Context: an optimization exercise on an open-source flow, tuned for small area, a short achievable clock period and few clock cycles. The choices shown serve that exercise and are no tape-out recipe.
At most, simulation tests tie the RTL to the original design; equivalence was not proved.
Some runs may be left out. An edit can pass the tests and still lose a function that they never use.
Only the layout flow was run in runs 1, 18 and 19; the RTL was not checked for function there.
Power and IR drop assume default switching activity.

==> flow/design.v, too long to show whole: its modules and the start of the top module <==
// module bch_encoder: 2590 lines
// module bch_xn: 6 lines
// module bch_xo: 6 lines
module bch_encoder(rst, clk, msg, bch_dataout, done);
  // ...
==> flow/flow/run.sh <==
#!/bin/bash
# Standard ORFS layout (standard synthesis) with one change: every input port
# is buffered with buf_4 and every output port with buf_1 (global_place.tcl's
# one buffer_ports call becomes two, in a copy of ORFS's scripts), instead of
# the resizer's default pick for both.
# make's output goes to make_finish.log here; ORFS's own logs are under orfs/logs.
set -euo pipefail
here=$(pwd)
IBUF=sky130_fd_sc_hd__buf_4
OBUF=sky130_fd_sc_hd__buf_1
rm -rf scripts_bp; cp -r "$FLOW_HOME/scripts" scripts_bp
sed -i 's|^    buffer_ports {\*}\[env_var_or_empty BUFFER_PORTS_ARGS\]|    buffer_ports -inputs -buffer_cell '"$IBUF"'; buffer_ports -outputs -buffer_cell '"$OBUF"'|' scripts_bp/global_place.tcl
grep -q "buffer_ports -inputs" scripts_bp/global_place.tcl
bash standard.sh "SCRIPTS_DIR=$here/scripts_bp" finish > make_finish.log 2>&1
==> flow/standard.sh <==
#!/bin/bash
# synth_recipe.tcl (not shown) runs the flow's synth.tcl, then flattens the netlist and writes it again
# the make line also repeats each setting of config.mk as NAME=value (left out here)
make -C /OpenROAD-flow-scripts/flow DESIGN_CONFIG=/design/flow/config.mk WORK_HOME=/design/flow/orfs CLKGATE_MAP_FILE= SYNTH_SCRIPT=/design/flow/synth_recipe.tcl "${@:-finish}"
==> flow/config.mk <==
export PLATFORM = sky130hd
export DESIGN_NAME = bch_encoder
export DESIGN_NICKNAME = bch_encoder
export VERILOG_FILES = /design/flow/design.v
export SDC_FILE = /design/flow/constraint.sdc
export NUM_CORES = 4
export LEC_CHECK = 0
export CAP_MARGIN = 20
export CORE_MARGIN = 2
export CORE_UTILIZATION = 35
export SETUP_SLACK_MARGIN = 2.75
export SLEW_MARGIN = 20
export SYNTH_HIERARCHICAL = 1
export SYNTH_MINIMUM_KEEP_SIZE = 0
==> flow/constraint.sdc <==
create_clock -name core_clock -period 6.0 [get_ports {clk}]
set_input_delay 1.2000 -clock core_clock [delete_from_list [all_inputs] [get_ports {clk}]]
set_output_delay 1.2000 -clock core_clock [all_outputs]
set_load 0.01 [all_outputs]
Fig. 1: run 1, met2 routing
The bar under the picture is 100 um long.
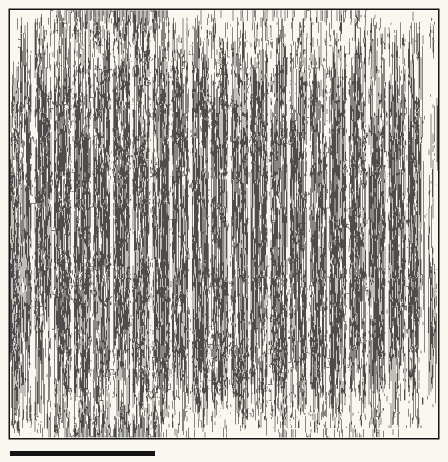
share of all routed wire: 41%
nets with wire on the layer: 3136
met2 Track Usage GR: 0.741
Detailed Route WL: 231 mm
Via Count: 26400

Fig. 2: run 1, signal wires on met3
The bar under the picture is 100 um long.
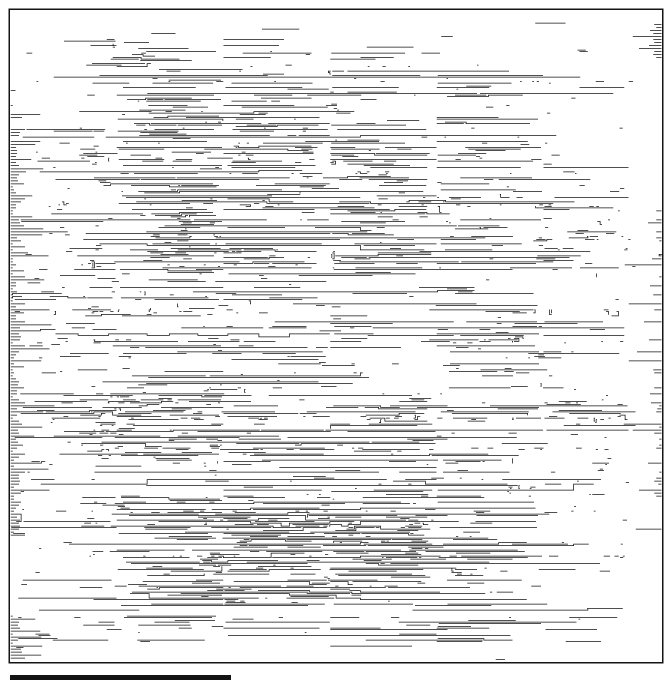
longest straight run: 238 um
nets with wire on the layer: 934

Fig. 3: run 1, wiring heat map
The bar under the picture is 100 um long. The die is cut into 30 by 30 equal tiles; black is low, pale yellow is high, scaled to the fullest tile. Values are wire area over tile area, all layers added.
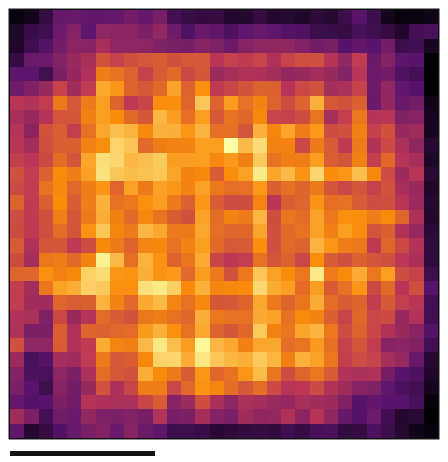
emptiest ninth of the die: upper right
nearly empty tiles: 0.60%
fullest tile: 0.89

==> results.toml, run 1 <==
[status]
status = "no timing/DRC/antenna violations"

[sta]
hold_violations = 0
max-slew-margin-rel = 0.139
hold_slack_ns = 0.620
skew_ns = 0.0133
tns_ns = 0

[worst_setup_path]
required_ns = 6.40
path_class = "input pin to flop"
critical_path.max_fanout = 7
critPathSlowestCell = "xnor2_1"
r2r_setup_slack_ns = 4.27
rr_worst_depth = 2

[floorplanning]
io_pins = 449
rows = 106
core_area_mm2 = 0.0838

[grt]
grt_pass1_vias = 24700
grt_overflow_total = 0

[logic_synthesis]
yosys_warnings = 7
ys_types = 4
synthArstFlopShare = 0
synth_fp_nets = 2964
synth_top_cell_by_area = "xnor2_1"
synth_flop_cell = "edfxtp_1"
syn_area_per_cell_um2 = 10.7
syn_inst = 2771
ys_ff_latch = 256

[cts]
cts_tree = "built"
clkTransAtPathRegs_ns = 0.07
clock-sinks = 256

[routing]
wl_per_cell_um = 50.0
drtPass1Iterations = 5

[placed_design]
portBuffers = 448
place_area_mm2 = 0.0357

[pwr]
p_leak_nw = 13.0
power_density_mw_per_mm2 = 600

[run]
maxCapViolations = 0

[cells_and_area]
syn_to_final_growth_pct = 36.6
fin_area_mm2 = 0.0406
[run 1: metrics by stage]
stage	utilization	instances	setup slack, ns
after floorplan	-	2771	1.45
after global placement	0.423	4503	0.770
after detailed placement	0.425	4507	1.00
after CTS	0.473	4590	2.60
after global routing	0.484	4609	2.63
final	0.484	4616	2.50
[run 1: cells by family after synthesis]
group,Yosys count,share of synthesized area
xor gates and xnor gates,2513,0.741
buffers and inverters,2,0.000253
DFF,256,0.259
[run 1: worst max-delay path, delay by kind of cell]
kind	cells	cell delay (ns)
buf+inv	1	0.26
xor+xnor	7	2.41
[run 1: layer usage]
metal / global-route usage / vias to the layer above / wire length [um]
met1: 0.626 / 13000 / 83500
met4: 0.500 / 2 / 27800
li1: - / 10100 / -
met2: 0.741 / 2453 / 93400
met5: 0 / - / 13
met3: 0.142 / 775 / 25900
[run 1: layout by cell type, fill, tap and decap left out, drive strengths merged]
cell      synthesis  layout
inv               2       6
xnor2          2513    2513
dfxtp             1       1
diode             0       7
clkinv            0       9
bufinv            0       5
clkbuf            0      33
buf               0     647
clkinvlp          0       6
edfxtp          255     255
[run 1: what timing repair did]
action | 4_1_cts | 5_1_grt
pin swaps | 15 | 15
resized for setup | 315 | 81
buffers inserted | 26 | 19
endpoints found under the setup margin | 64 | 55
[run 1: power by group]
group	internal, mW	leakage, nW	switching (mW)	total [mW]
logic	7.69	9.96	11.5	19.1
clock network	1.17	0.508	0.897	2.06
registers	2.98	2.50	0.142	3.12
total	11.8	13.0	12.5	24.3
[run 1: area by class of cell]
| type | instances | area (um^2) | share of cell area |
|---|---|---|---|
| diodes | 7 | 17.5 | 0.000432 |
| clock buffers | 33 | 783 | 0.0193 |
| clock inverters | 24 | 280 | 0.00691 |
| inverters | 2 | 11.3 | 0.000278 |
| multi-input cells | 2513 | 26300 | 0.647 |
| flip-flops and latches | 256 | 7680 | 0.189 |
| well taps | 1134 | 1420 | 0.0350 |
| repair buffers | 647 | 4120 | 0.102 |
==> run 2: too many edits to list; what changed since run 1 <==
flow/design.v: 2602 -> 2426 lines; modules unchanged: 2
  bch_encoder: edited, 2590 -> 2414 lines
==> flow/run.sh (new file) <==
#!/bin/bash
# synth_recipe.tcl (not shown) runs the flow's synth.tcl, then flattens the netlist and writes it again
# the make line also repeats each setting of config.mk as NAME=value (left out here)
make -C /OpenROAD-flow-scripts/flow DESIGN_CONFIG=/design/flow/config.mk WORK_HOME=/design/flow/orfs CLKGATE_MAP_FILE= SYNTH_SCRIPT=/design/flow/synth_recipe.tcl finish
removed: flow/flow/run.sh
removed: flow/standard.sh
Fig. 4: run 2, met2 routing
The bar under the picture is 100 um long.
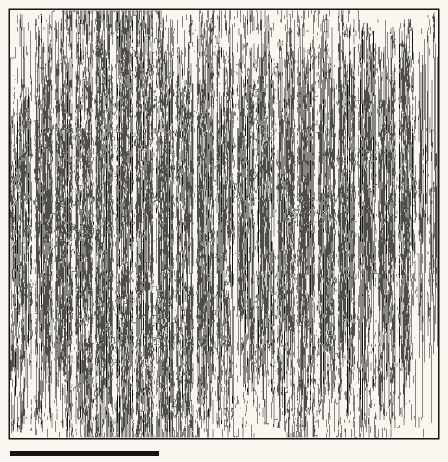
share of all routed wire: 40%
wire length on this layer: 91.2 mm
longest straight run: 155 um

==> run 2 against run 1 <==
Net effect: first-iteration DRC count decreased by 2.5%; still clean; critical path type unchanged; fmax increased by 0.21%; critical endpoint is now bch_dataout[12]; global-route usage grew 1.6 points; cell count up 7.0%; non-clock buffer count is 578 higher.
==> results.toml, run 2 <==
[worst_setup_path]
required_ns = 6.33
critical_path.max_fanout = 4
rr_worst_depth = 2
path_class = "input pin to flop"
r2r_setup_slack_ns = 4.19

[status]
status = "no timing/DRC/antenna violations"

[sta]
timing.final.ws_setup_ns = 2.50
max-slew-margin-rel = 0.295
skew_ns = 0.0169
hold_violations = 0

[floorplanning]
io_pins = 449
core_area_mm2 = 0.0800

[logic_synthesis]
synth_top_cell_by_area = "xnor2_1"
syn_inst = 2595
synth_flop_cell = "edfxtp_1"
ys_types = 4
synthArstFlopShare = 0

[grt]
grt_pass1_vias = 26800
grt_overflow_total = 0

[routing]
routed_wl_mm = 227
wl_per_cell_um = 46.0

[cells_and_area]
layout_common_cells = "xnor2_1, xnor2_2, buf_4, clkdlybuf4s50_1, edfxtp_1"
post-route-util = 0.643
final_common_cell = "xnor2_1"
antenna_cells = 0

[pwr]
p_leak_nw = 19.3
power_density_mw_per_mm2 = 555

[placed_design]
portBuffers = 448
Testbench counts for the RTL of run 2, summed over its fixed seeds: cycles 480.
Fig. 5: run 2, wiring heat map
The bar under the picture is 100 um long. The die is cut into 29 by 29 equal tiles; black is low, pale yellow is high, scaled to the fullest tile. Values are wire area over tile area, all layers added.
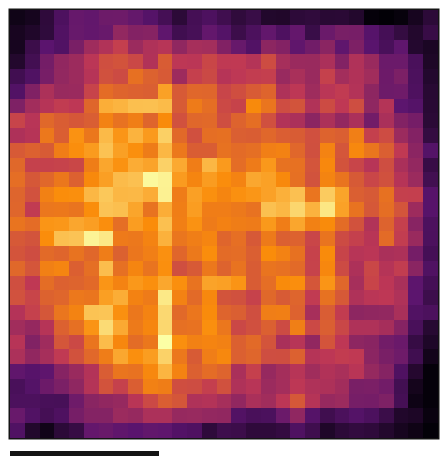
nearly empty tiles: 0.80%
mean over tiles: 0.51
fullest tile: 0.99
tiles over half the peak: 56%

run 2: cell types whose count changed in the layout (fill, tap and decap cells not counted), moves of 74 or more:
cell             previous run  this run
buf_1                     256         0
xnor2_2                   320       568
buf_4                     369       545
clkdlybuf4s50_1             0       291
xnor2_4                    98       243
xnor2_1                  2095      1526
buf_12                     16        90
buf_6                       5       131
run 2: timing repair:
item | CTS | global route
endpoints found under the setup margin | 64 | 64
resized for setup | 1156 | 400
pin swaps | 175 | 177
setup buffers | 181 | 112
run 2: stage by stage:
step / hold WS, ns / cells / cell area [um^2] / TNS, ns / total power, mW
6_report: 0.789 / 4940 / 51400 / 0 / 28.6
5_1_grt: 0.814 / 4940 / 51400 / 0 / 28.7
4_1_cts: 0.807 / 4828 / 48100 / 0 / 26.4
3_5_place_dp: 0.778 / 4587 / 38300 / 0 / 21.2
3_3_place_gp: 0.753 / 4586 / 38200 / -0.949 / 21.2
2_1_floorplan: 1.26 / 2595 / 28500 / 0 / 13.5
run 2: cell families after synthesis:
| family | after synthesis | synth area share |
|---|---|---|
| xor+xnor | 2337 | 0.727 |
| flops | 256 | 0.273 |
| buf+inv | 2 | 0.000267 |
run 2: routing by layer:
metal	part of all wire	wire length (um)	track usage	vias up
met3	0.13	30100	0.206	958
met1	0.34	77500	0.612	13700
met5	0.00036	82	0.00116	-
met2	0.40	91200	0.756	2669
met4	0.12	28300	0.522	8
li1	-	-	-	10700
run 2: area by class of cell:
class / instances / area, um^2 / share of cell area
clock buffer: 39 / 891 / 0.0173
clock inverter: 21 / 308 / 0.00598
inverter: 2 / 11.3 / 0.000219
multi-input combinational: 2337 / 29300 / 0.569
sequential: 256 / 7680 / 0.149
tap: 1060 / 1330 / 0.0258
timing repair buffer: 1225 / 11900 / 0.232
run 2: worst max-delay path, stage by stage:
cell             delay, ns
clkdlybuf4s15_2       0.41
buf_4                 0.30
xnor2_1               0.11
buf_4                 0.22
xnor2_1               0.59
xnor2_2               0.24
xnor2_1               0.36
xnor2_2               0.19
xnor2_1               0.18
run 2: power by group:
part	switching, mW	internal (mW)	leakage, nW
Sequential	0.188	2.98	2.50
Clock	0.923	1.37	0.581
Combinational	12.4	10.7	16.2
Total	13.5	15.1	19.3
==> run 3, diff against run 2 <==
==> flow/flow/run.sh (new file) <==
#!/bin/bash
# Standard ORFS layout (standard synthesis) with one change: every input port
# is buffered with buf_4 and every output port with buf_1 (global_place.tcl's
# one buffer_ports call becomes two, in a copy of ORFS's scripts), instead of
# the resizer's default pick for both.
# make's output goes to make_finish.log here; ORFS's own logs are under orfs/logs.
set -euo pipefail
here=$(pwd)
IBUF=sky130_fd_sc_hd__buf_4
OBUF=sky130_fd_sc_hd__buf_1
rm -rf scripts_bp; cp -r "$FLOW_HOME/scripts" scripts_bp
sed -i 's|^    buffer_ports {\*}\[env_var_or_empty BUFFER_PORTS_ARGS\]|    buffer_ports -inputs -buffer_cell '"$IBUF"'; buffer_ports -outputs -buffer_cell '"$OBUF"'|' scripts_bp/global_place.tcl
grep -q "buffer_ports -inputs" scripts_bp/global_place.tcl
bash standard.sh "SCRIPTS_DIR=$here/scripts_bp" finish > make_finish.log 2>&1
==> flow/standard.sh (new file) <==
#!/bin/bash
# synth_recipe.tcl (not shown) runs the flow's synth.tcl, then flattens the netlist and writes it again
# the make line also repeats each setting of config.mk as NAME=value (left out here)
make -C /OpenROAD-flow-scripts/flow DESIGN_CONFIG=/design/flow/config.mk WORK_HOME=/design/flow/orfs CLKGATE_MAP_FILE= SYNTH_SCRIPT=/design/flow/synth_recipe.tcl "${@:-finish}"
--- a/flow/config.mk
+++ b/flow/config.mk
@@ -7,7 +7,7 @@
 export LEC_CHECK = 0
 export CAP_MARGIN = 20
 export CORE_MARGIN = 2
-export CORE_UTILIZATION = 35
+export CORE_UTILIZATION = 40
 export SETUP_SLACK_MARGIN = 2.75
 export SLEW_MARGIN = 20
 export SYNTH_HIERARCHICAL = 1
removed: flow/run.sh
Fig. 6: run 3, wiring heat map
The bar under the picture is 100 um long. The die is cut into 27 by 27 equal tiles; black is low, pale yellow is high, scaled to the fullest tile. Values are wire area over tile area, all layers added.
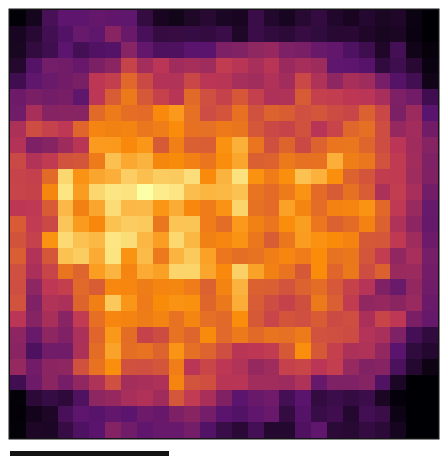
nearly empty tiles: 2.2%
tiles over half the peak: 52%
mean over tiles: 0.50
fullest tile: 1.0
Detailed Route WL: 192 mm
Via Count: 25300

==> run 3 against run 2 <==
Net effect: area after synthesis stayed put; highest routed layer unchanged; clock skew is 0.0069 ns lower; flip-flop and latch count unchanged; critical endpoint is now bch_dataout[50]; cell area fell by 27%; critical path depth stayed put; cell count fell by 15%; routed wire length fell by 16%; utilization decreased by 11 points; count of clock-buffer cells in the layout down 6; die area shrank 12%; still clean on timing, DRC and antenna; power decreased by 20%; global-route usage decreased by 2.2 points.
==> results.toml, run 3 <==
[status]
status = "no timing/DRC/antenna violations"

[grt]
grt_overflow_total = 0
busiest_layer = "met2"
gr-usage-met1 = 0.585
grt_pass1_vias = 24500
use_met3 = 0.241

[cells_and_area]
final_common_cell = "xnor2_1"
drive_gt1_frac = 0.228
syn_to_final_growth_pct = 32.7

[logic_synthesis]
syn_inst = 2595
ys_types = 4
synth_fp_nets = 2788
syn_area_per_cell_um2 = 10.8
synth_top_cell_by_area = "xnor2_1"
yosys_warnings = 7

[sta]
skew_ns = 0.0101
tns_ns = 0
hold_violations = 0
timing.final.ws_setup_ns = 2.44

[placed_design]
dp_slack_ns = 1.15
portBuffers = 448

[pwr]
p_leak_nw = 11.9
power_density_mw_per_mm2 = 608

[worst_setup_path]
crit_chain = "buf_4, xnor2_2, buf_4, xnor2_1, xnor2_1, xnor2_1, xnor2_1, xnor2_2, xnor2_1"
start_kind = "input pin"
cpMostUsedCell = "xnor2_1"
rr_worst_depth = 3
required_ns = 6.32
r2r_setup_slack_ns = 3.60
path_class = "input pin to flop"
slowest_delay_ns = 0.59

[routing]
drtPass1Iterations = 8
drtIter0Drc = 4037
wl_per_cell_um = 45.7

[floorplanning]
dieArea_mm2 = 0.0725
core_area_mm2 = 0.0699
rows = 97
io_pins = 449

[run]
maxCapViolations = 0

[cts]
cts_tree = "built"
clkTransAtPathRegs_ns = 0.06
Fig. 7: run 3, met2 routing
The bar under the picture is 100 um long.
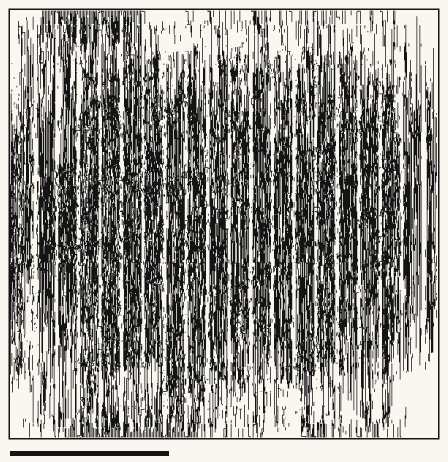
main direction: vertical
share of all routed wire: 39%
nets with wire on the layer: 3022
met2 Track Usage GR: 0.707

run 3: final cells by class:
cell class | instances | area [um^2]
Clock buffer | 33 | 741
Inverter | 2 | 11.3
Timing Repair Buffer | 603 | 3640
Multi-Input combinational cell | 2337 | 23900
Antenna cell | 2 | 5.00
Clock inverter | 18 | 174
Sequential cell | 256 | 7680
Tap cell | 940 | 1180
Fill cell | 6293 | 32500
run 3: logic make-up (layout without fill, tap and decap cells):
group | count (synthesis) | count (layout) | share of synthesized area
xor+xnor | 2337 | 2337 | 0.727
flops | 256 | 256 | 0.273
buf+inv | 2 | 656 | 0.000267
other cells | 0 | 2 | 0
run 3: per-layer routing:
| layer | wire, um | part of all wire |
|---|---|---|
| met5 | 9 | 0.000047 |
| met4 | 22700 | 0.12 |
| met3 | 29400 | 0.15 |
| met2 | 75000 | 0.39 |
| met1 | 64500 | 0.34 |
run 3: repair_timing:
| item | CTS | global route |
|---|---|---|
| pin swaps | 5 | 11 |
| gates resized for setup | 223 | 129 |
| buffers inserted | 8 | 15 |
| endpoints found under the setup margin | 64 | 57 |
run 3: stage by stage:
step                cell area, um^2  power (mW)  cells  utilization
floorplan                     28500        13.5   2595            -
global placement              33200        19.3   4113        0.475
detailed placement            33300        19.1   4114        0.476
CTS                           36100        21.3   4173        0.517
global route                  37400        22.9   4189        0.534
finish                        37400        22.7   4191        0.535
run 3: worst max-delay path, delay by kind of cell:
family                    cells  cell delay, ns
xor gates and xnor gates      7            2.20
buffers and inverters         2            0.46
run 3: power breakdown:
group	internal, mW	switching [mW]
clock	1.01	0.757
sequential	2.98	0.112
combinational	7.25	10.6
Fig. 8: run 3, routing congestion
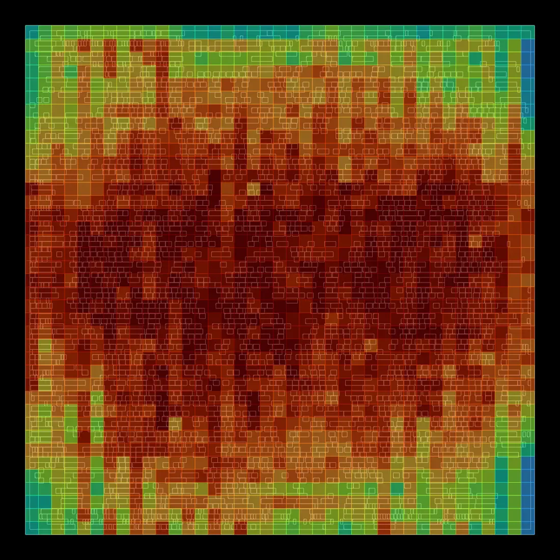

==> run 4, diff against run 3 <==
--- a/flow/config.mk
+++ b/flow/config.mk
@@ -7,7 +7,7 @@
 export LEC_CHECK = 0
 export CAP_MARGIN = 20
 export CORE_MARGIN = 2
-export CORE_UTILIZATION = 40
+export CORE_UTILIZATION = 30
 export SETUP_SLACK_MARGIN = 2.75
 export SLEW_MARGIN = 20
 export SYNTH_HIERARCHICAL = 1
Fig. 9: run 4, routing congestion
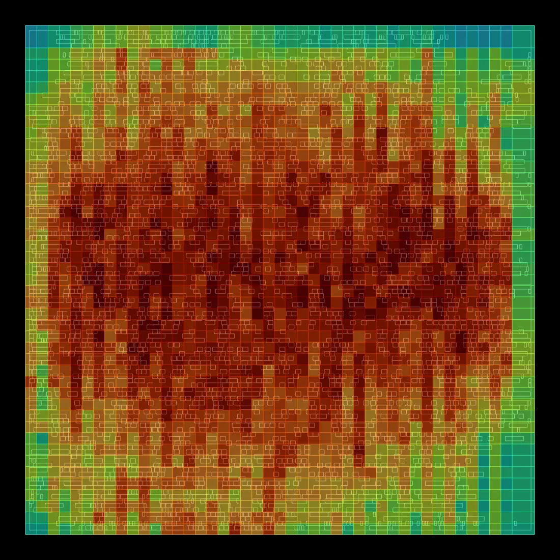
Util after Layout: 0.412
grt peak-use layer: met2
WL/cell: 47.9 um
met2 Track Usage GR: 0.654

Fig. 10: run 4, signal wires by layer
The bar under the picture is 100 um long. Only two layers are drawn.
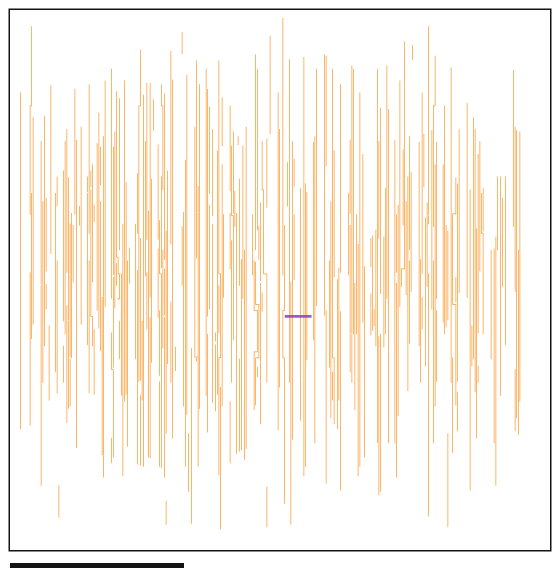
| layer | colour | wire length |
|---|---|---|
| metal 5 | purple | 13.8 um |
| metal 4 | orange | 24.0 mm |
GRT Total Usage: 0.450
Via Count: 24200

==> run 4 against run 3 <==
Net effect: routed wire length grew 15%; global-route usage shrank 6.4 points; critical path depth shrank 1; sequential share of layout area shrank 0.53 points; combinational power grew 4%; still clean; cell area grew 2.6%; highest routed layer unchanged.
==> results.toml, run 4 <==
[logic_synthesis]
ys_types = 4
synthAdderAreaFrac = 0
synthArstFlopShare = 0
synth_compound_area_frac = 0
syn_inst = 2595
synth_simple_gate_area_frac = 0
synthXorXnorAreaFrac = 0.727
ys_ff_latch = 256
muxShareOfSynthArea = 0
yosys_warnings = 7

[cells_and_area]
drive_gt1_frac = 0.245
syn_to_final_growth_pct = 36.2
seq_area_mm2 = 0.00768

[worst_setup_path]
required_ns = 6.36
critical_path.max_fanout = 7
path_class = "input pin to flop"

[placed_design]
place_inst = 4506
portBuffers = 448

[sta]
skew_ns = 0.0583
tns_ns = 0
max-slew-margin-rel = 0.0997

[grt]
grt_overflow_total = 0
grt_pass1_vias = 23400

[pwr]
finalPower_mw = 23.5
power_density_mw_per_mm2 = 614

[status]
status = "no timing/DRC/antenna violations"

[cts]
clkTransAtPathRegs_ns = 0.06
clock-sinks = 256

[floorplanning]
io_pins = 449
rows = 112

[routing]
drtPass1Iterations = 5
routed_wl_mm = 220
==> run 4: cell counts after synthesis <==
Identical to the previous run, type by type.
==> run 4: stage by stage <==
step           utilization  setup slack (ns)  area, um^2
2_1_floorplan            -              1.45       28500
3_3_place_gp         0.368             0.527       34300
3_5_place_dp         0.371              1.05       34500
4_1_cts              0.404              2.68       37700
5_1_grt              0.411              2.68       38300
6_report             0.412              2.51       38300
==> run 4: kinds of logic (layout without fill, tap and decap cells) <==
| family | after synthesis | count (layout) |
|---|---|---|
| xor+xnor | 2337 | 2337 |
| flops | 256 | 256 |
| buf+inv | 2 | 737 |
| other cells | 0 | 2 |
==> run 4: repair_timing <==
| action | 4_1_cts | 5_1_grt |
|---|---|---|
| gates resized for setup | 237 | 77 |
| pin swaps | 7 | 5 |
| setup endpoints to repair | 64 | 54 |
| gates cloned | 0 | 0 |
| setup buffers | 18 | 3 |
| endpoints found under the hold margin | 0 | 0 |
==> run 4: power breakdown <==
part,leakage [nW],switching (mW),internal [mW],total [mW]
logic,9.26,11.1,7.49,18.6
clock network,0.467,0.841,0.989,1.83
registers,2.50,0.119,2.98,3.10
total,12.2,12.1,11.5,23.5
==> run 4: worst max-delay path, stage by stage <==
cell and delay [ns]:
buf_4 0.21, xnor2_1 0.57, xnor2_1 0.18, xnor2_1 0.50, xnor2_1 0.18, xnor2_1 0.55
xnor2_1 0.26, xnor2_1 0.18
==> run 4: routing by layer <==
metal / vias up / share of wire / track usage
met2: 1926 / 0.41 / 0.654
met3: 599 / 0.091 / 0.0884
met5: - / 0.000059 / 0
li1: 9624 / - / -
met1: 12000 / 0.39 / 0.565
met4: 2 / 0.11 / 0.399
==> run 4: layout make-up <==
cell class | instances | share of cell area
multi-input cells | 2337 | 0.622
flip-flops and latches | 256 | 0.200
repair buffers | 678 | 0.111
well taps | 1254 | 0.0409
clock buffers | 34 | 0.0205
clock inverters | 23 | 0.00431
inverters | 2 | 0.000294
diodes | 2 | 0.000131
==> run 5, diff against run 4 <==
--- a/flow/config.mk
+++ b/flow/config.mk
@@ -7,8 +7,9 @@
 export LEC_CHECK = 0
 export CAP_MARGIN = 20
 export CORE_MARGIN = 2
-export CORE_UTILIZATION = 30
+export CORE_UTILIZATION = 35
 export SETUP_SLACK_MARGIN = 2.75
 export SLEW_MARGIN = 20
 export SYNTH_HIERARCHICAL = 1
 export SYNTH_MINIMUM_KEEP_SIZE = 0
+export TNS_END_PERCENT = 0
==> run 5 against run 4 <==
Net effect: still clean; cell count decreased by 5.3%; critical path depth unchanged; combinational power decreased by 5%; global-route usage increased by 3.2 points; routed wire length decreased by 7.7%; register-to-register slack improved by 0.09 ns; power decreased by 4.0%; cell area decreased by 4.7%; hold slack improved by 0.069 ns; clock skew decreased by 0.048 ns; via count decreased by 0.80%; flip-flop and latch count unchanged; highest routed layer unchanged.
==> results.toml, run 5 <==
[worst_setup_path]
critical_path.max_fanout = 7
start_kind = "input pin"
rr_worst_depth = 2
path_class = "input pin to flop"
cp.arrival_ns = 3.95
r2r_setup_slack_ns = 4.38

[sta]
skew_ns = 0.0108
hold_violations = 0
hold_slack_ns = 0.731
timing.final.ws_setup_ns = 2.39
max-slew-margin-rel = 0.259

[cts]
cts_buffer_depth = 3
clkTransAtPathRegs_ns = 0.06
clock-sinks = 256
cts_tree = "built"

[cells_and_area]
fin_cells = 4342
fin_nets = 3451
fin_area_mm2 = 0.0365
syn_to_final_growth_pct = 29.8
seq_area_mm2 = 0.00768
drive_gt1_frac = 0.203
fill_cells = 7762

[logic_synthesis]
synth.area.top_cells = "xnor2_1, edfxtp_1, dfxtp_1"
synth_fp_nets = 2788
synth_top_area_frac = 0.727
yosys-top-cells-count = "xnor2_1, edfxtp_1, inv_1"
synth_top_cell_by_area = "xnor2_1"
ys_types = 4
yosys_warnings = 7
synth_flop_cell = "edfxtp_1"
synthArstFlopShare = 0
yosysSeqAreaShare = 0.273

[routing]
routed_wl_mm = 203
ant_nets = 0
vias = 24000
via_per_inst = 5.52
drtIter0Drc = 3592
drtPass1Iterations = 5

[placed_design]
portBuffers = 448
place_inst = 4270
place_area_mm2 = 0.0335

[floorplanning]
rows = 104
dieArea_mm2 = 0.0827
core_area_mm2 = 0.0800

[grt]
grt_overflow_total = 0
grt_pass1_wl_mm = 252

[pwr]
finalPower_mw = 22.6
p_leak_nw = 11.4

[run]
maxCapViolations = 0

[status]
status = "no timing/DRC/antenna violations"
run 5: cell counts after synthesis:
Identical to the previous run, type by type.
run 5: layout make-up:
cell class	instances	area share
Timing Repair Buffer	631	0.105
Inverter	2	0.000308
Multi-Input combinational cell	2337	0.620
Clock buffer	37	0.0218
Clock inverter	18	0.00575
Tap cell	1060	0.0363
Antenna cell	1	0.0000685
Sequential cell	256	0.210
run 5: logic make-up after synthesis:
group	share of synthesized area
flip-flops	0.273
buffers and inverters	0.000267
XOR/XNOR	0.727
run 5: where the power goes:
| part | switching (mW) | leakage, nW | total, mW | internal [mW] |
|---|---|---|---|---|
| combinational | 10.5 | 8.39 | 17.6 | 7.09 |
| clock | 0.799 | 0.487 | 1.92 | 1.12 |
| sequential | 0.130 | 2.50 | 3.11 | 2.98 |
run 5: critical path: stages:
cell,delay [ns]
buf_4,0.23
xnor2_1,0.67
xnor2_1,0.26
xnor2_1,0.25
xnor2_1,0.18
xnor2_1,0.67
xnor2_1,0.28
xnor2_1,0.19
run 5: timing repair:
item / 4_1_cts / 5_1_grt
setup endpoints to repair: 64 / 63
pin swaps: 1 / 8
resized for setup: 109 / 127
setup buffers: 0 / 16
hold endpoints to repair: 0 / 0
run 5: metal layers:
metal,wire (um),GRT usage
met5,32,0
met4,22900,0.429
met3,22700,0.116
met2,83300,0.697
met1,73800,0.593
Fig. 11: run 5, wiring heat map
The bar under the picture is 100 um long. The die is cut into 29 by 29 equal tiles; black is low, pale yellow is high, scaled to the fullest tile. Values are wire area over tile area, all layers added.
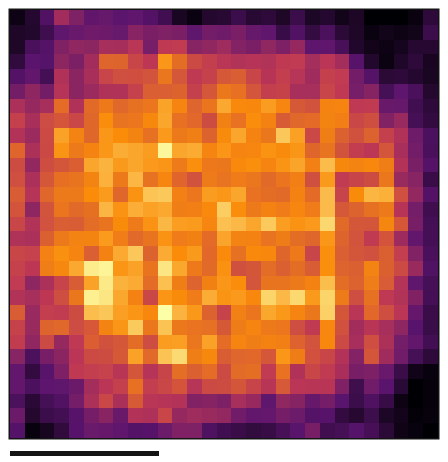
mean over tiles: 0.44
fullest tile: 0.85
tiles over half the peak: 59%

Fig. 12: run 5, routing congestion
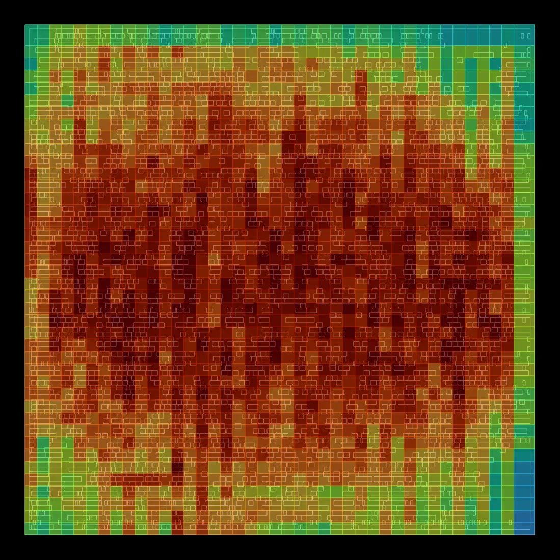
WL/cell: 46.7 um
GRT Total Usage: 0.481
Util after Layout: 0.457
met2 Track Usage GR: 0.697
GR Layer Usage met1: 0.593

==> run 6, diff against run 5 <==
--- a/flow/config.mk
+++ b/flow/config.mk
@@ -12,4 +12,3 @@
 export SLEW_MARGIN = 20
 export SYNTH_HIERARCHICAL = 1
 export SYNTH_MINIMUM_KEEP_SIZE = 0
-export TNS_END_PERCENT = 0
==> run 6 against run 5 <==
Net effect: still clean; first-iteration DRC count down 0.36%; flip-flop and latch count unchanged; routed wire length is 1.9% higher; clock power about the same; global-route usage increased by 0.83 points; critical path depth is 1 higher; clock skew is 0.0026 ns lower; register-to-register slack got worse by 0.83 ns; sequential power decreased by 1%; utilization increased by 2.0 points; synthesized cell count unchanged; cell count increased by 0.58%; critical endpoint is now bch_dataout[42].
==> results.toml, run 6 <==
[worst_setup_path]
crit_chain = "buf_4, xnor2_1, buf_4, xnor2_1, xnor2_1, xnor2_1, xnor2_1, xnor2_1, xnor2_1"
critPathSlowestCell = "xnor2_1"
path_class = "input pin to flop"
crit_cells = 9
crit_buf_inv = 2
start_kind = "input pin"
required_ns = 6.33
cp.arrival_ns = 3.86
r2r_setup_slack_ns = 3.55
slowest_delay_ns = 0.57
cp_top_family = "XOR/XNOR gates"

[logic_synthesis]
syn_area_per_cell_um2 = 10.8
yosysSeqAreaShare = 0.273
synthXorXnorAreaFrac = 0.727
synthAdderAreaFrac = 0
yosys_warnings = 7
synth.area.top_cells = "xnor2_1, edfxtp_1, dfxtp_1"
synth_compound_area_frac = 0
synth_simple_gate_area_frac = 0
ys_ff_latch = 256
synth_flop_cell = "edfxtp_1"

[grt]
grt_pass1_vias = 23300
grt_overflow_total = 0
grt_usage = 0.490

[cells_and_area]
fill_cells = 7652
fin_nets = 3474
drive_gt1_frac = 0.244
seq_area_mm2 = 0.00768
fin_area_mm2 = 0.0381
syn_to_final_growth_pct = 35.4

[floorplanning]
core_area_mm2 = 0.0800
dieArea_mm2 = 0.0827

[run]
maxCapViolations = 0

[cts]
clock-sinks = 256
cts_tree = "built"

[sta]
max-slew-margin-rel = 0.111

[status]
status = "no timing/DRC/antenna violations"

[pwr]
p_leak_nw = 12.2
power_density_mw_per_mm2 = 607
finalPower_mw = 23.1

[placed_design]
portBuffers = 448
place_area_mm2 = 0.0339

[routing]
drtPass1Iterations = 7
==> run 6: cells by family after synthesis <==
family	after synthesis
XOR/XNOR	2337
flip-flops	256
buffers and inverters	2
==> run 6: worst register-to-register path: stages, from the launching register on <==
cell        delay, ns
dfxtp_4          0.35
clkinvlp_4       0.08
buf_4            0.73
buf_4            0.86
==> run 6: power by group <==
group	total [mW]	internal, mW	switching (mW)
Sequential	3.07	2.97	0.0937
Clock	1.93	1.14	0.794
Combinational	18.1	7.37	10.8
Total	23.1	11.5	11.6
==> run 6: area by class of cell <==
type	count	share of cell area
multi-input cells	2337	0.630
inverters	2	0.000295
diodes	3	0.000197
repair buffers	655	0.107
clock buffers	30	0.0191
clock inverters	24	0.00735
flip-flops and latches	256	0.202
well taps	1060	0.0348
==> run 6: through the flow <==
step,setup WS (ns),hold WS [ns]
floorplan,1.45,1.26
global placement,1.08,0.967
detailed placement,1.37,0.990
CTS,2.64,0.720
global route,2.67,0.738
finish,2.47,0.735
==> run 6: repair_timing <==
action	4_1_cts	5_1_grt
endpoints found under the setup margin	64	51
buffers inserted	17	13
pin swaps	9	8
resized for setup	254	86
==> run 6: per-layer routing <==
| metal | GRT usage | share of wire | vias up |
|---|---|---|---|
| met4 | 0.423 | 0.11 | 0 |
| met2 | 0.719 | 0.42 | 2059 |
| li1 | - | - | 9549 |
| met5 | 0 | 0 | - |
| met1 | 0.601 | 0.37 | 12000 |
| met3 | 0.116 | 0.10 | 596 |
Fig. 13: run 6, signal wires on met3
The bar under the picture is 100 um long.
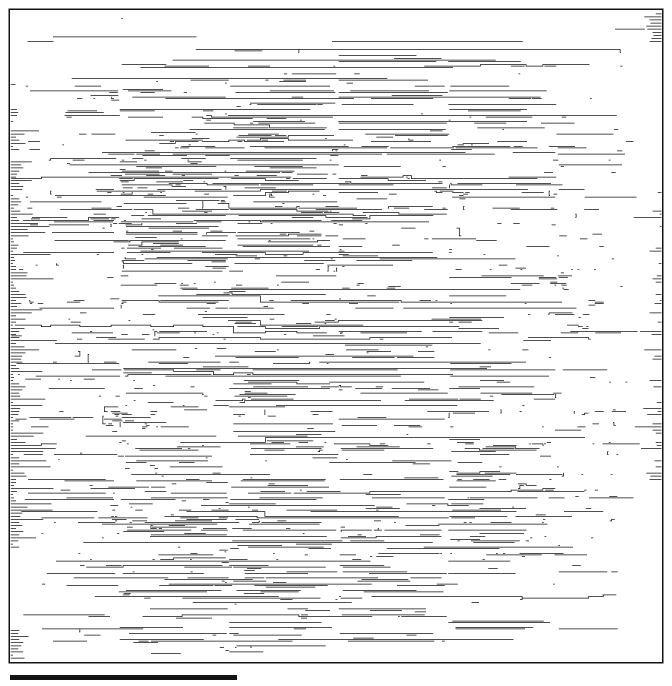
wire length on this layer: 21.2 mm
nets with wire on the layer: 829
longest straight run: 187 um
main direction: horizontal
Via Count: 24200
Detailed Route WL: 207 mm

Fig. 14: run 6, met2 routing
The bar under the picture is 100 um long.
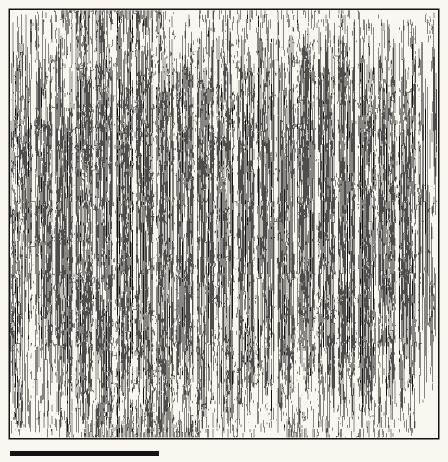
wire length on this layer: 86.6 mm
longest straight run: 193 um
main direction: vertical
share of all routed wire: 42%
met2 Track Usage GR: 0.719

Fig. 15: run 6, signal wires by layer
The bar under the picture is 100 um long. Only two layers are drawn.
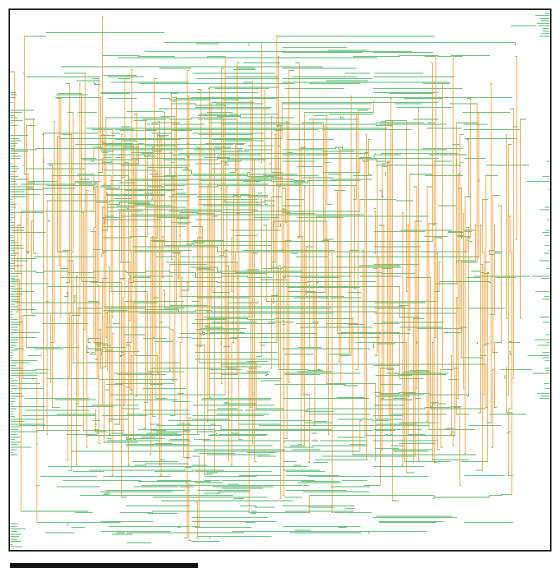

--- run 7: outline of the changes from run 6 ---
flow/design.v: 2426 -> 2391 lines; modules unchanged: 2
  bch_encoder: edited, 2414 -> 2379 lines
--- a/flow/config.mk
+++ b/flow/config.mk
@@ -13,2 +13,3 @@
 export SYNTH_HIERARCHICAL = 1
 export SYNTH_MINIMUM_KEEP_SIZE = 0
+export TNS_END_PERCENT = 0
Fig. 16: run 7, signal wires by layer
The bar under the picture is 100 um long. Only two layers are drawn.
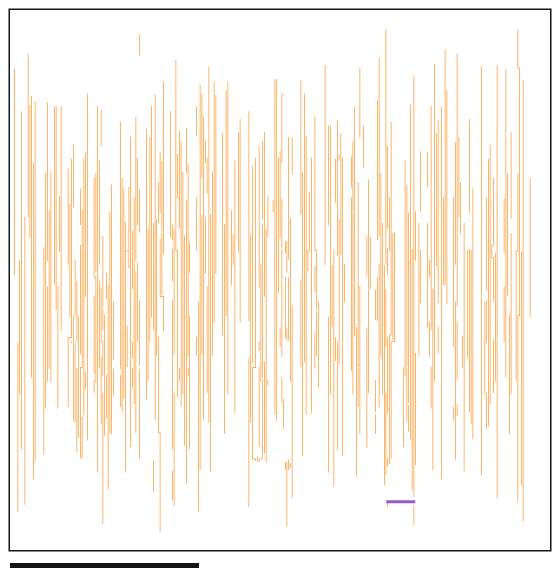
| layer | colour | wire length |
|---|---|---|
| metal 5 | purple | 13.8 um |
| metal 4 | orange | 22.7 mm |
Detailed Route WL: 209 mm
GRT Total Usage: 0.499
WL/cell: 48.6 um
Via Count: 24000

Fig. 17: run 7, met2 routing
The bar under the picture is 100 um long.
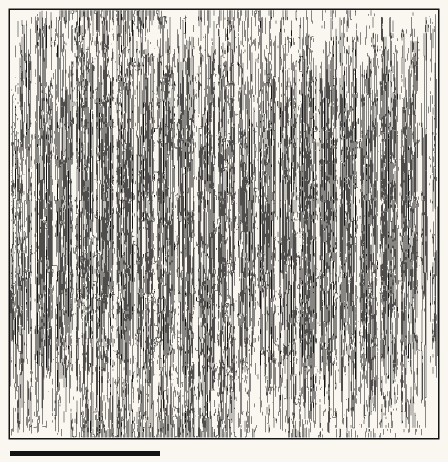
share of all routed wire: 40%
nets with wire on the layer: 2905
main direction: vertical
longest straight run: 146 um
wire length on this layer: 83.7 mm
met2 Track Usage GR: 0.706

==> run 7 against run 6 <==
Net effect: utilization decreased by 2.5 points; critical path depth decreased by 1; sequential power about the same; critical path type unchanged; cell count decreased by 1.6%; sequential share of layout area increased by 1.4 points; setup slack got worse by 0.17 ns; largest power group unchanged; via count decreased by 0.93%; cell area decreased by 6.6%; hold slack got worse by 0.021 ns; synthesized cell count decreased by 1.3%; power decreased by 2.7%.
==> results.toml, run 7 <==
[cts]
clock-sinks = 256
clkTransAtPathRegs_ns = 0.06
cts_tree = "built"
cts_setup_buffers = 0
cts_buffer_depth = 3

[logic_synthesis]
synth_top_area_frac = 0.724
yosys_warnings = 7
synth_top_cell_by_area = "xnor2_1"
synth_fp_nets = 2753
synth.area.top_cells = "xnor2_1, edfxtp_1, dfxtp_1"
syn_area_per_cell_um2 = 10.9
yosys-top-cells-count = "xnor2_1, edfxtp_1, inv_1"
syn_inst = 2560

[floorplanning]
dieArea_mm2 = 0.0818
core_area_mm2 = 0.0789
io_pins = 449
rows = 103

[cells_and_area]
fill_cells = 7689
fin_nets = 3413
fin_area_mm2 = 0.0356
multi_input_area_mm2 = 0.0219
final_common_cell = "xnor2_1"
drive_gt1_frac = 0.186

[pwr]
internal_power_mw = 10.9
comb_power_share = 0.789
power_frac_clock = 0.075
power_density_mw_per_mm2 = 632
pwr-share-seq = 0.136
swShare = 0.514
switching_power_mw = 11.6

[worst_setup_path]
path_class = "input pin to flop"
cp.arrival_ns = 4.07
rr_worst_depth = 3
r2r_setup_slack_ns = 3.77
start_kind = "input pin"

[grt]
grt_overflow_total = 0
gr-usage-met1 = 0.608
use_met3 = 0.159

[sta]
tns_ns = 0
max-slew-margin-rel = 0.172
timing.final.ws_setup_ns = 2.29
skew_ns = 0.00811

[routing]
ant_nets = 0
drtIter0Drc = 3738
drtPass1Iterations = 6

[placed_design]
dp_slack_ns = 1.11
portBuffers = 448
place_inst = 4239

[status]
status = "no timing/DRC/antenna violations"

[run]
maxCapViolations = 0
Testbench counts for the RTL of run 7, summed over its fixed seeds: cycles 480.
-- run 7: changes by cell type in the layout (fill, tap and decap cells not counted), moves of 6 or more --
cell / delta
xnor2_1: +130
xnor2_2: -119
xnor2_4: -46
buf_4: -17
buf_12: -9
clkbuf_1: +6
-- run 7: timing repair --
item                                    4_1_cts  5_1_grt
endpoints found under the setup margin       64       64
hold buffers                                  0        0
gates resized for setup                     107       61
-- run 7: cell type report --
type	instances	share of cell area
Antenna cell	5	0.000352
Clock buffer	36	0.0211
Clock inverter	15	0.00306
Inverter	2	0.000316
Multi-Input combinational cell	2302	0.616
Sequential cell	256	0.216
Tap cell	1050	0.0369
Timing Repair Buffer	629	0.106
-- run 7: cells by family after synthesis --
logic type / share of synthesized area
xor+xnor: 0.724
flops: 0.276
buf+inv: 0.000270
-- run 7: power by group through the flow --
stage	registers [mW]	logic, mW	clock network [mW]
floorplan	3.27	10.2	0
global placement	3.10	16.6	0
detailed placement	3.11	16.6	0
CTS	3.07	16.8	1.72
global route	3.10	17.9	1.76
finish	3.06	17.8	1.68
-- run 7: critical path, cell delays in order --
cell,delay (ns)
buf_4,0.23
xnor2_1,0.66
xnor2_1,0.24
xnor2_1,0.62
xnor2_1,0.23
xnor2_2,0.43
xnor2_1,0.25
xnor2_1,0.17
-- run 7: per-stage QoR --
| step | util | power [mW] | hold WS [ns] |
|---|---|---|---|
| 6_report | 0.451 | 22.5 | 0.714 |
| 5_1_grt | 0.451 | 22.7 | 0.716 |
| 4_1_cts | 0.445 | 21.6 | 0.667 |
| 3_5_place_dp | 0.423 | 19.7 | 1.04 |
| 3_3_place_gp | 0.422 | 19.7 | 1.03 |
| 2_1_floorplan | - | 13.4 | 1.26 |
-- run 7: metal layers --
layer	wire (um)	vias to the layer above
met5	13	-
met4	22700	2
met3	24200	695
met2	83700	1986
met1	78200	11900
li1	-	9367
==> run 8, diff against run 7 <==
--- a/flow/config.mk
+++ b/flow/config.mk
@@ -8,7 +8,7 @@
 export CAP_MARGIN = 20
 export CORE_MARGIN = 2
 export CORE_UTILIZATION = 35
-export SETUP_SLACK_MARGIN = 2.75
+export SETUP_SLACK_MARGIN = 3.0
 export SLEW_MARGIN = 20
 export SYNTH_HIERARCHICAL = 1
 export SYNTH_MINIMUM_KEEP_SIZE = 0
Fig. 18: run 8, signal wires on met3
The bar under the picture is 100 um long.
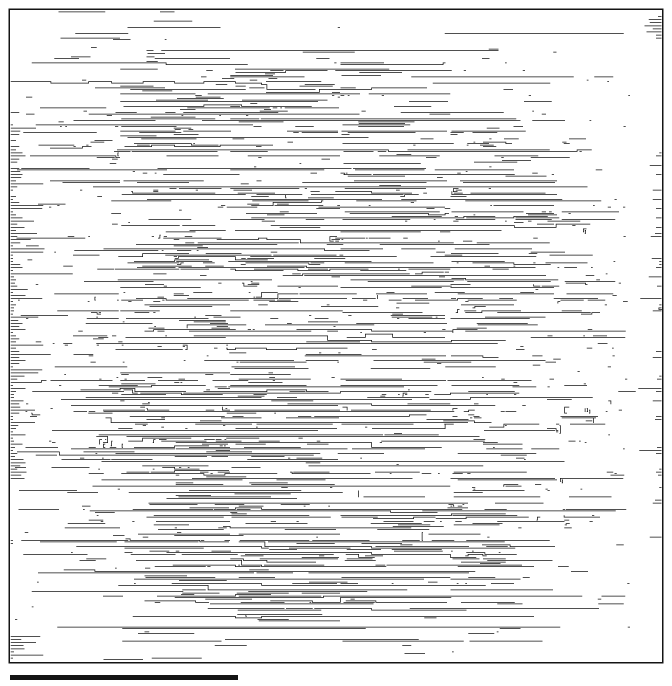
share of all routed wire: 12%
main direction: horizontal
Via Count: 24500
met3 Use GR: 0.168

Fig. 19: run 8, met2 routing
The bar under the picture is 100 um long.
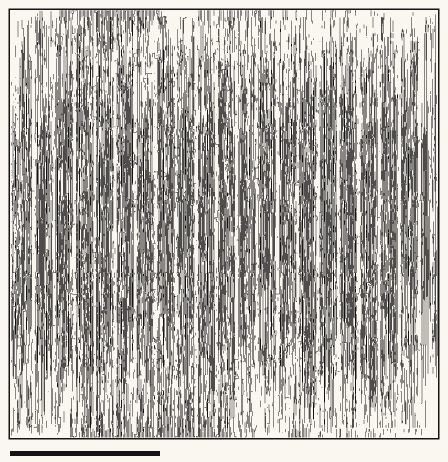
share of all routed wire: 40%
main direction: vertical

==> run 8 against run 7 <==
Net effect: synthesized cell count is the same; die area is the same; routed wire length grew 0.63%; highest routed layer unchanged; largest power group unchanged; sequential power is essentially flat; sequential share of layout area shrank 2.8 points; register-to-register slack is essentially flat; via count grew 2.1%; setup slack gained 0.48 ns; flip-flop and latch count is the same; critical path type unchanged.
==> results.toml, run 8 <==
[cells_and_area]
fin_nets = 3504
layout_common_cells = "xnor2_1, xnor2_2, buf_4, buf_1, edfxtp_1"
fin_cells = 4382
drive_gt1_frac = 0.320

[routing]
ant_nets = 0
via_per_inst = 5.58
wl_per_cell_um = 48.0
drtIter0Drc = 3690
drtPass1Iterations = 5

[run]
maxCapViolations = 0

[worst_setup_path]
required_ns = 6.35
crit_chain = "buf_4, xnor2_1, xnor2_2, xnor2_1, xnor2_1, xnor2_2, xnor2_1, xnor2_1"
critical_path.max_fanout = 7
slowest_delay_ns = 0.54
r2r_setup_slack_ns = 3.76

[pwr]
p_leak_nw = 13.8

[placed_design]
portBuffers = 448
place_inst = 4239
dp_slack_ns = 1.11

[sta]
tns_ns = 0
skew_ns = 0.0199
hold_violations = 0

[grt]
grt_usage = 0.503
grt_pass1_wl_mm = 259
busiest_layer = "met2"
gr-usage-met1 = 0.613

[cts]
cts_buffer_depth = 3

[status]
status = "no timing/DRC/antenna violations"

[logic_synthesis]
yosys-top-cells-count = "xnor2_1, edfxtp_1, inv_1"
synth.area.top_cells = "xnor2_1, edfxtp_1, dfxtp_1"
ys_ff_latch = 256
synth_simple_gate_area_frac = 0

[floorplanning]
io_pins = 449
[run 8: cell counts after synthesis]
No cell type changed its count.
[run 8: cells by family after synthesis]
group / count (synthesis)
XOR/XNOR: 2302
buffers and inverters: 2
flip-flops: 256
[run 8: worst max-delay path: cells and delay by family]
kind	cells	cell delay (ns)
buffers and inverters	1	0.32
xor gates and xnor gates	7	2.03
[run 8: stage by stage]
| step | util | hold slack (ns) |
|---|---|---|
| floorplan | - | 1.26 |
| global placement | 0.422 | 1.03 |
| detailed placement | 0.423 | 1.04 |
| CTS | 0.482 | 0.667 |
| global route | 0.518 | 0.716 |
| finish | 0.518 | 0.712 |
[run 8: final cells by class]
class	count	area, um^2
Clock inverter	15	109
Inverter	2	11.3
Tap cell	1050	1310
Fill cell	7249	38000
Timing Repair Buffer	720	4950
Multi-Input combinational cell	2302	26000
Antenna cell	1	2.50
Sequential cell	256	7680
Clock buffer	36	752
[run 8: repair_timing]
action,in CTS,in global routing
buffers inserted,37,54
endpoints found under the setup margin,64,64
hold buffers,0,0
gates cloned,0,0
pin swaps,27,53
gates resized for setup,419,274
[run 8: metal layers]
layer / vias up / share of wire
li1: 9591 / -
met3: 721 / 0.12
met5: - / 0.0011
met2: 2022 / 0.40
met1: 12100 / 0.37
met4: 10 / 0.11
[run 8: where the power goes]
part           leakage, nW  total, mW  switching [mW]  internal, mW
clock network        0.422       1.67           0.749         0.923
registers             2.50       3.06          0.0898          2.97
logic                 10.9       19.6            11.3          8.28
total                 13.8       24.3            12.1          12.2
==> run 9, diff against run 8 <==
--- a/flow/config.mk
+++ b/flow/config.mk
@@ -8,8 +8,7 @@
 export CAP_MARGIN = 20
 export CORE_MARGIN = 2
 export CORE_UTILIZATION = 35
-export SETUP_SLACK_MARGIN = 3.0
+export SETUP_SLACK_MARGIN = 2.75
 export SLEW_MARGIN = 20
 export SYNTH_HIERARCHICAL = 1
 export SYNTH_MINIMUM_KEEP_SIZE = 0
-export TNS_END_PERCENT = 0
Fig. 20: run 9, signal wires on met3
The bar under the picture is 100 um long.
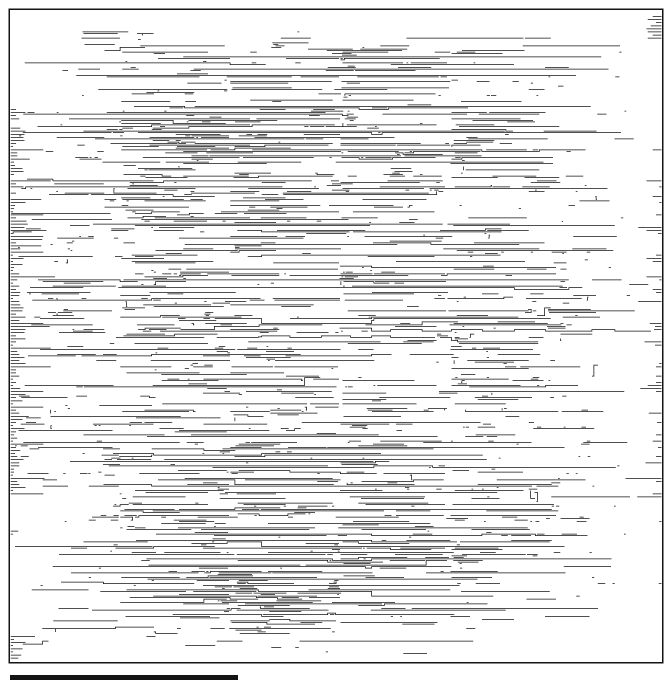
main direction: horizontal
longest straight run: 219 um
met3 Use GR: 0.162
Detailed Route WL: 213 mm
Via Count: 24400

Fig. 21: run 9, wiring heat map
The bar under the picture is 100 um long. The die is cut into 29 by 29 equal tiles; black is low, pale yellow is high, scaled to the fullest tile. Values are wire area over tile area, all layers added.
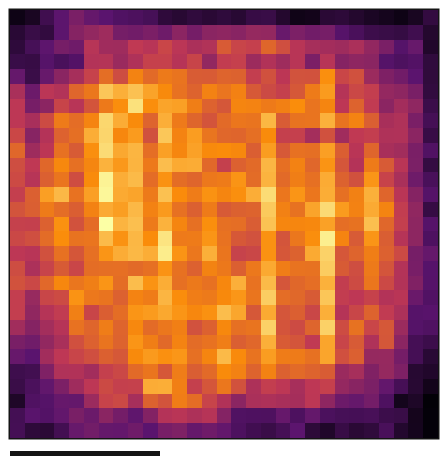
mean over tiles: 0.47
nearly empty tiles: 0.40%
tiles over half the peak: 61%
fullest tile: 0.88
GRT Total Usage: 0.509
WL/cell: 49.3 um

==> run 9 against run 8 <==
Net effect: hold slack got worse by 0.0057 ns; via count fell by 0.19%; utilization down 4.2 points; largest cell class unchanged.
==> results.toml, run 9 <==
[logic_synthesis]
synth_flop_cell = "edfxtp_1"
ys_types = 4
yosys-top-cells-count = "xnor2_1, edfxtp_1, inv_1"
ys_ff_latch = 256
synth_top_cell_by_area = "xnor2_1"
synth_top_area_frac = 0.724
synthArstFlopShare = 0
syn_inst = 2560
yosysSeqAreaShare = 0.276
syn_area_per_cell_um2 = 10.9
synth_fp_nets = 2753
yosys_warnings = 7

[placed_design]
dp_slack_ns = 1.16
place_area_mm2 = 0.0336

[routing]
ant_nets = 0
drtPass1Iterations = 6
via_per_inst = 5.65

[status]
status = "no timing/DRC/antenna violations"

[cells_and_area]
final_common_cell = "xnor2_1"
syn_to_final_growth_pct = 34.8
post-route-util = 0.476
fill_cells = 7492
fin_area_mm2 = 0.0375
drive_gt1_frac = 0.243
fin_nets = 3440
fin_cells = 4320

[sta]
timing.final.ws_setup_ns = 2.52
hold_slack_ns = 0.707
skew_ns = 0.0186
hold_violations = 0

[floorplanning]
rows = 103
dieArea_mm2 = 0.0818

[worst_setup_path]
start_kind = "input pin"
r2r_setup_slack_ns = 4.38
path_class = "input pin to flop"
cp.arrival_ns = 3.89

[pwr]
power_density_mw_per_mm2 = 614
p_leak_nw = 12.1

[grt]
grt_overflow_total = 0
grt_pass1_wl_mm = 261
grt_pass1_vias = 23200

[cts]
ctsHoldBuffers = 0
cts_buffer_depth = 3
clock-sinks = 256

[run]
maxCapViolations = 0
[run 9: kinds of logic after synthesis]
family	Yosys count	synth area share
buffers and inverters	2	0.000270
DFF	256	0.276
xor gates and xnor gates	2302	0.724
[run 9: layer usage]
layer	vias to the layer above	GRT usage	share of wire
li1	9451	-	-
met1	12100	0.618	0.36
met2	2188	0.721	0.40
met3	640	0.162	0.12
met4	4	0.449	0.11
met5	-	0	0.00011
[run 9: critical path: stages]
cell     delay [ns]
buf_4          0.20
xnor2_1        0.50
xnor2_1        0.30
buf_4          0.25
xnor2_1        0.24
xnor2_2        0.17
xnor2_2        0.47
xnor2_1        0.21
xnor2_1        0.32
[run 9: area by class of cell]
type                            count  area (um^2)  share of cell area
Clock inverter                     18          153             0.00407
Antenna cell                        2         5.00            0.000133
Timing Repair Buffer              655         4100               0.109
Tap cell                         1050         1310              0.0350
Multi-Input combinational cell   2302        23500               0.626
Inverter                            2         11.3            0.000300
Clock buffer                       35          769              0.0205
Sequential cell                   256         7680               0.205
[run 9: repair_timing]
action / CTS / global route
pin swaps: 10 / 9
setup endpoints to repair: 64 / 61
buffers inserted: 15 / 7
gates resized for setup: 238 / 92
[run 9: power breakdown]
group          switching (mW)  leakage, nW  total, mW  internal (mW)
registers               0.116         2.50       3.09           2.98
logic                    10.8         9.10       18.1           7.30
clock network           0.816        0.450       1.81          0.994
==> run 10, diff against run 9 <==
--- a/flow/config.mk
+++ b/flow/config.mk
@@ -5,10 +5,10 @@
 export SDC_FILE = /design/flow/constraint.sdc
 export NUM_CORES = 4
 export LEC_CHECK = 0
-export CAP_MARGIN = 20
+export CAP_MARGIN = 0
 export CORE_MARGIN = 2
 export CORE_UTILIZATION = 35
 export SETUP_SLACK_MARGIN = 2.75
-export SLEW_MARGIN = 20
+export SLEW_MARGIN = 0
 export SYNTH_HIERARCHICAL = 1
 export SYNTH_MINIMUM_KEEP_SIZE = 0
==> run 10 against run 9 <==
Net effect: still clean; utilization barely moved; register-to-register slack improved by 0.02 ns; critical path depth fell by 1; cell area barely moved; clock skew barely moved; combinational power barely moved; cell count rose by 0.14%; die area did not move; flip-flop and latch count did not move; hold slack got worse by 0.0043 ns; fmax fell by 1.1%.
==> results.toml, run 10 <==
[worst_setup_path]
cpMostUsedCell = "xnor2_1"
path_class = "input pin to flop"
critical_path.max_fanout = 6
cp_top_family = "XOR/XNOR gates"
required_ns = 6.38
start_kind = "input pin"
slowest_delay_ns = 0.70
crit_cells = 8
critPathSlowestCell = "xnor2_2"
r2r_setup_slack_ns = 4.40
crit_chain = "buf_4, xnor2_2, xnor2_2, xnor2_2, xnor2_1, xnor2_1, xnor2_1, xnor2_1"
cp.arrival_ns = 3.90

[logic_synthesis]
synth_flop_cell = "edfxtp_1"
syn_area_per_cell_um2 = 10.9
synthArstFlopShare = 0
ys_ff_latch = 256
synth_top_area_frac = 0.724
syn_inst = 2560
yosys_warnings = 7
ys_types = 4
synth.area.top_cells = "xnor2_1, edfxtp_1, dfxtp_1"

[cells_and_area]
fin_cells = 4326
fin_nets = 3443
syn_to_final_growth_pct = 34.8
post-route-util = 0.476
layout_common_cells = "xnor2_1, buf_4, xnor2_2, buf_1, edfxtp_1"

[grt]
grt_overflow_total = 0
grt_pass1_wl_mm = 262

[routing]
drtPass1Iterations = 6
ant_nets = 0
via_per_inst = 5.68

[cts]
cts_tree = "built"
clkTransAtPathRegs_ns = 0.06
clock-sinks = 256
ctsHoldBuffers = 0

[pwr]
power_frac_clock = 0.086
power_density_mw_per_mm2 = 620
internal_power_mw = 11.4
comb_power_share = 0.781
pwr-share-seq = 0.133

[status]
status = "no timing/DRC/antenna violations"

[floorplanning]
rows = 103
dieArea_mm2 = 0.0818

[sta]
max-slew-margin-rel = 0.192
tns_ns = 0

[placed_design]
portBuffers = 448
place_inst = 4243

[run]
maxCapViolations = 0
[run 10: per-stage QoR]
step	worst slack (ns)	hold WS [ns]
2_1_floorplan	1.45	1.26
3_3_place_gp	0.709	0.996
3_5_place_dp	1.16	1.02
4_1_cts	2.71	0.669
5_1_grt	2.63	0.698
6_report	2.48	0.702
[run 10: power groups by stage]
stage | clock (mW) | sequential (mW) | combinational (mW)
4_1_cts | 2.05 | 3.10 | 17.1
3_5_place_dp | 0 | 3.14 | 16.5
3_3_place_gp | 0 | 3.13 | 16.6
5_1_grt | 2.08 | 3.12 | 18.2
6_report | 2.01 | 3.09 | 18.2
2_1_floorplan | 0 | 3.27 | 10.2
[run 10: metal layers]
metal / vias up / share of wire / track usage
li1: 9456 / - / -
met1: 12100 / 0.37 / 0.622
met2: 2303 / 0.40 / 0.720
met3: 693 / 0.12 / 0.159
met4: 4 / 0.11 / 0.459
met5: - / 0.00014 / 0
[run 10: cell families after synthesis]
logic type / Yosys count / share of synthesized area
xor gates and xnor gates: 2302 / 0.724
DFF: 256 / 0.276
buffers and inverters: 2 / 0.000270
[run 10: final cells by class]
| class | count | area [um^2] |
|---|---|---|
| Fill cell | 7561 | 41300 |
| Antenna cell | 4 | 10.0 |
| Clock buffer | 36 | 795 |
| Clock inverter | 19 | 244 |
| Inverter | 2 | 11.3 |
| Multi-Input combinational cell | 2302 | 23400 |
| Tap cell | 1050 | 1310 |
| Timing Repair Buffer | 657 | 4090 |
| Sequential cell | 256 | 7680 |
[run 10: repair_timing]
| item | CTS | global route |
|---|---|---|
| setup endpoints to repair | 64 | 56 |
| setup buffers | 16 | 8 |
| resized for setup | 227 | 95 |
| pin swaps | 9 | 7 |
Fig. 22: run 10, met2 routing
The bar under the picture is 100 um long.
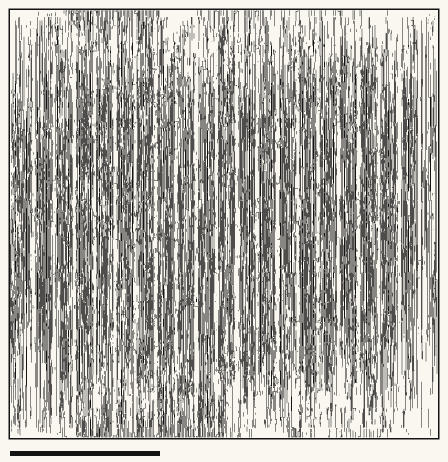
nets with wire on the layer: 2934
share of all routed wire: 40%
main direction: vertical
longest straight run: 208 um
Detailed Route WL: 214 mm
Via Count: 24600
met2 Track Usage GR: 0.720

Fig. 23: run 10, wiring heat map
The bar under the picture is 100 um long. The die is cut into 29 by 29 equal tiles; black is low, pale yellow is high, scaled to the fullest tile. Values are wire area over tile area, all layers added.
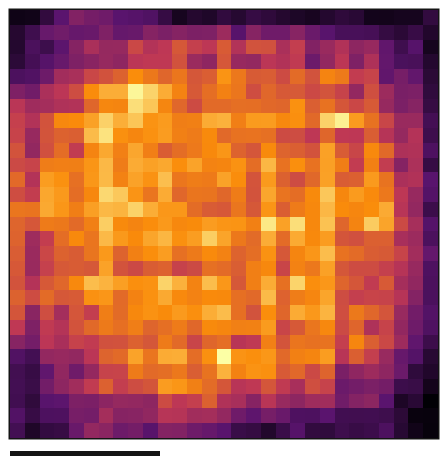
mean over tiles: 0.47
fullest tile: 0.88
nearly empty tiles: 0.10%
tiles over half the peak: 62%
WL/cell: 49.6 um
GRT Total Usage: 0.511

==> run 11, diff against run 10 <==
--- a/flow/config.mk
+++ b/flow/config.mk
@@ -5,10 +5,10 @@
 export SDC_FILE = /design/flow/constraint.sdc
 export NUM_CORES = 4
 export LEC_CHECK = 0
-export CAP_MARGIN = 0
+export CAP_MARGIN = 40
 export CORE_MARGIN = 2
 export CORE_UTILIZATION = 35
 export SETUP_SLACK_MARGIN = 2.75
-export SLEW_MARGIN = 0
+export SLEW_MARGIN = 40
 export SYNTH_HIERARCHICAL = 1
 export SYNTH_MINIMUM_KEEP_SIZE = 0
Fig. 24: run 11, routing congestion
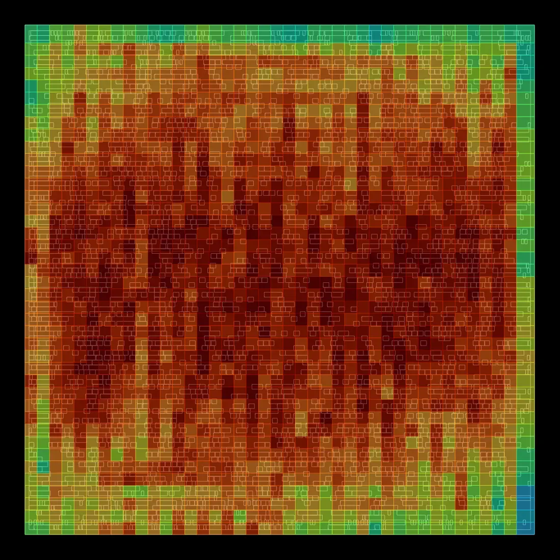
WL/cell: 49.3 um
met3 Use GR: 0.168
GRT Total Usage: 0.509

Fig. 25: run 11, signal wires by layer
The bar under the picture is 100 um long. Only two layers are drawn.
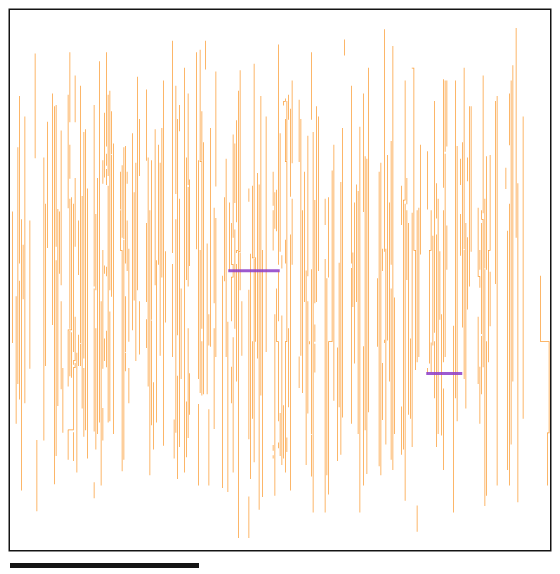
| layer | colour | wire length |
|---|---|---|
| metal 4 | orange | 23.4 mm |
| metal 5 | purple | 43.2 um |
Detailed Route WL: 214 mm
Via Count: 24700

==> run 11 against run 10 <==
Net effect: non-clock buffer count up 2; fmax down 0.13%; via count up 0.49%; register-to-register slack worse by 0.08 ns; routed wire length down 0.37%; flip-flop and latch count unchanged; cell area up 0.62%; first-iteration DRC count down 3.3%.
==> results.toml, run 11 <==
[logic_synthesis]
synth_flop_cell = "edfxtp_1"
syn_inst = 2560
yosys-top-cells-count = "xnor2_1, edfxtp_1, inv_1"
synthArstFlopShare = 0
syn_area_per_cell_um2 = 10.9
synth.area.top_cells = "xnor2_1, edfxtp_1, dfxtp_1"
ys_types = 4
synth_fp_nets = 2753
synth_top_area_frac = 0.724

[pwr]
comb_power_share = 0.781
internal_power_mw = 11.4
p_leak_nw = 12.2
finalPower_mw = 23.2
power_frac_clock = 0.086
switching_power_mw = 11.8
pwr-share-seq = 0.133

[routing]
top_layer = "met5"
drtPass1Iterations = 6
drtIter0Drc = 3926
met3_length_mm = 26.1
via_per_inst = 5.70
ant_nets = 0
wl_met2_mm = 86.3

[placed_design]
place_area_mm2 = 0.0343
portBuffers = 448

[floorplanning]
rows = 103
io_pins = 449
core_area_mm2 = 0.0789

[worst_setup_path]
critical_path.max_fanout = 7
cp.arrival_ns = 3.90
rr_worst_depth = 3
r2r_setup_slack_ns = 4.32
cpMostUsedCell = "xnor2_1"
start_kind = "input pin"
cp_top_family = "XOR/XNOR gates"
slowest_delay_ns = 0.58
crit_cells = 8
critPathSlowestCell = "xnor2_1"
path_class = "input pin to flop"
crit_chain = "buf_4, xnor2_1, xnor2_1, xnor2_1, xnor2_1, xnor2_1, xnor2_1, xnor2_1"

[sta]
max-slew-margin-rel = 0.279
tns_ns = 0
hold_violations = 0

[run]
maxCapViolations = 0

[cells_and_area]
drive_gt1_frac = 0.250
post-route-util = 0.479
fin_area_mm2 = 0.0378
fin_nets = 3445
syn_to_final_growth_pct = 35.6
final_common_cell = "xnor2_1"

[grt]
grt_pass1_vias = 23200
grt_overflow_total = 0

[status]
status = "no timing/DRC/antenna violations"

[cts]
cts_tree = "built"
clock-sinks = 256
clkTransAtPathRegs_ns = 0.06
-- run 11: cells by family after synthesis --
kind of cell              after synthesis  synth area share
buffers and inverters                   2          0.000270
xor gates and xnor gates             2302             0.724
DFF                                   256             0.276
-- run 11: worst register-to-register path, delay by kind of cell, from the launching register on --
kind	cells	cell delay, ns
buf+inv	3	0.72
flops	1	0.35
-- run 11: cell type report --
class                   count  area (um^2)
fillers                  7466        41100
multi-input cells        2302        23600
flip-flops and latches    256         7680
repair buffers            659         4140
well taps                1050         1310
clock buffers              36          795
clock inverters            22          238
inverters                   2         11.3
diodes                      4         10.0
-- run 11: what timing repair did --
item / 4_1_cts / 5_1_grt
cloned: 0 / 0
hold endpoints to repair: 0 / 0
pin swaps: 6 / 9
endpoints found under the setup margin: 63 / 56
buffers inserted: 13 / 12
resized for setup: 145 / 101
-- run 11: per-stage QoR --
step | setup WS, ns | hold slack [ns] | instances
floorplan | 1.45 | 1.26 | 2560
global placement | 0.709 | 0.996 | 4242
detailed placement | 1.42 | 1.01 | 4243
CTS | 2.59 | 0.658 | 4314
global route | 2.69 | 0.677 | 4327
finish | 2.47 | 0.678 | 4331
-- run 11: layer usage --
layer | vias to the layer above | GRT usage
met5 | - | 0.00233
li1 | 9475 | -
met3 | 690 | 0.168
met2 | 2342 | 0.720
met4 | 4 | 0.445
met1 | 12200 | 0.617
-- run 11: power by group through the flow --
| stage | registers, mW | clock network, mW | logic, mW |
|---|---|---|---|
| final | 3.09 | 1.99 | 18.2 |
| after global routing | 3.12 | 2.07 | 18.3 |
| after CTS | 3.10 | 2.04 | 17.1 |
| after detailed placement | 3.14 | 0 | 16.7 |
| after global placement | 3.13 | 0 | 16.6 |
| after floorplan | 3.27 | 0 | 10.2 |
==> run 12, diff against run 11 <==
==> flow/config.mk (replaced) <==
export PLATFORM = sky130hd
export DESIGN_NAME = bch_encoder
export DESIGN_NICKNAME = bch_encoder
export VERILOG_FILES = /design/flow/design.v
export SDC_FILE = /design/flow/constraint.sdc
export NUM_CORES = 4
export LEC_CHECK = 0
export CAP_MARGIN = 20
export CORE_MARGIN = 2
export CORE_UTILIZATION = 38
export SETUP_SLACK_MARGIN = 2.75
export SLEW_MARGIN = 20
export SYNTH_HIERARCHICAL = 1
export SYNTH_MINIMUM_KEEP_SIZE = 0
Fig. 26: run 12, signal wires by layer
The bar under the picture is 100 um long. Only two layers are drawn.
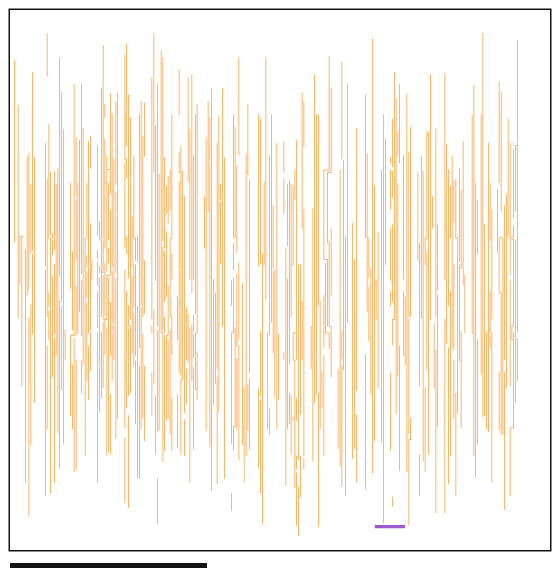
| layer | colour | wire length |
|---|---|---|
| metal 4 | orange | 24.6 mm |
| metal 5 | purple | 13.8 um |
WL/cell: 48.6 um
GRT Total Usage: 0.533
Detailed Route WL: 205 mm

==> run 12 against run 11 <==
Net effect: setup slack gained 0.039 ns; flip-flop and latch count stayed put; clock skew is 0.019 ns lower; register-to-register slack got worse by 0.65 ns; largest power group unchanged; synthesized cell count is the same; fmax up 1.1%; largest cell class unchanged; power is 0.82% higher; via count is 2.2% higher; routed wire length fell by 4.0%.
==> results.toml, run 12 <==
[cells_and_area]
drive_gt1_frac = 0.241
multi_input_area_mm2 = 0.0236
fill_cells = 6677
layout_common_cells = "xnor2_1, buf_4, xnor2_2, buf_1, edfxtp_1"
seq_area_mm2 = 0.00768
syn_to_final_growth_pct = 35.0

[pwr]
switching_power_mw = 11.9
p_leak_nw = 12.1
swShare = 0.509
power_frac_clock = 0.084
comb_power_share = 0.784

[logic_synthesis]
synthArstFlopShare = 0
yosys_warnings = 7
synth_top_area_frac = 0.724
syn_inst = 2560
yosysSeqAreaShare = 0.276
syn_area_per_cell_um2 = 10.9
synth_flop_cell = "edfxtp_1"

[cts]
cts_buffer_depth = 3
cts_tree = "built"
ctsHoldBuffers = 0

[sta]
hold_violations = 0
max-slew-margin-rel = 0.190

[worst_setup_path]
critical_path.max_fanout = 7
path_class = "input pin to flop"
start_kind = "input pin"

[routing]
drtIter0Drc = 4556
via_per_inst = 5.98

[floorplanning]
rows = 99
dieArea_mm2 = 0.0755
io_pins = 449

[status]
status = "no timing/DRC/antenna violations"
Fig. 27: run 12, wiring heat map
The bar under the picture is 100 um long. The die is cut into 27 by 27 equal tiles; black is low, pale yellow is high, scaled to the fullest tile. Values are wire area over tile area, all layers added.
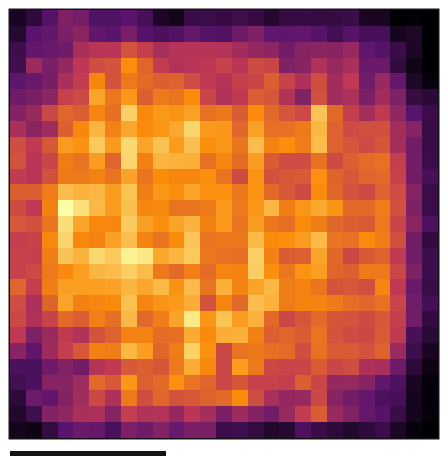
tiles over half the peak: 64%
nearly empty tiles: 1.5%
fullest tile: 0.94
emptiest ninth of the die: upper right
mean over tiles: 0.50

==> run 12: cells by family after synthesis <==
| logic type | synth area share |
|---|---|
| xor gates and xnor gates | 0.724 |
| buffers and inverters | 0.000270 |
| DFF | 0.276 |
==> run 12: power groups by stage <==
stage	sequential [mW]	clock [mW]	combinational, mW
3_3_place_gp	3.13	0	16.6
4_1_cts	3.10	1.97	17.2
2_1_floorplan	3.27	0	10.2
6_report	3.10	1.96	18.4
5_1_grt	3.13	2.02	18.4
3_5_place_dp	3.14	0	16.5
==> run 12: routing by layer <==
metal  global-route usage  up-vias  wire length, um
met2                0.737     2553            80300
met3                0.205      883            28700
met5              0.00125        -               13
met1                0.631    12400            71600
met4                0.494        2            24600
li1                     -     9413                -
==> run 12: timing repair <==
action	CTS	global route
hold endpoints to repair	0	0
endpoints found under the setup margin	64	55
gates resized for setup	243	86
pin swaps	8	16
buffers inserted	17	16
==> run 12: worst max-delay path, stage by stage <==
cell and delay [ns]:
buf_4 0.19, xnor2_1 0.71, xnor2_1 0.24, xnor2_1 0.31, xnor2_2 0.20, xnor2_1 0.64
xnor2_1 0.18, xnor2_1 0.15
==> run 12: final cells by class <==
class                   instances  area share
well taps                     959      0.0319
multi-input cells            2302       0.629
clock buffers                  33      0.0197
clock inverters                20     0.00682
diodes                          5    0.000333
inverters                       2    0.000300
flip-flops and latches        256       0.204
repair buffers                647       0.108
==> run 12: metrics by stage <==
stage                util  total power, mW  area [um^2]  cells  setup slack [ns]
finish              0.517             23.4        37600   4224              2.51
global route        0.517             23.5        37600   4219              2.65
CTS                 0.505             22.3        36700   4203              2.64
detailed placement  0.461             19.7        33500   4133              1.22
global placement    0.457             19.7        33200   4126             0.326
floorplan               -             13.5        28100   2560              1.45
==> run 13, diff against run 12 <==
--- a/flow/config.mk
+++ b/flow/config.mk
@@ -7,7 +7,7 @@
 export LEC_CHECK = 0
 export CAP_MARGIN = 20
 export CORE_MARGIN = 2
-export CORE_UTILIZATION = 38
+export CORE_UTILIZATION = 32
 export SETUP_SLACK_MARGIN = 2.75
 export SLEW_MARGIN = 20
 export SYNTH_HIERARCHICAL = 1
Fig. 28: run 13, signal wires on met3
The bar under the picture is 100 um long.
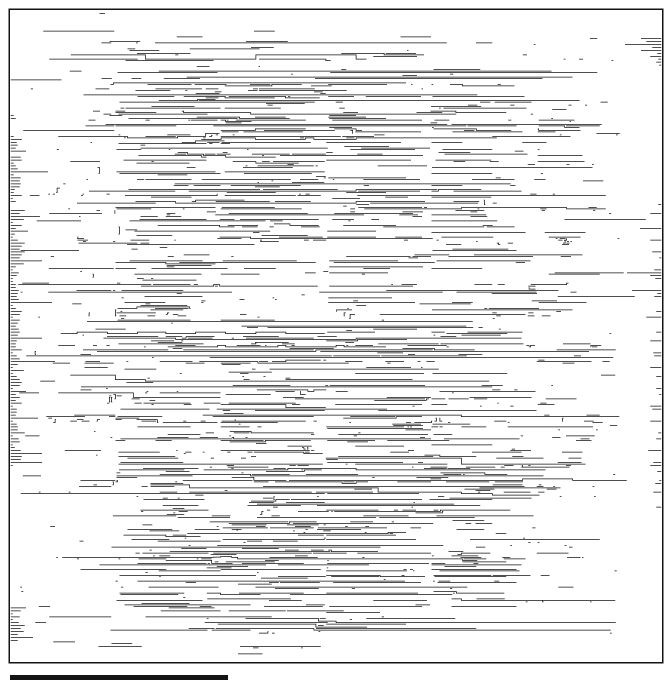
share of all routed wire: 11%
main direction: horizontal
Detailed Route WL: 221 mm
met3 Use GR: 0.125
Via Count: 24200

Fig. 29: run 13, met2 routing
The bar under the picture is 100 um long.
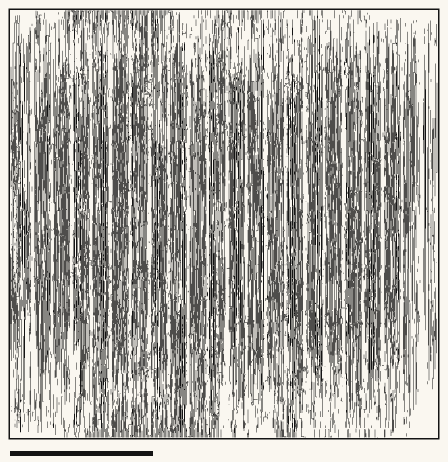
longest straight run: 225 um
nets with wire on the layer: 2916

==> run 13 against run 12 <==
Net effect: critical endpoint is now bch_dataout[25]; area after synthesis unchanged; hold slack better by 0.018 ns; die area up 18%.
==> results.toml, run 13 <==
[logic_synthesis]
ys_types = 4
ys_ff_latch = 256
yosys-top-cells-count = "xnor2_1, edfxtp_1, inv_1"
synthArstFlopShare = 0
synth_top_area_frac = 0.724
syn_area_per_cell_um2 = 10.9

[cells_and_area]
syn_to_final_growth_pct = 38.5
fin_nets = 3458
fin_cells = 4441

[cts]
clock-sinks = 256

[sta]
max-slew-margin-rel = 0.295

[status]
status = "no timing/DRC/antenna violations"

[floorplanning]
rows = 108
dieArea_mm2 = 0.0894
io_pins = 449
core_area_mm2 = 0.0865

[placed_design]
place_area_mm2 = 0.0339
dp_slack_ns = 0.945

[routing]
drtPass1Iterations = 6

[worst_setup_path]
critPathSlowestCell = "xnor2_1"
cp.arrival_ns = 3.79
required_ns = 6.35
r2r_setup_slack_ns = 4.43

[grt]
grt_pass1_vias = 23000

[pwr]
power_density_mw_per_mm2 = 616
## run 13: cell counts after synthesis
Identical to the previous run, type by type.
## run 13: repair_timing
action,4_1_cts,5_1_grt
endpoints found under the setup margin,64,56
resized for setup,295,93
hold buffers,0,0
pin swaps,16,16
buffers inserted,22,21
## run 13: cells by family (layout without fill, tap and decap cells)
| group | count (synthesis) | after routing | share of synthesized area |
|---|---|---|---|
| other cells | 0 | 1 | 0 |
| flops | 256 | 256 | 0.276 |
| xor+xnor | 2302 | 2302 | 0.724 |
| buf+inv | 2 | 727 | 0.000270 |
## run 13: layer usage
layer / vias up / wire length [um] / global-route usage
li1: 9494 / - / -
met1: 12000 / 82000 / 0.597
met2: 2079 / 90700 / 0.702
met3: 615 / 24500 / 0.125
met4: 6 / 23700 / 0.405
met5: - / 34 / 0
## run 13: cell type report
class | instances | area (um^2)
inverters | 2 | 11.3
fillers | 8448 | 47900
well taps | 1155 | 1450
flip-flops and latches | 256 | 7680
multi-input cells | 2302 | 24200
clock buffers | 30 | 729
repair buffers | 674 | 4260
clock inverters | 21 | 269
diodes | 1 | 2.50
## run 13: stage by stage
stage                     hold WS, ns  utilization
after floorplan                  1.26            -
after global placement          0.981        0.391
after detailed placement        0.997        0.392
after CTS                       0.707        0.435
after global routing            0.734        0.446
final                           0.730        0.446
## run 13: worst max-delay path: cells and delay by family
kind,cells,cell delay (ns)
XOR/XNOR,7,2.11
buffers and inverters,2,0.46
## run 13: report_power, final
part,switching [mW],internal (mW),leakage [nW],total [mW]
registers,0.112,2.98,2.50,3.09
logic,11.2,7.58,9.49,18.7
clock network,0.800,1.14,0.472,1.93
total,12.1,11.7,12.5,23.8
==> run 14, diff against run 13 <==
==> flow/flow/run.sh (replaced) <==
#!/bin/bash
# Standard ORFS layout (standard synthesis) with one change: every input port
# is buffered with buf_2 and every output port with buf_1 (global_place.tcl's
# one buffer_ports call becomes two, in a copy of ORFS's scripts), instead of
# the resizer's default pick for both.
# make's output goes to make_finish.log here; ORFS's own logs are under orfs/logs.
set -euo pipefail
here=$(pwd)
IBUF=sky130_fd_sc_hd__buf_2
OBUF=sky130_fd_sc_hd__buf_1
rm -rf scripts_bp; cp -r "$FLOW_HOME/scripts" scripts_bp
sed -i 's|^    buffer_ports {\*}\[env_var_or_empty BUFFER_PORTS_ARGS\]|    buffer_ports -inputs -buffer_cell '"$IBUF"'; buffer_ports -outputs -buffer_cell '"$OBUF"'|' scripts_bp/global_place.tcl
grep -q "buffer_ports -inputs" scripts_bp/global_place.tcl
bash standard.sh "SCRIPTS_DIR=$here/scripts_bp" finish > make_finish.log 2>&1
--- a/flow/config.mk
+++ b/flow/config.mk
@@ -7,7 +7,7 @@
 export LEC_CHECK = 0
 export CAP_MARGIN = 20
 export CORE_MARGIN = 2
-export CORE_UTILIZATION = 32
+export CORE_UTILIZATION = 35
 export SETUP_SLACK_MARGIN = 2.75
 export SLEW_MARGIN = 20
 export SYNTH_HIERARCHICAL = 1
Fig. 30: run 14, signal wires on met3
The bar under the picture is 100 um long.
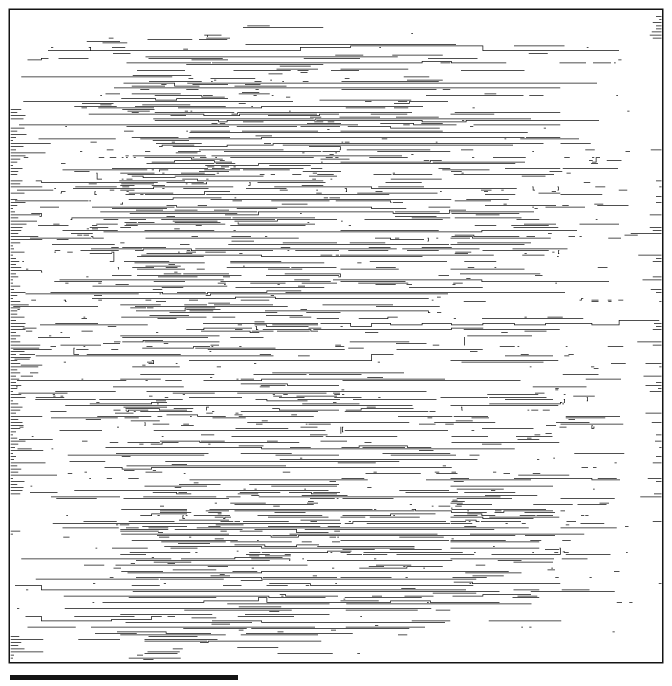
longest straight run: 196 um
wire length on this layer: 25.6 mm

Fig. 31: run 14, met2 routing
The bar under the picture is 100 um long.
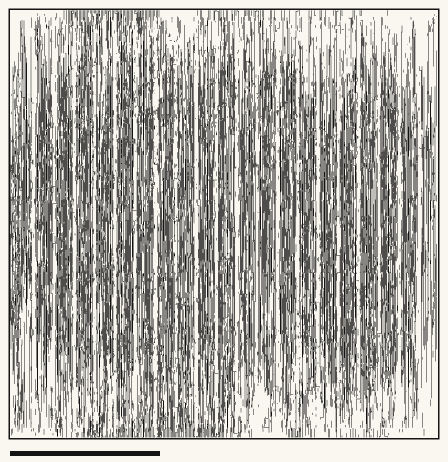
nets with wire on the layer: 3004
longest straight run: 194 um
wire length on this layer: 86.3 mm
main direction: vertical
share of all routed wire: 40%
met2 Track Usage GR: 0.725
Via Count: 24600
Detailed Route WL: 215 mm

==> run 14 against run 13 <==
Net effect: flip-flop and latch count is the same; sequential share of layout area is 0.089 points lower; still clean; combinational power about the same; global-route usage increased by 3.2 points; via count rose by 1.7%.
==> results.toml, run 14 <==
[logic_synthesis]
synth_simple_gate_area_frac = 0
synth_flop_cell = "edfxtp_1"
ys_types = 4
ys_ff_latch = 256
muxShareOfSynthArea = 0
yosysSeqAreaShare = 0.276
synth.area.top_cells = "xnor2_1, edfxtp_1, dfxtp_1"
synth_top_area_frac = 0.724
synth_compound_area_frac = 0
synth_top_family_by_area = "XOR/XNOR gates"
synthAdderAreaFrac = 0

[cells_and_area]
fin_area_mm2 = 0.0388
syn_to_final_growth_pct = 39.2
layout_common_cells = "xnor2_1, xnor2_2, buf_4, buf_1, edfxtp_1"

[sta]
timing.final.ws_setup_ns = 2.57
hold_violations = 0
tns_ns = 0

[cts]
clkTransAtPathRegs_ns = 0.07
cts_buffer_depth = 3
clock-sinks = 256

[worst_setup_path]
cp.arrival_ns = 3.78
start_kind = "input pin"
critical_path.max_fanout = 6
r2r_setup_slack_ns = 4.39
required_ns = 6.35
rr_worst_depth = 2

[status]
status = "no timing/DRC/antenna violations"

[grt]
grt_overflow_total = 0
grt_pass1_vias = 23400
gr-usage-met1 = 0.624
grt_usage = 0.515

[routing]
via_per_inst = 5.59
ant_nets = 0
wl_per_cell_um = 49.0

[floorplanning]
io_pins = 449
dieArea_mm2 = 0.0818
core_area_mm2 = 0.0789
rows = 103

[run]
maxCapViolations = 0

[pwr]
power_frac_clock = 0.087
finalPower_mw = 23.9
p_leak_nw = 12.8

[placed_design]
place_area_mm2 = 0.0334
dp_slack_ns = 1.04
portBuffers = 448
[run 14: cell types whose count changed in the layout (fill, tap and decap cells not counted), sizes merged]
cell      change
buf          +28
clkbuf       +22
clkinvlp      -3
bufinv        +1
diode         +2
clkinv        +1
inv           +3
[run 14: worst max-delay path, cell delays in order]
cell      delay, ns
clkbuf_4       0.28
xnor2_4        0.54
buf_4          0.24
xnor2_2        0.13
xnor2_1        0.55
xnor2_1        0.18
xnor2_1        0.31
xnor2_1        0.23
xnor2_1        0.11
[run 14: area by class of cell]
class,count,area [um^2],area share
Inverter,2,11.3,0.000291
Antenna cell,3,7.51,0.000194
Clock buffer,33,783,0.0202
Tap cell,1050,1310,0.0339
Timing Repair Buffer,721,4310,0.111
Sequential cell,256,7680,0.198
Multi-Input combinational cell,2302,24300,0.628
Clock inverter,23,320,0.00827
[run 14: metrics by stage]
stage	hold WS [ns]	instances	utilization
after floorplan	1.26	2560	-
after global placement	0.980	4280	0.423
after detailed placement	0.988	4281	0.424
after CTS	0.663	4373	0.475
after global routing	0.712	4387	0.491
final	0.708	4390	0.491
[run 14: power groups by stage]
stage / clock network (mW) / registers [mW] / logic, mW
after floorplan: 0 / 3.27 / 10.2
after global placement: 0 / 3.14 / 16.8
after detailed placement: 0 / 3.14 / 16.7
after CTS: 2.11 / 3.10 / 17.5
after global routing: 2.15 / 3.12 / 18.8
final: 2.07 / 3.10 / 18.7
[run 14: timing repair]
item                                    4_1_cts  5_1_grt
endpoints found under the hold margin         0        0
pin swaps                                    20       17
endpoints found under the setup margin       64       64
setup buffers                                36       14
hold buffers                                  0        0
resized for setup                           309      152
[run 14: cells by family (layout without fill, tap and decap cells)]
logic type   Yosys count  in the layout
xor+xnor            2302           2302
buf+inv                2            779
flops                256            256
other cells            0              3
[run 14: layer usage]
layer / wire length, um / vias up
met5: 29 / -
met4: 24800 / 6
met3: 25600 / 666
met2: 86300 / 2216
met1: 78300 / 12100
li1: - / 9597
==> run 15, diff against run 14 <==
==> flow/flow/run.sh (replaced) <==
#!/bin/bash
# Standard ORFS layout (standard synthesis) with one change: every input port
# is buffered with buf_1 and every output port with buf_1 (global_place.tcl's
# one buffer_ports call becomes two, in a copy of ORFS's scripts), instead of
# the resizer's default pick for both.
# make's output goes to make_finish.log here; ORFS's own logs are under orfs/logs.
set -euo pipefail
here=$(pwd)
IBUF=sky130_fd_sc_hd__buf_1
OBUF=sky130_fd_sc_hd__buf_1
rm -rf scripts_bp; cp -r "$FLOW_HOME/scripts" scripts_bp
sed -i 's|^    buffer_ports {\*}\[env_var_or_empty BUFFER_PORTS_ARGS\]|    buffer_ports -inputs -buffer_cell '"$IBUF"'; buffer_ports -outputs -buffer_cell '"$OBUF"'|' scripts_bp/global_place.tcl
grep -q "buffer_ports -inputs" scripts_bp/global_place.tcl
bash standard.sh "SCRIPTS_DIR=$here/scripts_bp" finish > make_finish.log 2>&1
Fig. 32: run 15, routing congestion
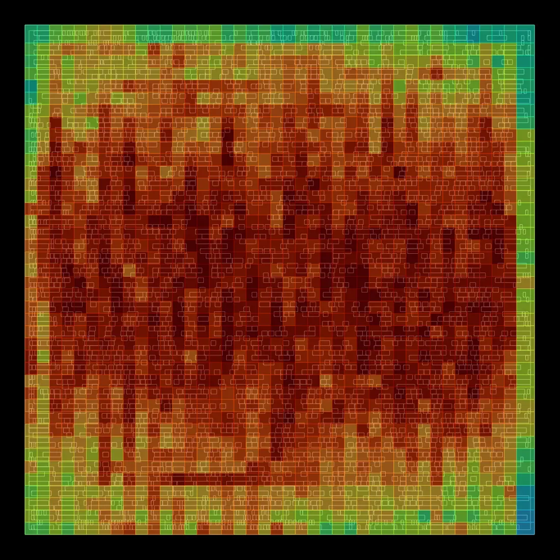
WL/cell: 47.8 um
Util after Layout: 0.503
GR Layer Usage met1: 0.617
GRT Total Usage: 0.517
met3 Use GR: 0.175

Fig. 33: run 15, signal wires on met3
The bar under the picture is 100 um long.
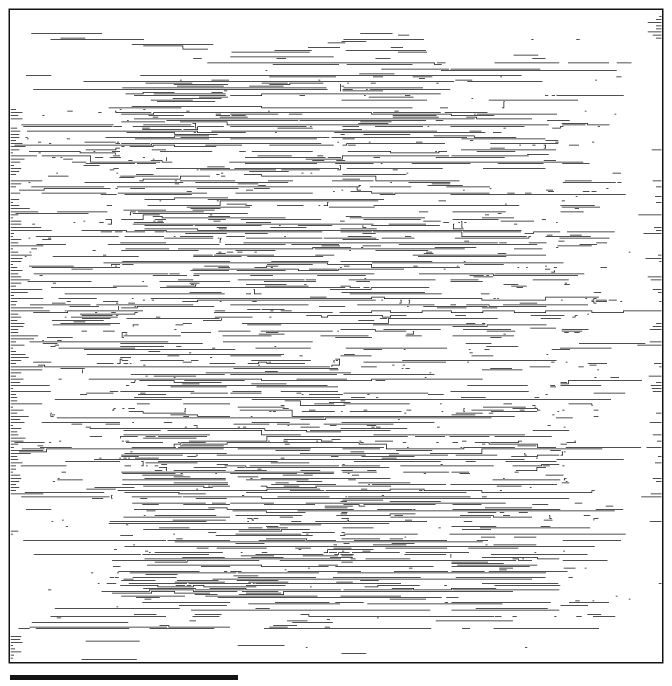
longest straight run: 206 um
wire length on this layer: 27.1 mm

==> run 15 against run 14 <==
Net effect: cell area up 2.3%; power up 0.17%; routed wire length increased by 0.58%; synthesized cell count unchanged; hold slack gained 0.019 ns; fmax fell by 1.8%; via count grew 3.4%; critical path type unchanged; critical endpoint is now bch_dataout[44]; largest power group unchanged; highest routed layer unchanged.
==> results.toml, run 15 <==
[cells_and_area]
drive_gt1_frac = 0.283
fin_area_mm2 = 0.0397
fin_nets = 3642
layout_common_cells = "xnor2_1, buf_4, buf_1, xnor2_2, edfxtp_1"

[floorplanning]
core_area_mm2 = 0.0789
rows = 103
io_pins = 449
dieArea_mm2 = 0.0818

[placed_design]
portBuffers = 448
place_inst = 4406
place_area_mm2 = 0.0341

[logic_synthesis]
ys_ff_latch = 256
syn_inst = 2560
syn_area_per_cell_um2 = 10.9
synthAdderAreaFrac = 0
yosys_warnings = 7
synth.area.top_cells = "xnor2_1, edfxtp_1, dfxtp_1"
yosysSeqAreaShare = 0.276
synth_top_cell_by_area = "xnor2_1"
synth_compound_area_frac = 0
synth_top_family_by_area = "XOR/XNOR gates"
muxShareOfSynthArea = 0
synthXorXnorAreaFrac = 0.724

[worst_setup_path]
start_kind = "input pin"
required_ns = 6.36
rr_worst_depth = 2
critical_path.max_fanout = 4
path_class = "input pin to flop"
cp.arrival_ns = 3.85

[routing]
via_per_inst = 5.61
routed_wl_mm = 216

[pwr]
power_density_mw_per_mm2 = 602
p_leak_nw = 13.2
finalPower_mw = 23.9

[cts]
clock-sinks = 256
ctsHoldBuffers = 0
cts_tree = "built"
clkTransAtPathRegs_ns = 0.06

[run]
maxCapViolations = 0

[sta]
tns_ns = 0
skew_ns = 0.0109

[grt]
grt_pass1_wl_mm = 266
grt_overflow_total = 0

[status]
status = "no timing/DRC/antenna violations"
## run 15: cell types whose count changed in the layout (fill, tap and decap cells not counted), sizes merged
cell / delta
bufinv: -4
buf: +134
inv: -2
clkinv: +3
clkdlybuf4s15: +2
clkbuf: +3
## run 15: stage by stage
stage	util	setup slack (ns)
6_report	0.503	2.51
4_1_cts	0.486	2.65
3_3_place_gp	0.431	0.466
2_1_floorplan	-	1.45
3_5_place_dp	0.432	1.00
5_1_grt	0.503	2.68
## run 15: per-layer routing
metal	track usage	routed length, um	up-vias
met5	0	278	-
met4	0.482	25600	10
met3	0.175	27100	784
li1	-	-	9864
met1	0.617	77500	12400
met2	0.727	85900	2323
## run 15: worst max-delay path, stage by stage
cell and delay, ns:
buf_1 0.24, buf_4 0.28, xnor2_4 0.18, xnor2_1 0.67
xnor2_1 0.40, xnor2_1 0.52, xnor2_1 0.19, xnor2_1 0.15
## run 15: logic make-up (layout without fill, tap and decap cells)
kind of cell,count (synthesis),count (layout)
flip-flops,256,256
other,0,3
XOR/XNOR,2302,2302
buffers and inverters,2,915
## run 15: repair_timing
item,in CTS,in global routing
gates resized for setup,405,163
buffers inserted,39,22
pin swaps,23,25
setup endpoints to repair,64,63
## run 15: power by group
| group | switching [mW] | internal [mW] |
|---|---|---|
| logic | 11.1 | 7.82 |
| clock network | 0.821 | 1.07 |
| registers | 0.107 | 2.98 |
| total | 12.0 | 11.9 |
## run 15: final cells by class
class                   count  area (um^2)
clock buffers              36          795
clock inverters            20          188
flip-flops and latches    256         7680
inverters                   2         11.3
diodes                      3         7.51
multi-input cells        2302        24500
repair buffers            857         5130
fillers                  7423        39200
well taps                1050         1310
Fig. 34: run 15, signal wires by layer
The bar under the picture is 100 um long. Only two layers are drawn.
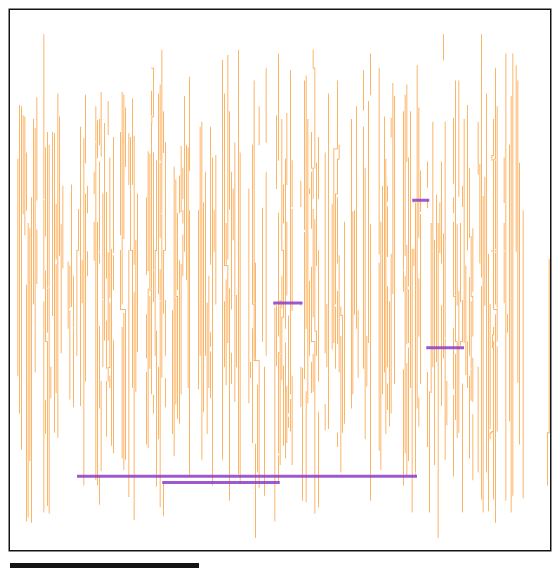

==> run 16, diff against run 15 <==
==> flow/flow/run.sh (replaced) <==
#!/bin/bash
# Standard ORFS layout (standard synthesis) with one change: every input port
# is buffered with buf_4 and every output port with buf_1 (global_place.tcl's
# one buffer_ports call becomes two, in a copy of ORFS's scripts), instead of
# the resizer's default pick for both.
# Also: after global-route timing repair, gates off the critical paths are
# downsized again (ORFS's RECOVER_POWER step, with its repair_timing call
# patched to keep SETUP_SLACK_MARGIN as its setup margin).
# make's output goes to make_finish.log here; ORFS's own logs are under orfs/logs.
set -euo pipefail
here=$(pwd)
IBUF=sky130_fd_sc_hd__buf_4
OBUF=sky130_fd_sc_hd__buf_1
rm -rf scripts_bp; cp -r "$FLOW_HOME/scripts" scripts_bp
sed -i 's|^    buffer_ports {\*}\[env_var_or_empty BUFFER_PORTS_ARGS\]|    buffer_ports -inputs -buffer_cell '"$IBUF"'; buffer_ports -outputs -buffer_cell '"$OBUF"'|' scripts_bp/global_place.tcl
grep -q "buffer_ports -inputs" scripts_bp/global_place.tcl
sed -i 's|^  append_env_var additional_args RECOVER_POWER -recover_power 1|  append_env_var additional_args RECOVER_POWER -recover_power 1\n  append_env_var additional_args SETUP_SLACK_MARGIN -setup_margin 1|' scripts_bp/util.tcl
grep -q "SETUP_SLACK_MARGIN -setup_margin 1" scripts_bp/util.tcl
bash standard.sh "SCRIPTS_DIR=$here/scripts_bp" RECOVER_POWER=100 finish > make_finish.log 2>&1
Fig. 35: run 16, signal wires by layer
The bar under the picture is 100 um long. Only two layers are drawn.
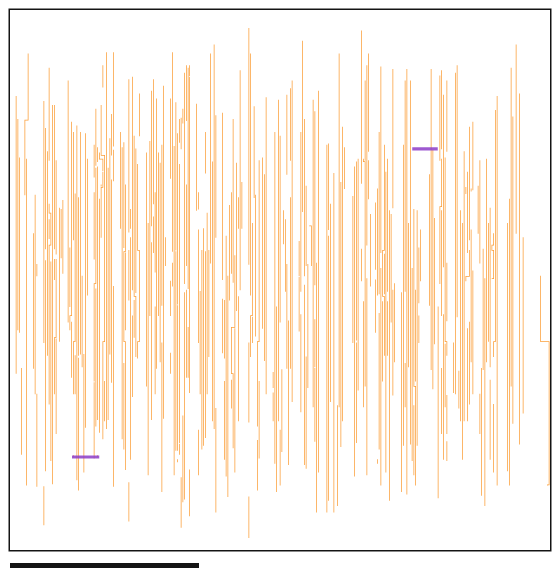
| layer | colour | wire length |
|---|---|---|
| metal 4 | orange | 24.8 mm |
| metal 5 | purple | 24.8 um |
GRT Total Usage: 0.509
Via Count: 24400
Detailed Route WL: 214 mm
WL/cell: 49.4 um

==> run 16 against run 15 <==
Net effect: now fails the layout checks on max-capacitance violations, max-slew violations; cell count fell by 4.6%; critical path depth did not move; critical endpoint is now bch_dataout[57]; largest power group unchanged; setup slack got worse by 1.4 ns; largest cell class unchanged; area after synthesis did not move.
==> results.toml, run 16 <==
[run]
maxCapViolations = 12

[worst_setup_path]
cp.arrival_ns = 5.24
critical_path.max_fanout = 7
crit_buf_inv = 1
path_class = "input pin to flop"
r2r_setup_slack_ns = 2.31
required_ns = 6.38
rr_worst_depth = 2
cp_top_family = "XOR/XNOR gates"
start_kind = "input pin"
critPathSlowestCell = "clkbuf_1"
cpMostUsedCell = "xnor2_1"
slowest_delay_ns = 1.17

[logic_synthesis]
yosys-top-cells-count = "xnor2_1, edfxtp_1, inv_1"
synth_top_area_frac = 0.724
synth_top_cell_by_area = "xnor2_1"
synth.area.top_cells = "xnor2_1, edfxtp_1, dfxtp_1"
yosysSeqAreaShare = 0.276
yosys_warnings = 7
ys_ff_latch = 256

[placed_design]
dp_slack_ns = 1.16
portBuffers = 448
place_inst = 4243

[sta]
tns_ns = 0
maxSlewViolCount = 317
timing.final.ws_setup_ns = 1.13

[routing]
ant_nets = 0
drtPass1Iterations = 5
via_per_inst = 5.64

[grt]
grt_pass1_wl_mm = 261
grt_overflow_total = 0

[cells_and_area]
drive_gt1_frac = 0.174
fill_cells = 7720
final_common_cell = "xnor2_1"
syn_to_final_growth_pct = 31.1
layout_common_cells = "xnor2_1, xnor2_2, buf_1, edfxtp_1, clkbuf_1"

[pwr]
p_leak_nw = 11.2
power_density_mw_per_mm2 = 628
finalPower_mw = 22.9

[floorplanning]
io_pins = 449
dieArea_mm2 = 0.0818

[cts]
clkTransAtPathRegs_ns = 0.07
clock-sinks = 256
cts_buffer_depth = 3

[status]
status = "finished with violations"
failed_checks = "max-capacitance violations, max-slew violations"
Fig. 36: run 16, routing congestion
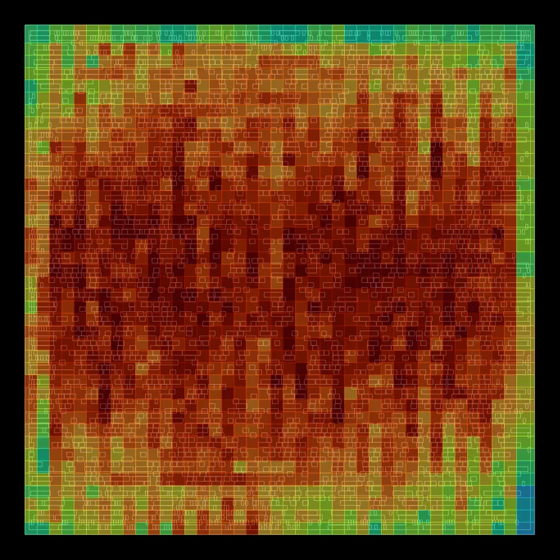
met2 Track Usage GR: 0.721
met3 Use GR: 0.162
GR Layer Usage met1: 0.618
Util after Layout: 0.463

run 16: through the flow:
stage                      util  cell area (um^2)  hold WS [ns]
after CTS                 0.465             36700         0.682
after floorplan               -             28100          1.26
after detailed placement  0.426             33600          1.02
after global routing      0.463             36500         0.735
after global placement    0.426             33600         0.996
final                     0.463             36500         0.737
run 16: cell families after synthesis:
| family | after synthesis | share of synthesized area |
|---|---|---|
| xor gates and xnor gates | 2302 | 0.724 |
| buffers and inverters | 2 | 0.000270 |
| DFF | 256 | 0.276 |
run 16: power breakdown:
| group | switching (mW) | leakage [nW] | internal, mW |
|---|---|---|---|
| Clock | 0.812 | 0.450 | 0.994 |
| Sequential | 0.116 | 2.50 | 2.99 |
| Combinational | 10.8 | 8.22 | 7.18 |
run 16: layout make-up:
class                      count  area (um^2)  area share
multi-input combinational   2302        23300       0.638
sequential                   256         7680       0.210
timing repair buffer         655         3310      0.0905
tap                         1050         1310      0.0360
clock buffer                  35          769      0.0211
clock inverter                18          153     0.00418
inverter                       2         11.3    0.000308
antenna                        1         2.50   0.0000685
run 16: metal layers:
metal / track usage / part of all wire
met3: 0.162 / 0.13
met2: 0.721 / 0.40
met5: 0 / 0.00011
met4: 0.449 / 0.12
met1: 0.618 / 0.36
run 16: repair_timing:
item | CTS | global route
buffers inserted | 15 | 7
pin swaps | 10 | 9
resized for setup | 238 | 92
setup endpoints to repair | 64 | 61
run 16: worst register-to-register path, delay by kind of cell, from the launching register on:
kind	cells	cell delay (ns)
flip-flops	1	0.33
buffers and inverters	2	2.49
==> run 17, diff against run 16 <==
--- a/flow/config.mk
+++ b/flow/config.mk
@@ -8,7 +8,7 @@
 export CAP_MARGIN = 20
 export CORE_MARGIN = 2
 export CORE_UTILIZATION = 35
-export SETUP_SLACK_MARGIN = 2.75
+export SETUP_SLACK_MARGIN = 3.0
 export SLEW_MARGIN = 20
 export SYNTH_HIERARCHICAL = 1
 export SYNTH_MINIMUM_KEEP_SIZE = 0
Fig. 37: run 17, met2 routing
The bar under the picture is 100 um long.
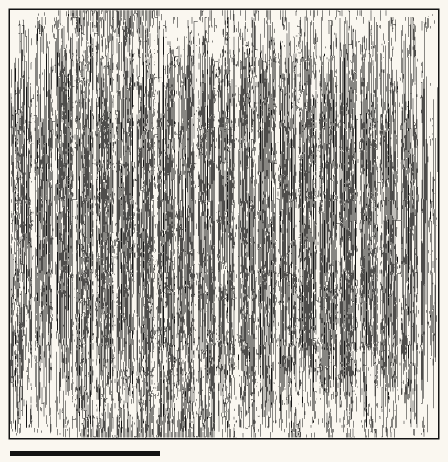
share of all routed wire: 40%
nets with wire on the layer: 3041
longest straight run: 174 um
met2 Track Usage GR: 0.724
Detailed Route WL: 214 mm
Via Count: 25000

Fig. 38: run 17, signal wires on met3
The bar under the picture is 100 um long.
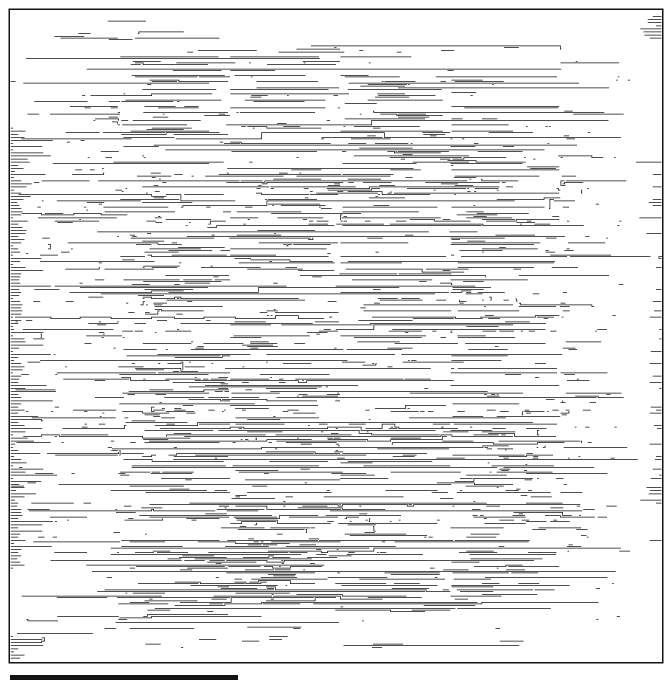
main direction: horizontal
nets with wire on the layer: 862
share of all routed wire: 12%
wire length on this layer: 25.6 mm

==> run 17 against run 16 <==
Net effect: still fails the layout checks on max-capacitance violations, max-slew violations; hold slack better by 0.012 ns; count of clock-buffer cells in the layout is 4 higher; combinational power is 8% higher; power is 5.9% higher; cell count is 2.5% higher; clock skew is 0.00081 ns higher; non-clock buffer count is 104 higher; flip-flop and latch count stayed put; utilization is 6.7 points higher.
==> results.toml, run 17 <==
[logic_synthesis]
synth_fp_nets = 2753
synth_flop_cell = "edfxtp_1"
yosysSeqAreaShare = 0.276
syn_inst = 2560
synth_top_cell_by_area = "xnor2_1"
yosys-top-cells-count = "xnor2_1, edfxtp_1, inv_1"
synth.area.top_cells = "xnor2_1, edfxtp_1, dfxtp_1"
yosys_warnings = 7

[cells_and_area]
syn_to_final_growth_pct = 50.0
layout_common_cells = "xnor2_1, xnor2_2, buf_1, edfxtp_1, buf_4"
drive_gt1_frac = 0.285
final_common_cell = "xnor2_1"
fin_area_mm2 = 0.0418
fin_nets = 3544

[sta]
max-slew-margin-rel = -1.54
hold_violations = 0
maxSlewViolCount = 440

[status]
failed_checks = "max-capacitance violations, max-slew violations"
status = "finished with violations"

[routing]
drtIter0Drc = 3557
drtPass1Iterations = 5

[worst_setup_path]
slowest_delay_ns = 1.15
path_class = "input pin to flop"
cp.arrival_ns = 5.12
crit_chain = "clkbuf_1, xnor2_1, clkbuf_1, xnor2_4, xnor2_1, xnor2_1, xnor2_1, xnor2_1, xnor2_1"
rr_worst_depth = 2
required_ns = 6.33
crit_cells = 9
r2r_setup_slack_ns = 2.30
critPathSlowestCell = "clkbuf_1"
crit_buf_inv = 2
cpMostUsedCell = "xnor2_1"
cp_top_family = "XOR/XNOR gates"

[cts]
clock-sinks = 256
ctsHoldBuffers = 0
cts_buffer_depth = 3
clkTransAtPathRegs_ns = 0.05
cts_tree = "built"

[placed_design]
place_area_mm2 = 0.0339
portBuffers = 448

[grt]
grt_usage = 0.509
grt_overflow_total = 0

[run]
maxCapViolations = 28

[floorplanning]
core_area_mm2 = 0.0789

[pwr]
finalPower_mw = 24.3
p_leak_nw = 13.8
==> run 17: through the flow <==
step                cells  hold slack, ns  setup slack (ns)
detailed placement   4197           0.996             0.956
global route         4426           0.747              1.46
floorplan            2560            1.26              1.45
finish               4426           0.748              1.21
global placement     4195           0.985             0.954
CTS                  4364           0.705              2.92
==> run 17: area by class of cell <==
cell class                 count  area (um^2)
timing repair buffer         759         4800
inverter                       2         8.76
sequential                   256         7680
clock buffer                  39          785
antenna                        2         5.00
multi-input combinational   2302        27000
clock inverter                16          139
tap                         1050         1310
fill                        7304        37100
==> run 17: worst reg2reg max path, cell delays in order, from the launching register on <==
cell        delay (ns)
dfxtp_1           0.32
clkinvlp_2        0.07
clkbuf_2          2.45
==> run 17: cells by family (layout without fill, tap and decap cells) <==
kind of cell,after synthesis,after routing,synth area share
other,0,2,0
XOR/XNOR,2302,2302,0.724
flip-flops,256,256,0.276
buffers and inverters,2,816,0.000270
==> run 17: what timing repair did <==
item	4_1_cts	5_1_grt
buffers inserted	112	60
pin swaps	75	76
resized for setup	517	203
setup endpoints to repair	64	64
==> run 17: layer usage <==
metal	up-vias	track usage	part of all wire
met5	-	0	0.00015
met4	4	0.470	0.12
met3	759	0.156	0.12
met2	2204	0.724	0.40
met1	12300	0.612	0.36
li1	9694	-	-
==> run 17: where the power goes <==
| part | total, mW | switching, mW | internal, mW |
|---|---|---|---|
| Sequential | 3.10 | 0.119 | 2.99 |
| Combinational | 19.4 | 11.1 | 8.25 |
| Clock | 1.78 | 0.781 | 1.00 |
| Total | 24.3 | 12.0 | 12.2 |
## Run 18: large edit since run 17, in outline
flow/design.v: 2391 -> 2463 lines; modules unchanged: 2
  bch_encoder: edited, 2379 -> 2451 lines
==> flow/flow/run.sh (replaced) <==
#!/bin/bash
# Standard ORFS layout (standard synthesis) with one change: every input port
# is buffered with buf_4 and every output port with buf_1 (global_place.tcl's
# one buffer_ports call becomes two, in a copy of ORFS's scripts), instead of
# the resizer's default pick for both.
# make's output goes to make_finish.log here; ORFS's own logs are under orfs/logs.
set -euo pipefail
here=$(pwd)
IBUF=sky130_fd_sc_hd__buf_4
OBUF=sky130_fd_sc_hd__buf_1
rm -rf scripts_bp; cp -r "$FLOW_HOME/scripts" scripts_bp
sed -i 's|^    buffer_ports {\*}\[env_var_or_empty BUFFER_PORTS_ARGS\]|    buffer_ports -inputs -buffer_cell '"$IBUF"'; buffer_ports -outputs -buffer_cell '"$OBUF"'|' scripts_bp/global_place.tcl
grep -q "buffer_ports -inputs" scripts_bp/global_place.tcl
bash standard.sh "SCRIPTS_DIR=$here/scripts_bp" finish > make_finish.log 2>&1
--- a/flow/config.mk
+++ b/flow/config.mk
@@ -9,5 +9,5 @@
 export CORE_MARGIN = 2
 export CORE_UTILIZATION = 35
-export SETUP_SLACK_MARGIN = 3.0
+export SETUP_SLACK_MARGIN = 2.75
 export SLEW_MARGIN = 20
 export SYNTH_HIERARCHICAL = 1
==> run 18 against run 17 <==
Net effect: the run now finishes clean; clock power increased by 26%; cell area shrank 8.0%; area after synthesis grew 6.9%; via count down 1.2%; sequential share of layout area rose by 6.6 points; clock skew is 0.011 ns lower; flip-flop and latch count grew 64; die area increased by 6.8%; synthesized cell count up 2.5%; critical endpoint is now rb[25]; largest cell class unchanged; largest power group unchanged; highest routed layer unchanged.
==> results.toml, run 18 <==
[status]
status = "no timing/DRC/antenna violations"

[floorplanning]
dieArea_mm2 = 0.0874

[routing]
via_per_inst = 5.54
drtIter0Drc = 3890
routed_wl_mm = 216
drtPass1Iterations = 5

[sta]
max-slew-margin-rel = 0.141
tns_ns = 0
maxSlewViolCount = 0

[logic_synthesis]
syn_area_per_cell_um2 = 11.3
yosysSeqAreaShare = 0.322
syn_inst = 2624
synth_top_area_frac = 0.677
synth.area.top_cells = "xnor2_1, edfxtp_1, dfxtp_1"
synth_flop_cell = "edfxtp_1"
ys_types = 4
synth_top_cell_by_area = "xnor2_1"
synthArstFlopShare = 0

[pwr]
power_frac_clock = 0.099
power_density_mw_per_mm2 = 588

[worst_setup_path]
required_ns = 6.24
path_class = "input pin to flop"
start_kind = "input pin"
cp.arrival_ns = 3.71

[cells_and_area]
final_common_cell = "xnor2_1"

[grt]
grt_usage = 0.486
grt_overflow_total = 0
grt_pass1_wl_mm = 265

[placed_design]
place_inst = 4381

[cts]
cts_tree = "built"
-- run 18: final cells by class --
| type | count | area share |
|---|---|---|
| Tap cell | 1134 | 0.0369 |
| Clock buffer | 48 | 0.0257 |
| Timing Repair Buffer | 632 | 0.100 |
| Antenna cell | 2 | 0.000130 |
| Clock inverter | 20 | 0.00453 |
| Multi-Input combinational cell | 2302 | 0.583 |
| Sequential cell | 320 | 0.250 |
| Inverter | 2 | 0.000293 |
-- run 18: cells by family (layout without fill, tap and decap cells) --
| group | Yosys count | count (layout) | synth area share |
|---|---|---|---|
| other | 0 | 2 | 0 |
| buffers and inverters | 2 | 702 | 0.000252 |
| DFF | 320 | 320 | 0.322 |
| xor gates and xnor gates | 2302 | 2302 | 0.677 |
-- run 18: layer usage --
metal  up-vias  track usage  part of all wire
met1     12100        0.598              0.37
met3       679        0.135              0.11
met2      2206        0.691              0.41
met5         -      0.00111          0.000037
li1       9670            -                 -
met4         2        0.438              0.11
-- run 18: worst max-delay path, stage by stage --
cell and delay (ns):
buf_4 0.20, xnor2_1 0.60, xnor2_1 0.36, xnor2_1 0.31, xnor2_1 0.13, xnor2_1 0.56, xnor2_1 0.32
-- run 18: timing repair --
item                       CTS  global route
setup endpoints to repair  121            52
gates resized for setup    168            43
pin swaps                    3             2
buffers inserted             3             6
-- run 18: metrics by stage --
| step | total power, mW | instance area (um^2) | setup slack, ns |
|---|---|---|---|
| 6_report | 22.6 | 38400 | 2.54 |
| 5_1_grt | 22.8 | 38400 | 2.74 |
| 4_1_cts | 21.9 | 38000 | 2.60 |
| 3_5_place_dp | 19.3 | 35400 | 1.37 |
| 3_3_place_gp | 19.4 | 35300 | 0.931 |
| 2_1_floorplan | 12.7 | 29800 | 0.483 |
-- run 18: power groups by stage --
stage / logic [mW] / clock network [mW] / registers (mW)
after floorplan: 8.75 / 0 / 3.98
after detailed placement: 15.2 / 0 / 4.10
after global placement: 15.3 / 0 / 4.09
final: 16.3 / 2.24 / 4.05
after global routing: 16.4 / 2.35 / 4.10
after CTS: 15.5 / 2.30 / 4.06
Fig. 39: run 18, signal wires on met3
The bar under the picture is 100 um long.
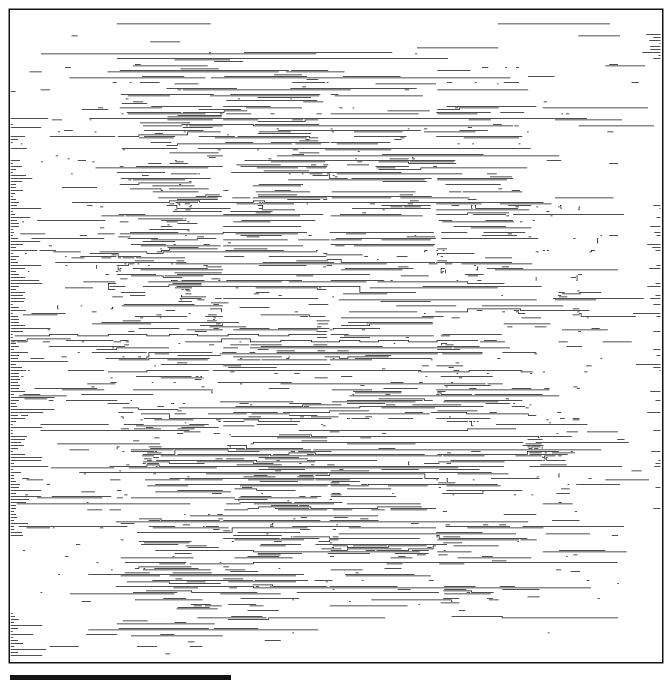
wire length on this layer: 23.3 mm
nets with wire on the layer: 875
main direction: horizontal

Fig. 40: run 18, wiring heat map
The bar under the picture is 100 um long. The die is cut into 30 by 30 equal tiles; black is low, pale yellow is high, scaled to the fullest tile. Values are wire area over tile area, all layers added.
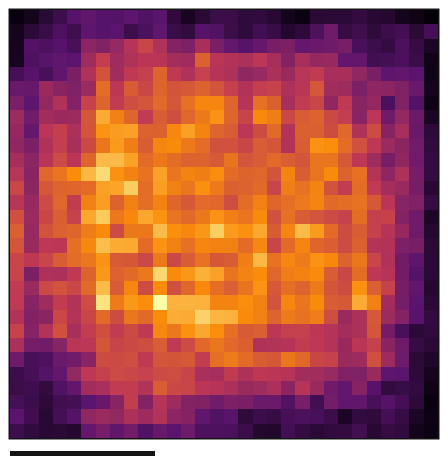
fullest tile: 0.94
nearly empty tiles: 0.10%
mean over tiles: 0.44
densest ninth of the die: centre

==> run 19, diff against run 18 <==
--- a/flow/config.mk
+++ b/flow/config.mk
@@ -8,7 +8,7 @@
 export CAP_MARGIN = 20
 export CORE_MARGIN = 2
 export CORE_UTILIZATION = 35
-export SETUP_SLACK_MARGIN = 2.75
+export SETUP_SLACK_MARGIN = 3.0
 export SLEW_MARGIN = 20
 export SYNTH_HIERARCHICAL = 1
 export SYNTH_MINIMUM_KEEP_SIZE = 0
Fig. 41: run 19, wiring heat map
The bar under the picture is 100 um long. The die is cut into 30 by 30 equal tiles; black is low, pale yellow is high, scaled to the fullest tile. Values are wire area over tile area, all layers added.
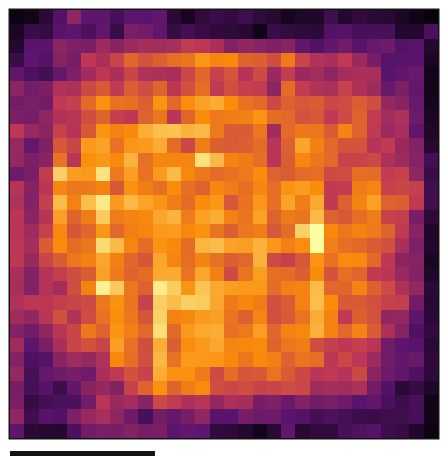
mean over tiles: 0.44
densest ninth of the die: centre
tiles over half the peak: 57%
fullest tile: 0.86
nearly empty tiles: 0.10%
WL/cell: 47.9 um
GRT Total Usage: 0.486
Via Count: 24900
Detailed Route WL: 215 mm

Fig. 42: run 19, routing congestion
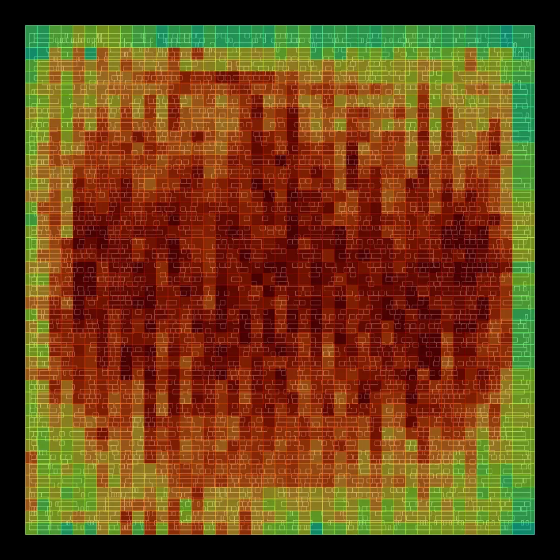
met2 Track Usage GR: 0.690
Util after Layout: 0.497
GR Layer Usage met1: 0.595
met3 Use GR: 0.140

==> run 19 against run 18 <==
Net effect: still clean on timing, DRC and antenna; fmax rose by 8.1%; first-iteration DRC count fell by 16%; area after synthesis did not move; cell area rose by 8.7%; clock power rose by 5%; sequential power barely moved; synthesized cell count did not move.
==> results.toml, run 19 <==
[status]
status = "no timing/DRC/antenna violations"

[floorplanning]
rows = 106
dieArea_mm2 = 0.0874
io_pins = 449
core_area_mm2 = 0.0840

[sta]
skew_ns = 0.0323
hold_slack_ns = 0.750
max-slew-margin-rel = 0.198
maxSlewViolCount = 0

[routing]
via_per_inst = 5.54
ant_nets = 0
drtPass1Iterations = 7
drtIter0Drc = 3270

[pwr]
internal_power_mw = 11.8
power_frac_clock = 0.101
swShare = 0.494

[cells_and_area]
fin_cells = 4496
fin_area_mm2 = 0.0418
syn_to_final_growth_pct = 40.3
fill_cells = 7823
fin_nets = 3525

[logic_synthesis]
syn_area_per_cell_um2 = 11.3
syn_inst = 2624
yosysSeqAreaShare = 0.322
synthArstFlopShare = 0
ys_types = 4
synth_top_area_frac = 0.677
ys_ff_latch = 320
synth_top_cell_by_area = "xnor2_1"
yosys-top-cells-count = "xnor2_1, edfxtp_1, inv_1"

[worst_setup_path]
critical_path.max_fanout = 8
crit_chain = "buf_4, xnor2_2, xnor2_2, buf_4, xnor2_1, xnor2_1, xnor2_2, xnor2_1"
rr_worst_depth = 2
path_class = "input pin to flop"
cp.arrival_ns = 3.50
critPathSlowestCell = "xnor2_2"

[cts]
ctsHoldBuffers = 0
cts_tree = "built"
clkTransAtPathRegs_ns = 0.06
clock-sinks = 320
cts_buffer_depth = 3

[grt]
grt_overflow_total = 0
grt_pass1_wl_mm = 264

[run]
maxCapViolations = 0

[placed_design]
portBuffers = 448
place_inst = 4341
place_area_mm2 = 0.0355
## run 19: cell counts after synthesis
No cell type changed its count.
## run 19: logic make-up (layout without fill, tap and decap cells)
logic type	count (synthesis)	in the layout	share of synthesized area
xor+xnor	2302	2302	0.677
buf+inv	2	739	0.000252
flops	320	320	0.322
other cells	0	1	0
## run 19: per-layer routing
layer / part of all wire / GRT usage / up-vias / wire length, um
li1: - / - / 9761 / -
met1: 0.37 / 0.595 / 12400 / 80300
met2: 0.41 / 0.690 / 2058 / 87900
met3: 0.11 / 0.140 / 664 / 23600
met4: 0.11 / 0.434 / 6 / 23400
met5: 0.00021 / 0 / - / 45
## run 19: area by class of cell
class / count / area (um^2) / share of cell area
timing repair buffer: 669 / 4460 / 0.107
clock inverter: 27 / 244 / 0.00584
sequential: 320 / 9600 / 0.230
tap: 1134 / 1420 / 0.0340
multi-input combinational: 2302 / 25000 / 0.600
inverter: 2 / 11.3 / 0.000270
clock buffer: 41 / 983 / 0.0235
antenna: 1 / 2.50 / 0.0000599
## run 19: metrics by stage
stage	setup slack, ns	power (mW)
after detailed placement	1.42	19.0
after global placement	0.979	19.0
final	2.80	23.3
after CTS	2.89	22.3
after global routing	2.90	23.6
after floorplan	0.483	12.8
## run 19: power by group through the flow
stage                     clock (mW)  sequential [mW]  combinational (mW)
after floorplan                    0             3.98                8.80
after global routing            2.45             4.09                17.0
after detailed placement           0             4.08                14.9
final                           2.35             4.03                16.9
after CTS                       2.39             4.04                15.9
after global placement             0             4.07                14.9
## run 19: timing repair
| action | 4_1_cts | 5_1_grt |
|---|---|---|
| setup buffers | 41 | 44 |
| setup endpoints to repair | 128 | 91 |
| endpoints found under the hold margin | 0 | 0 |
| pin swaps | 24 | 38 |
| resized for setup | 355 | 124 |
## run 19: critical path, delay by kind of cell
kind	cells	cell delay [ns]
xor gates and xnor gates	6	1.73
buffers and inverters	2	0.53

afterwards: timing with drivers on the ports:
In the flow no input, the clock included, has a driving cell. The finished layouts below were timed again as built, in two steps. Step 1 assumes that a clkbuf_16 drives the clock port and a buf_2 every other input. Step 2 also shifts input and output timing later by t, the mid clock arrival at the registers, as if the neighbouring blocks saw the same clock. Three values: no drivers, after step 1, after step 2; two values: the first two.
| run | shift t [ns] | slack for setup (ns) | worst setup path at the end | max-slew violations | cell pins on the clock port's net |
|---|---|---|---|---|---|
| run 1 | 0.717 | 2.496 / 2.545 / 1.828 | input to register | 0 / 0 | 1 |
| run 2 | 0.647 | 2.503 / 2.527 / 1.879 | input to register | 0 / 0 | 1 |
| run 3 | 0.659 | 2.443 / 2.489 / 1.830 | input to register | 0 / 0 | 1 |
| run 4 | 0.714 | 2.515 / 2.559 / 1.845 | input to register | 0 / 0 | 1 |
| run 5 | 0.675 | 2.394 / 2.441 / 1.765 | input to register | 0 / 0 | 1 |
| run 6 | 0.675 | 2.466 / 2.508 / 1.834 | input to register | 0 / 0 | 1 |
| run 7 | 0.689 | 2.292 / 2.343 / 1.654 | input to register | 0 / 0 | 1 |
| run 8 | 0.680 | 2.775 / 2.815 / 2.135 | input to register | 0 / 0 | 1 |
| run 9 | 0.694 | 2.517 / 2.559 / 1.866 | input to register | 0 / 0 | 1 |
| run 10 | 0.710 | 2.477 / 2.527 / 1.817 | input to register | 0 / 0 | 1 |
| run 11 | 0.716 | 2.472 / 2.508 / 1.793 | input to register | 0 / 0 | 1 |
| run 12 | 0.690 | 2.511 / 2.554 / 1.865 | input to register | 0 / 0 | 1 |
| run 13 | 0.677 | 2.555 / 2.605 / 1.928 | input to register | 0 / 0 | 1 |
| run 14 | 0.680 | 2.571 / 2.590 / 1.910 | input to register | 0 / 0 | 1 |
| run 15 | 0.681 | 2.509 / 2.547 / 1.866 | input to register | 0 / 0 | 1 |
| run 16 | 0.693 | 1.135 / 1.155 / 0.462 | input to register | 317 / 324 | 1 |
| run 17 | 0.682 | 1.207 / 1.246 / 0.564 | input to register | 440 / 449 | 1 |
| run 18 | 0.649 | 2.538 / 2.585 / 1.936 | input to register | 0 / 0 | 1 |
| run 19 | 0.639 | 2.797 / 2.839 / 2.200 | input to register | 0 / 0 | 1 |
With drivers on, slew violations rise in run 16 and run 17. For run 11, which loses most, drivers alone change the setup slack by +0.036 ns; drivers and shift together by -0.679 ns.
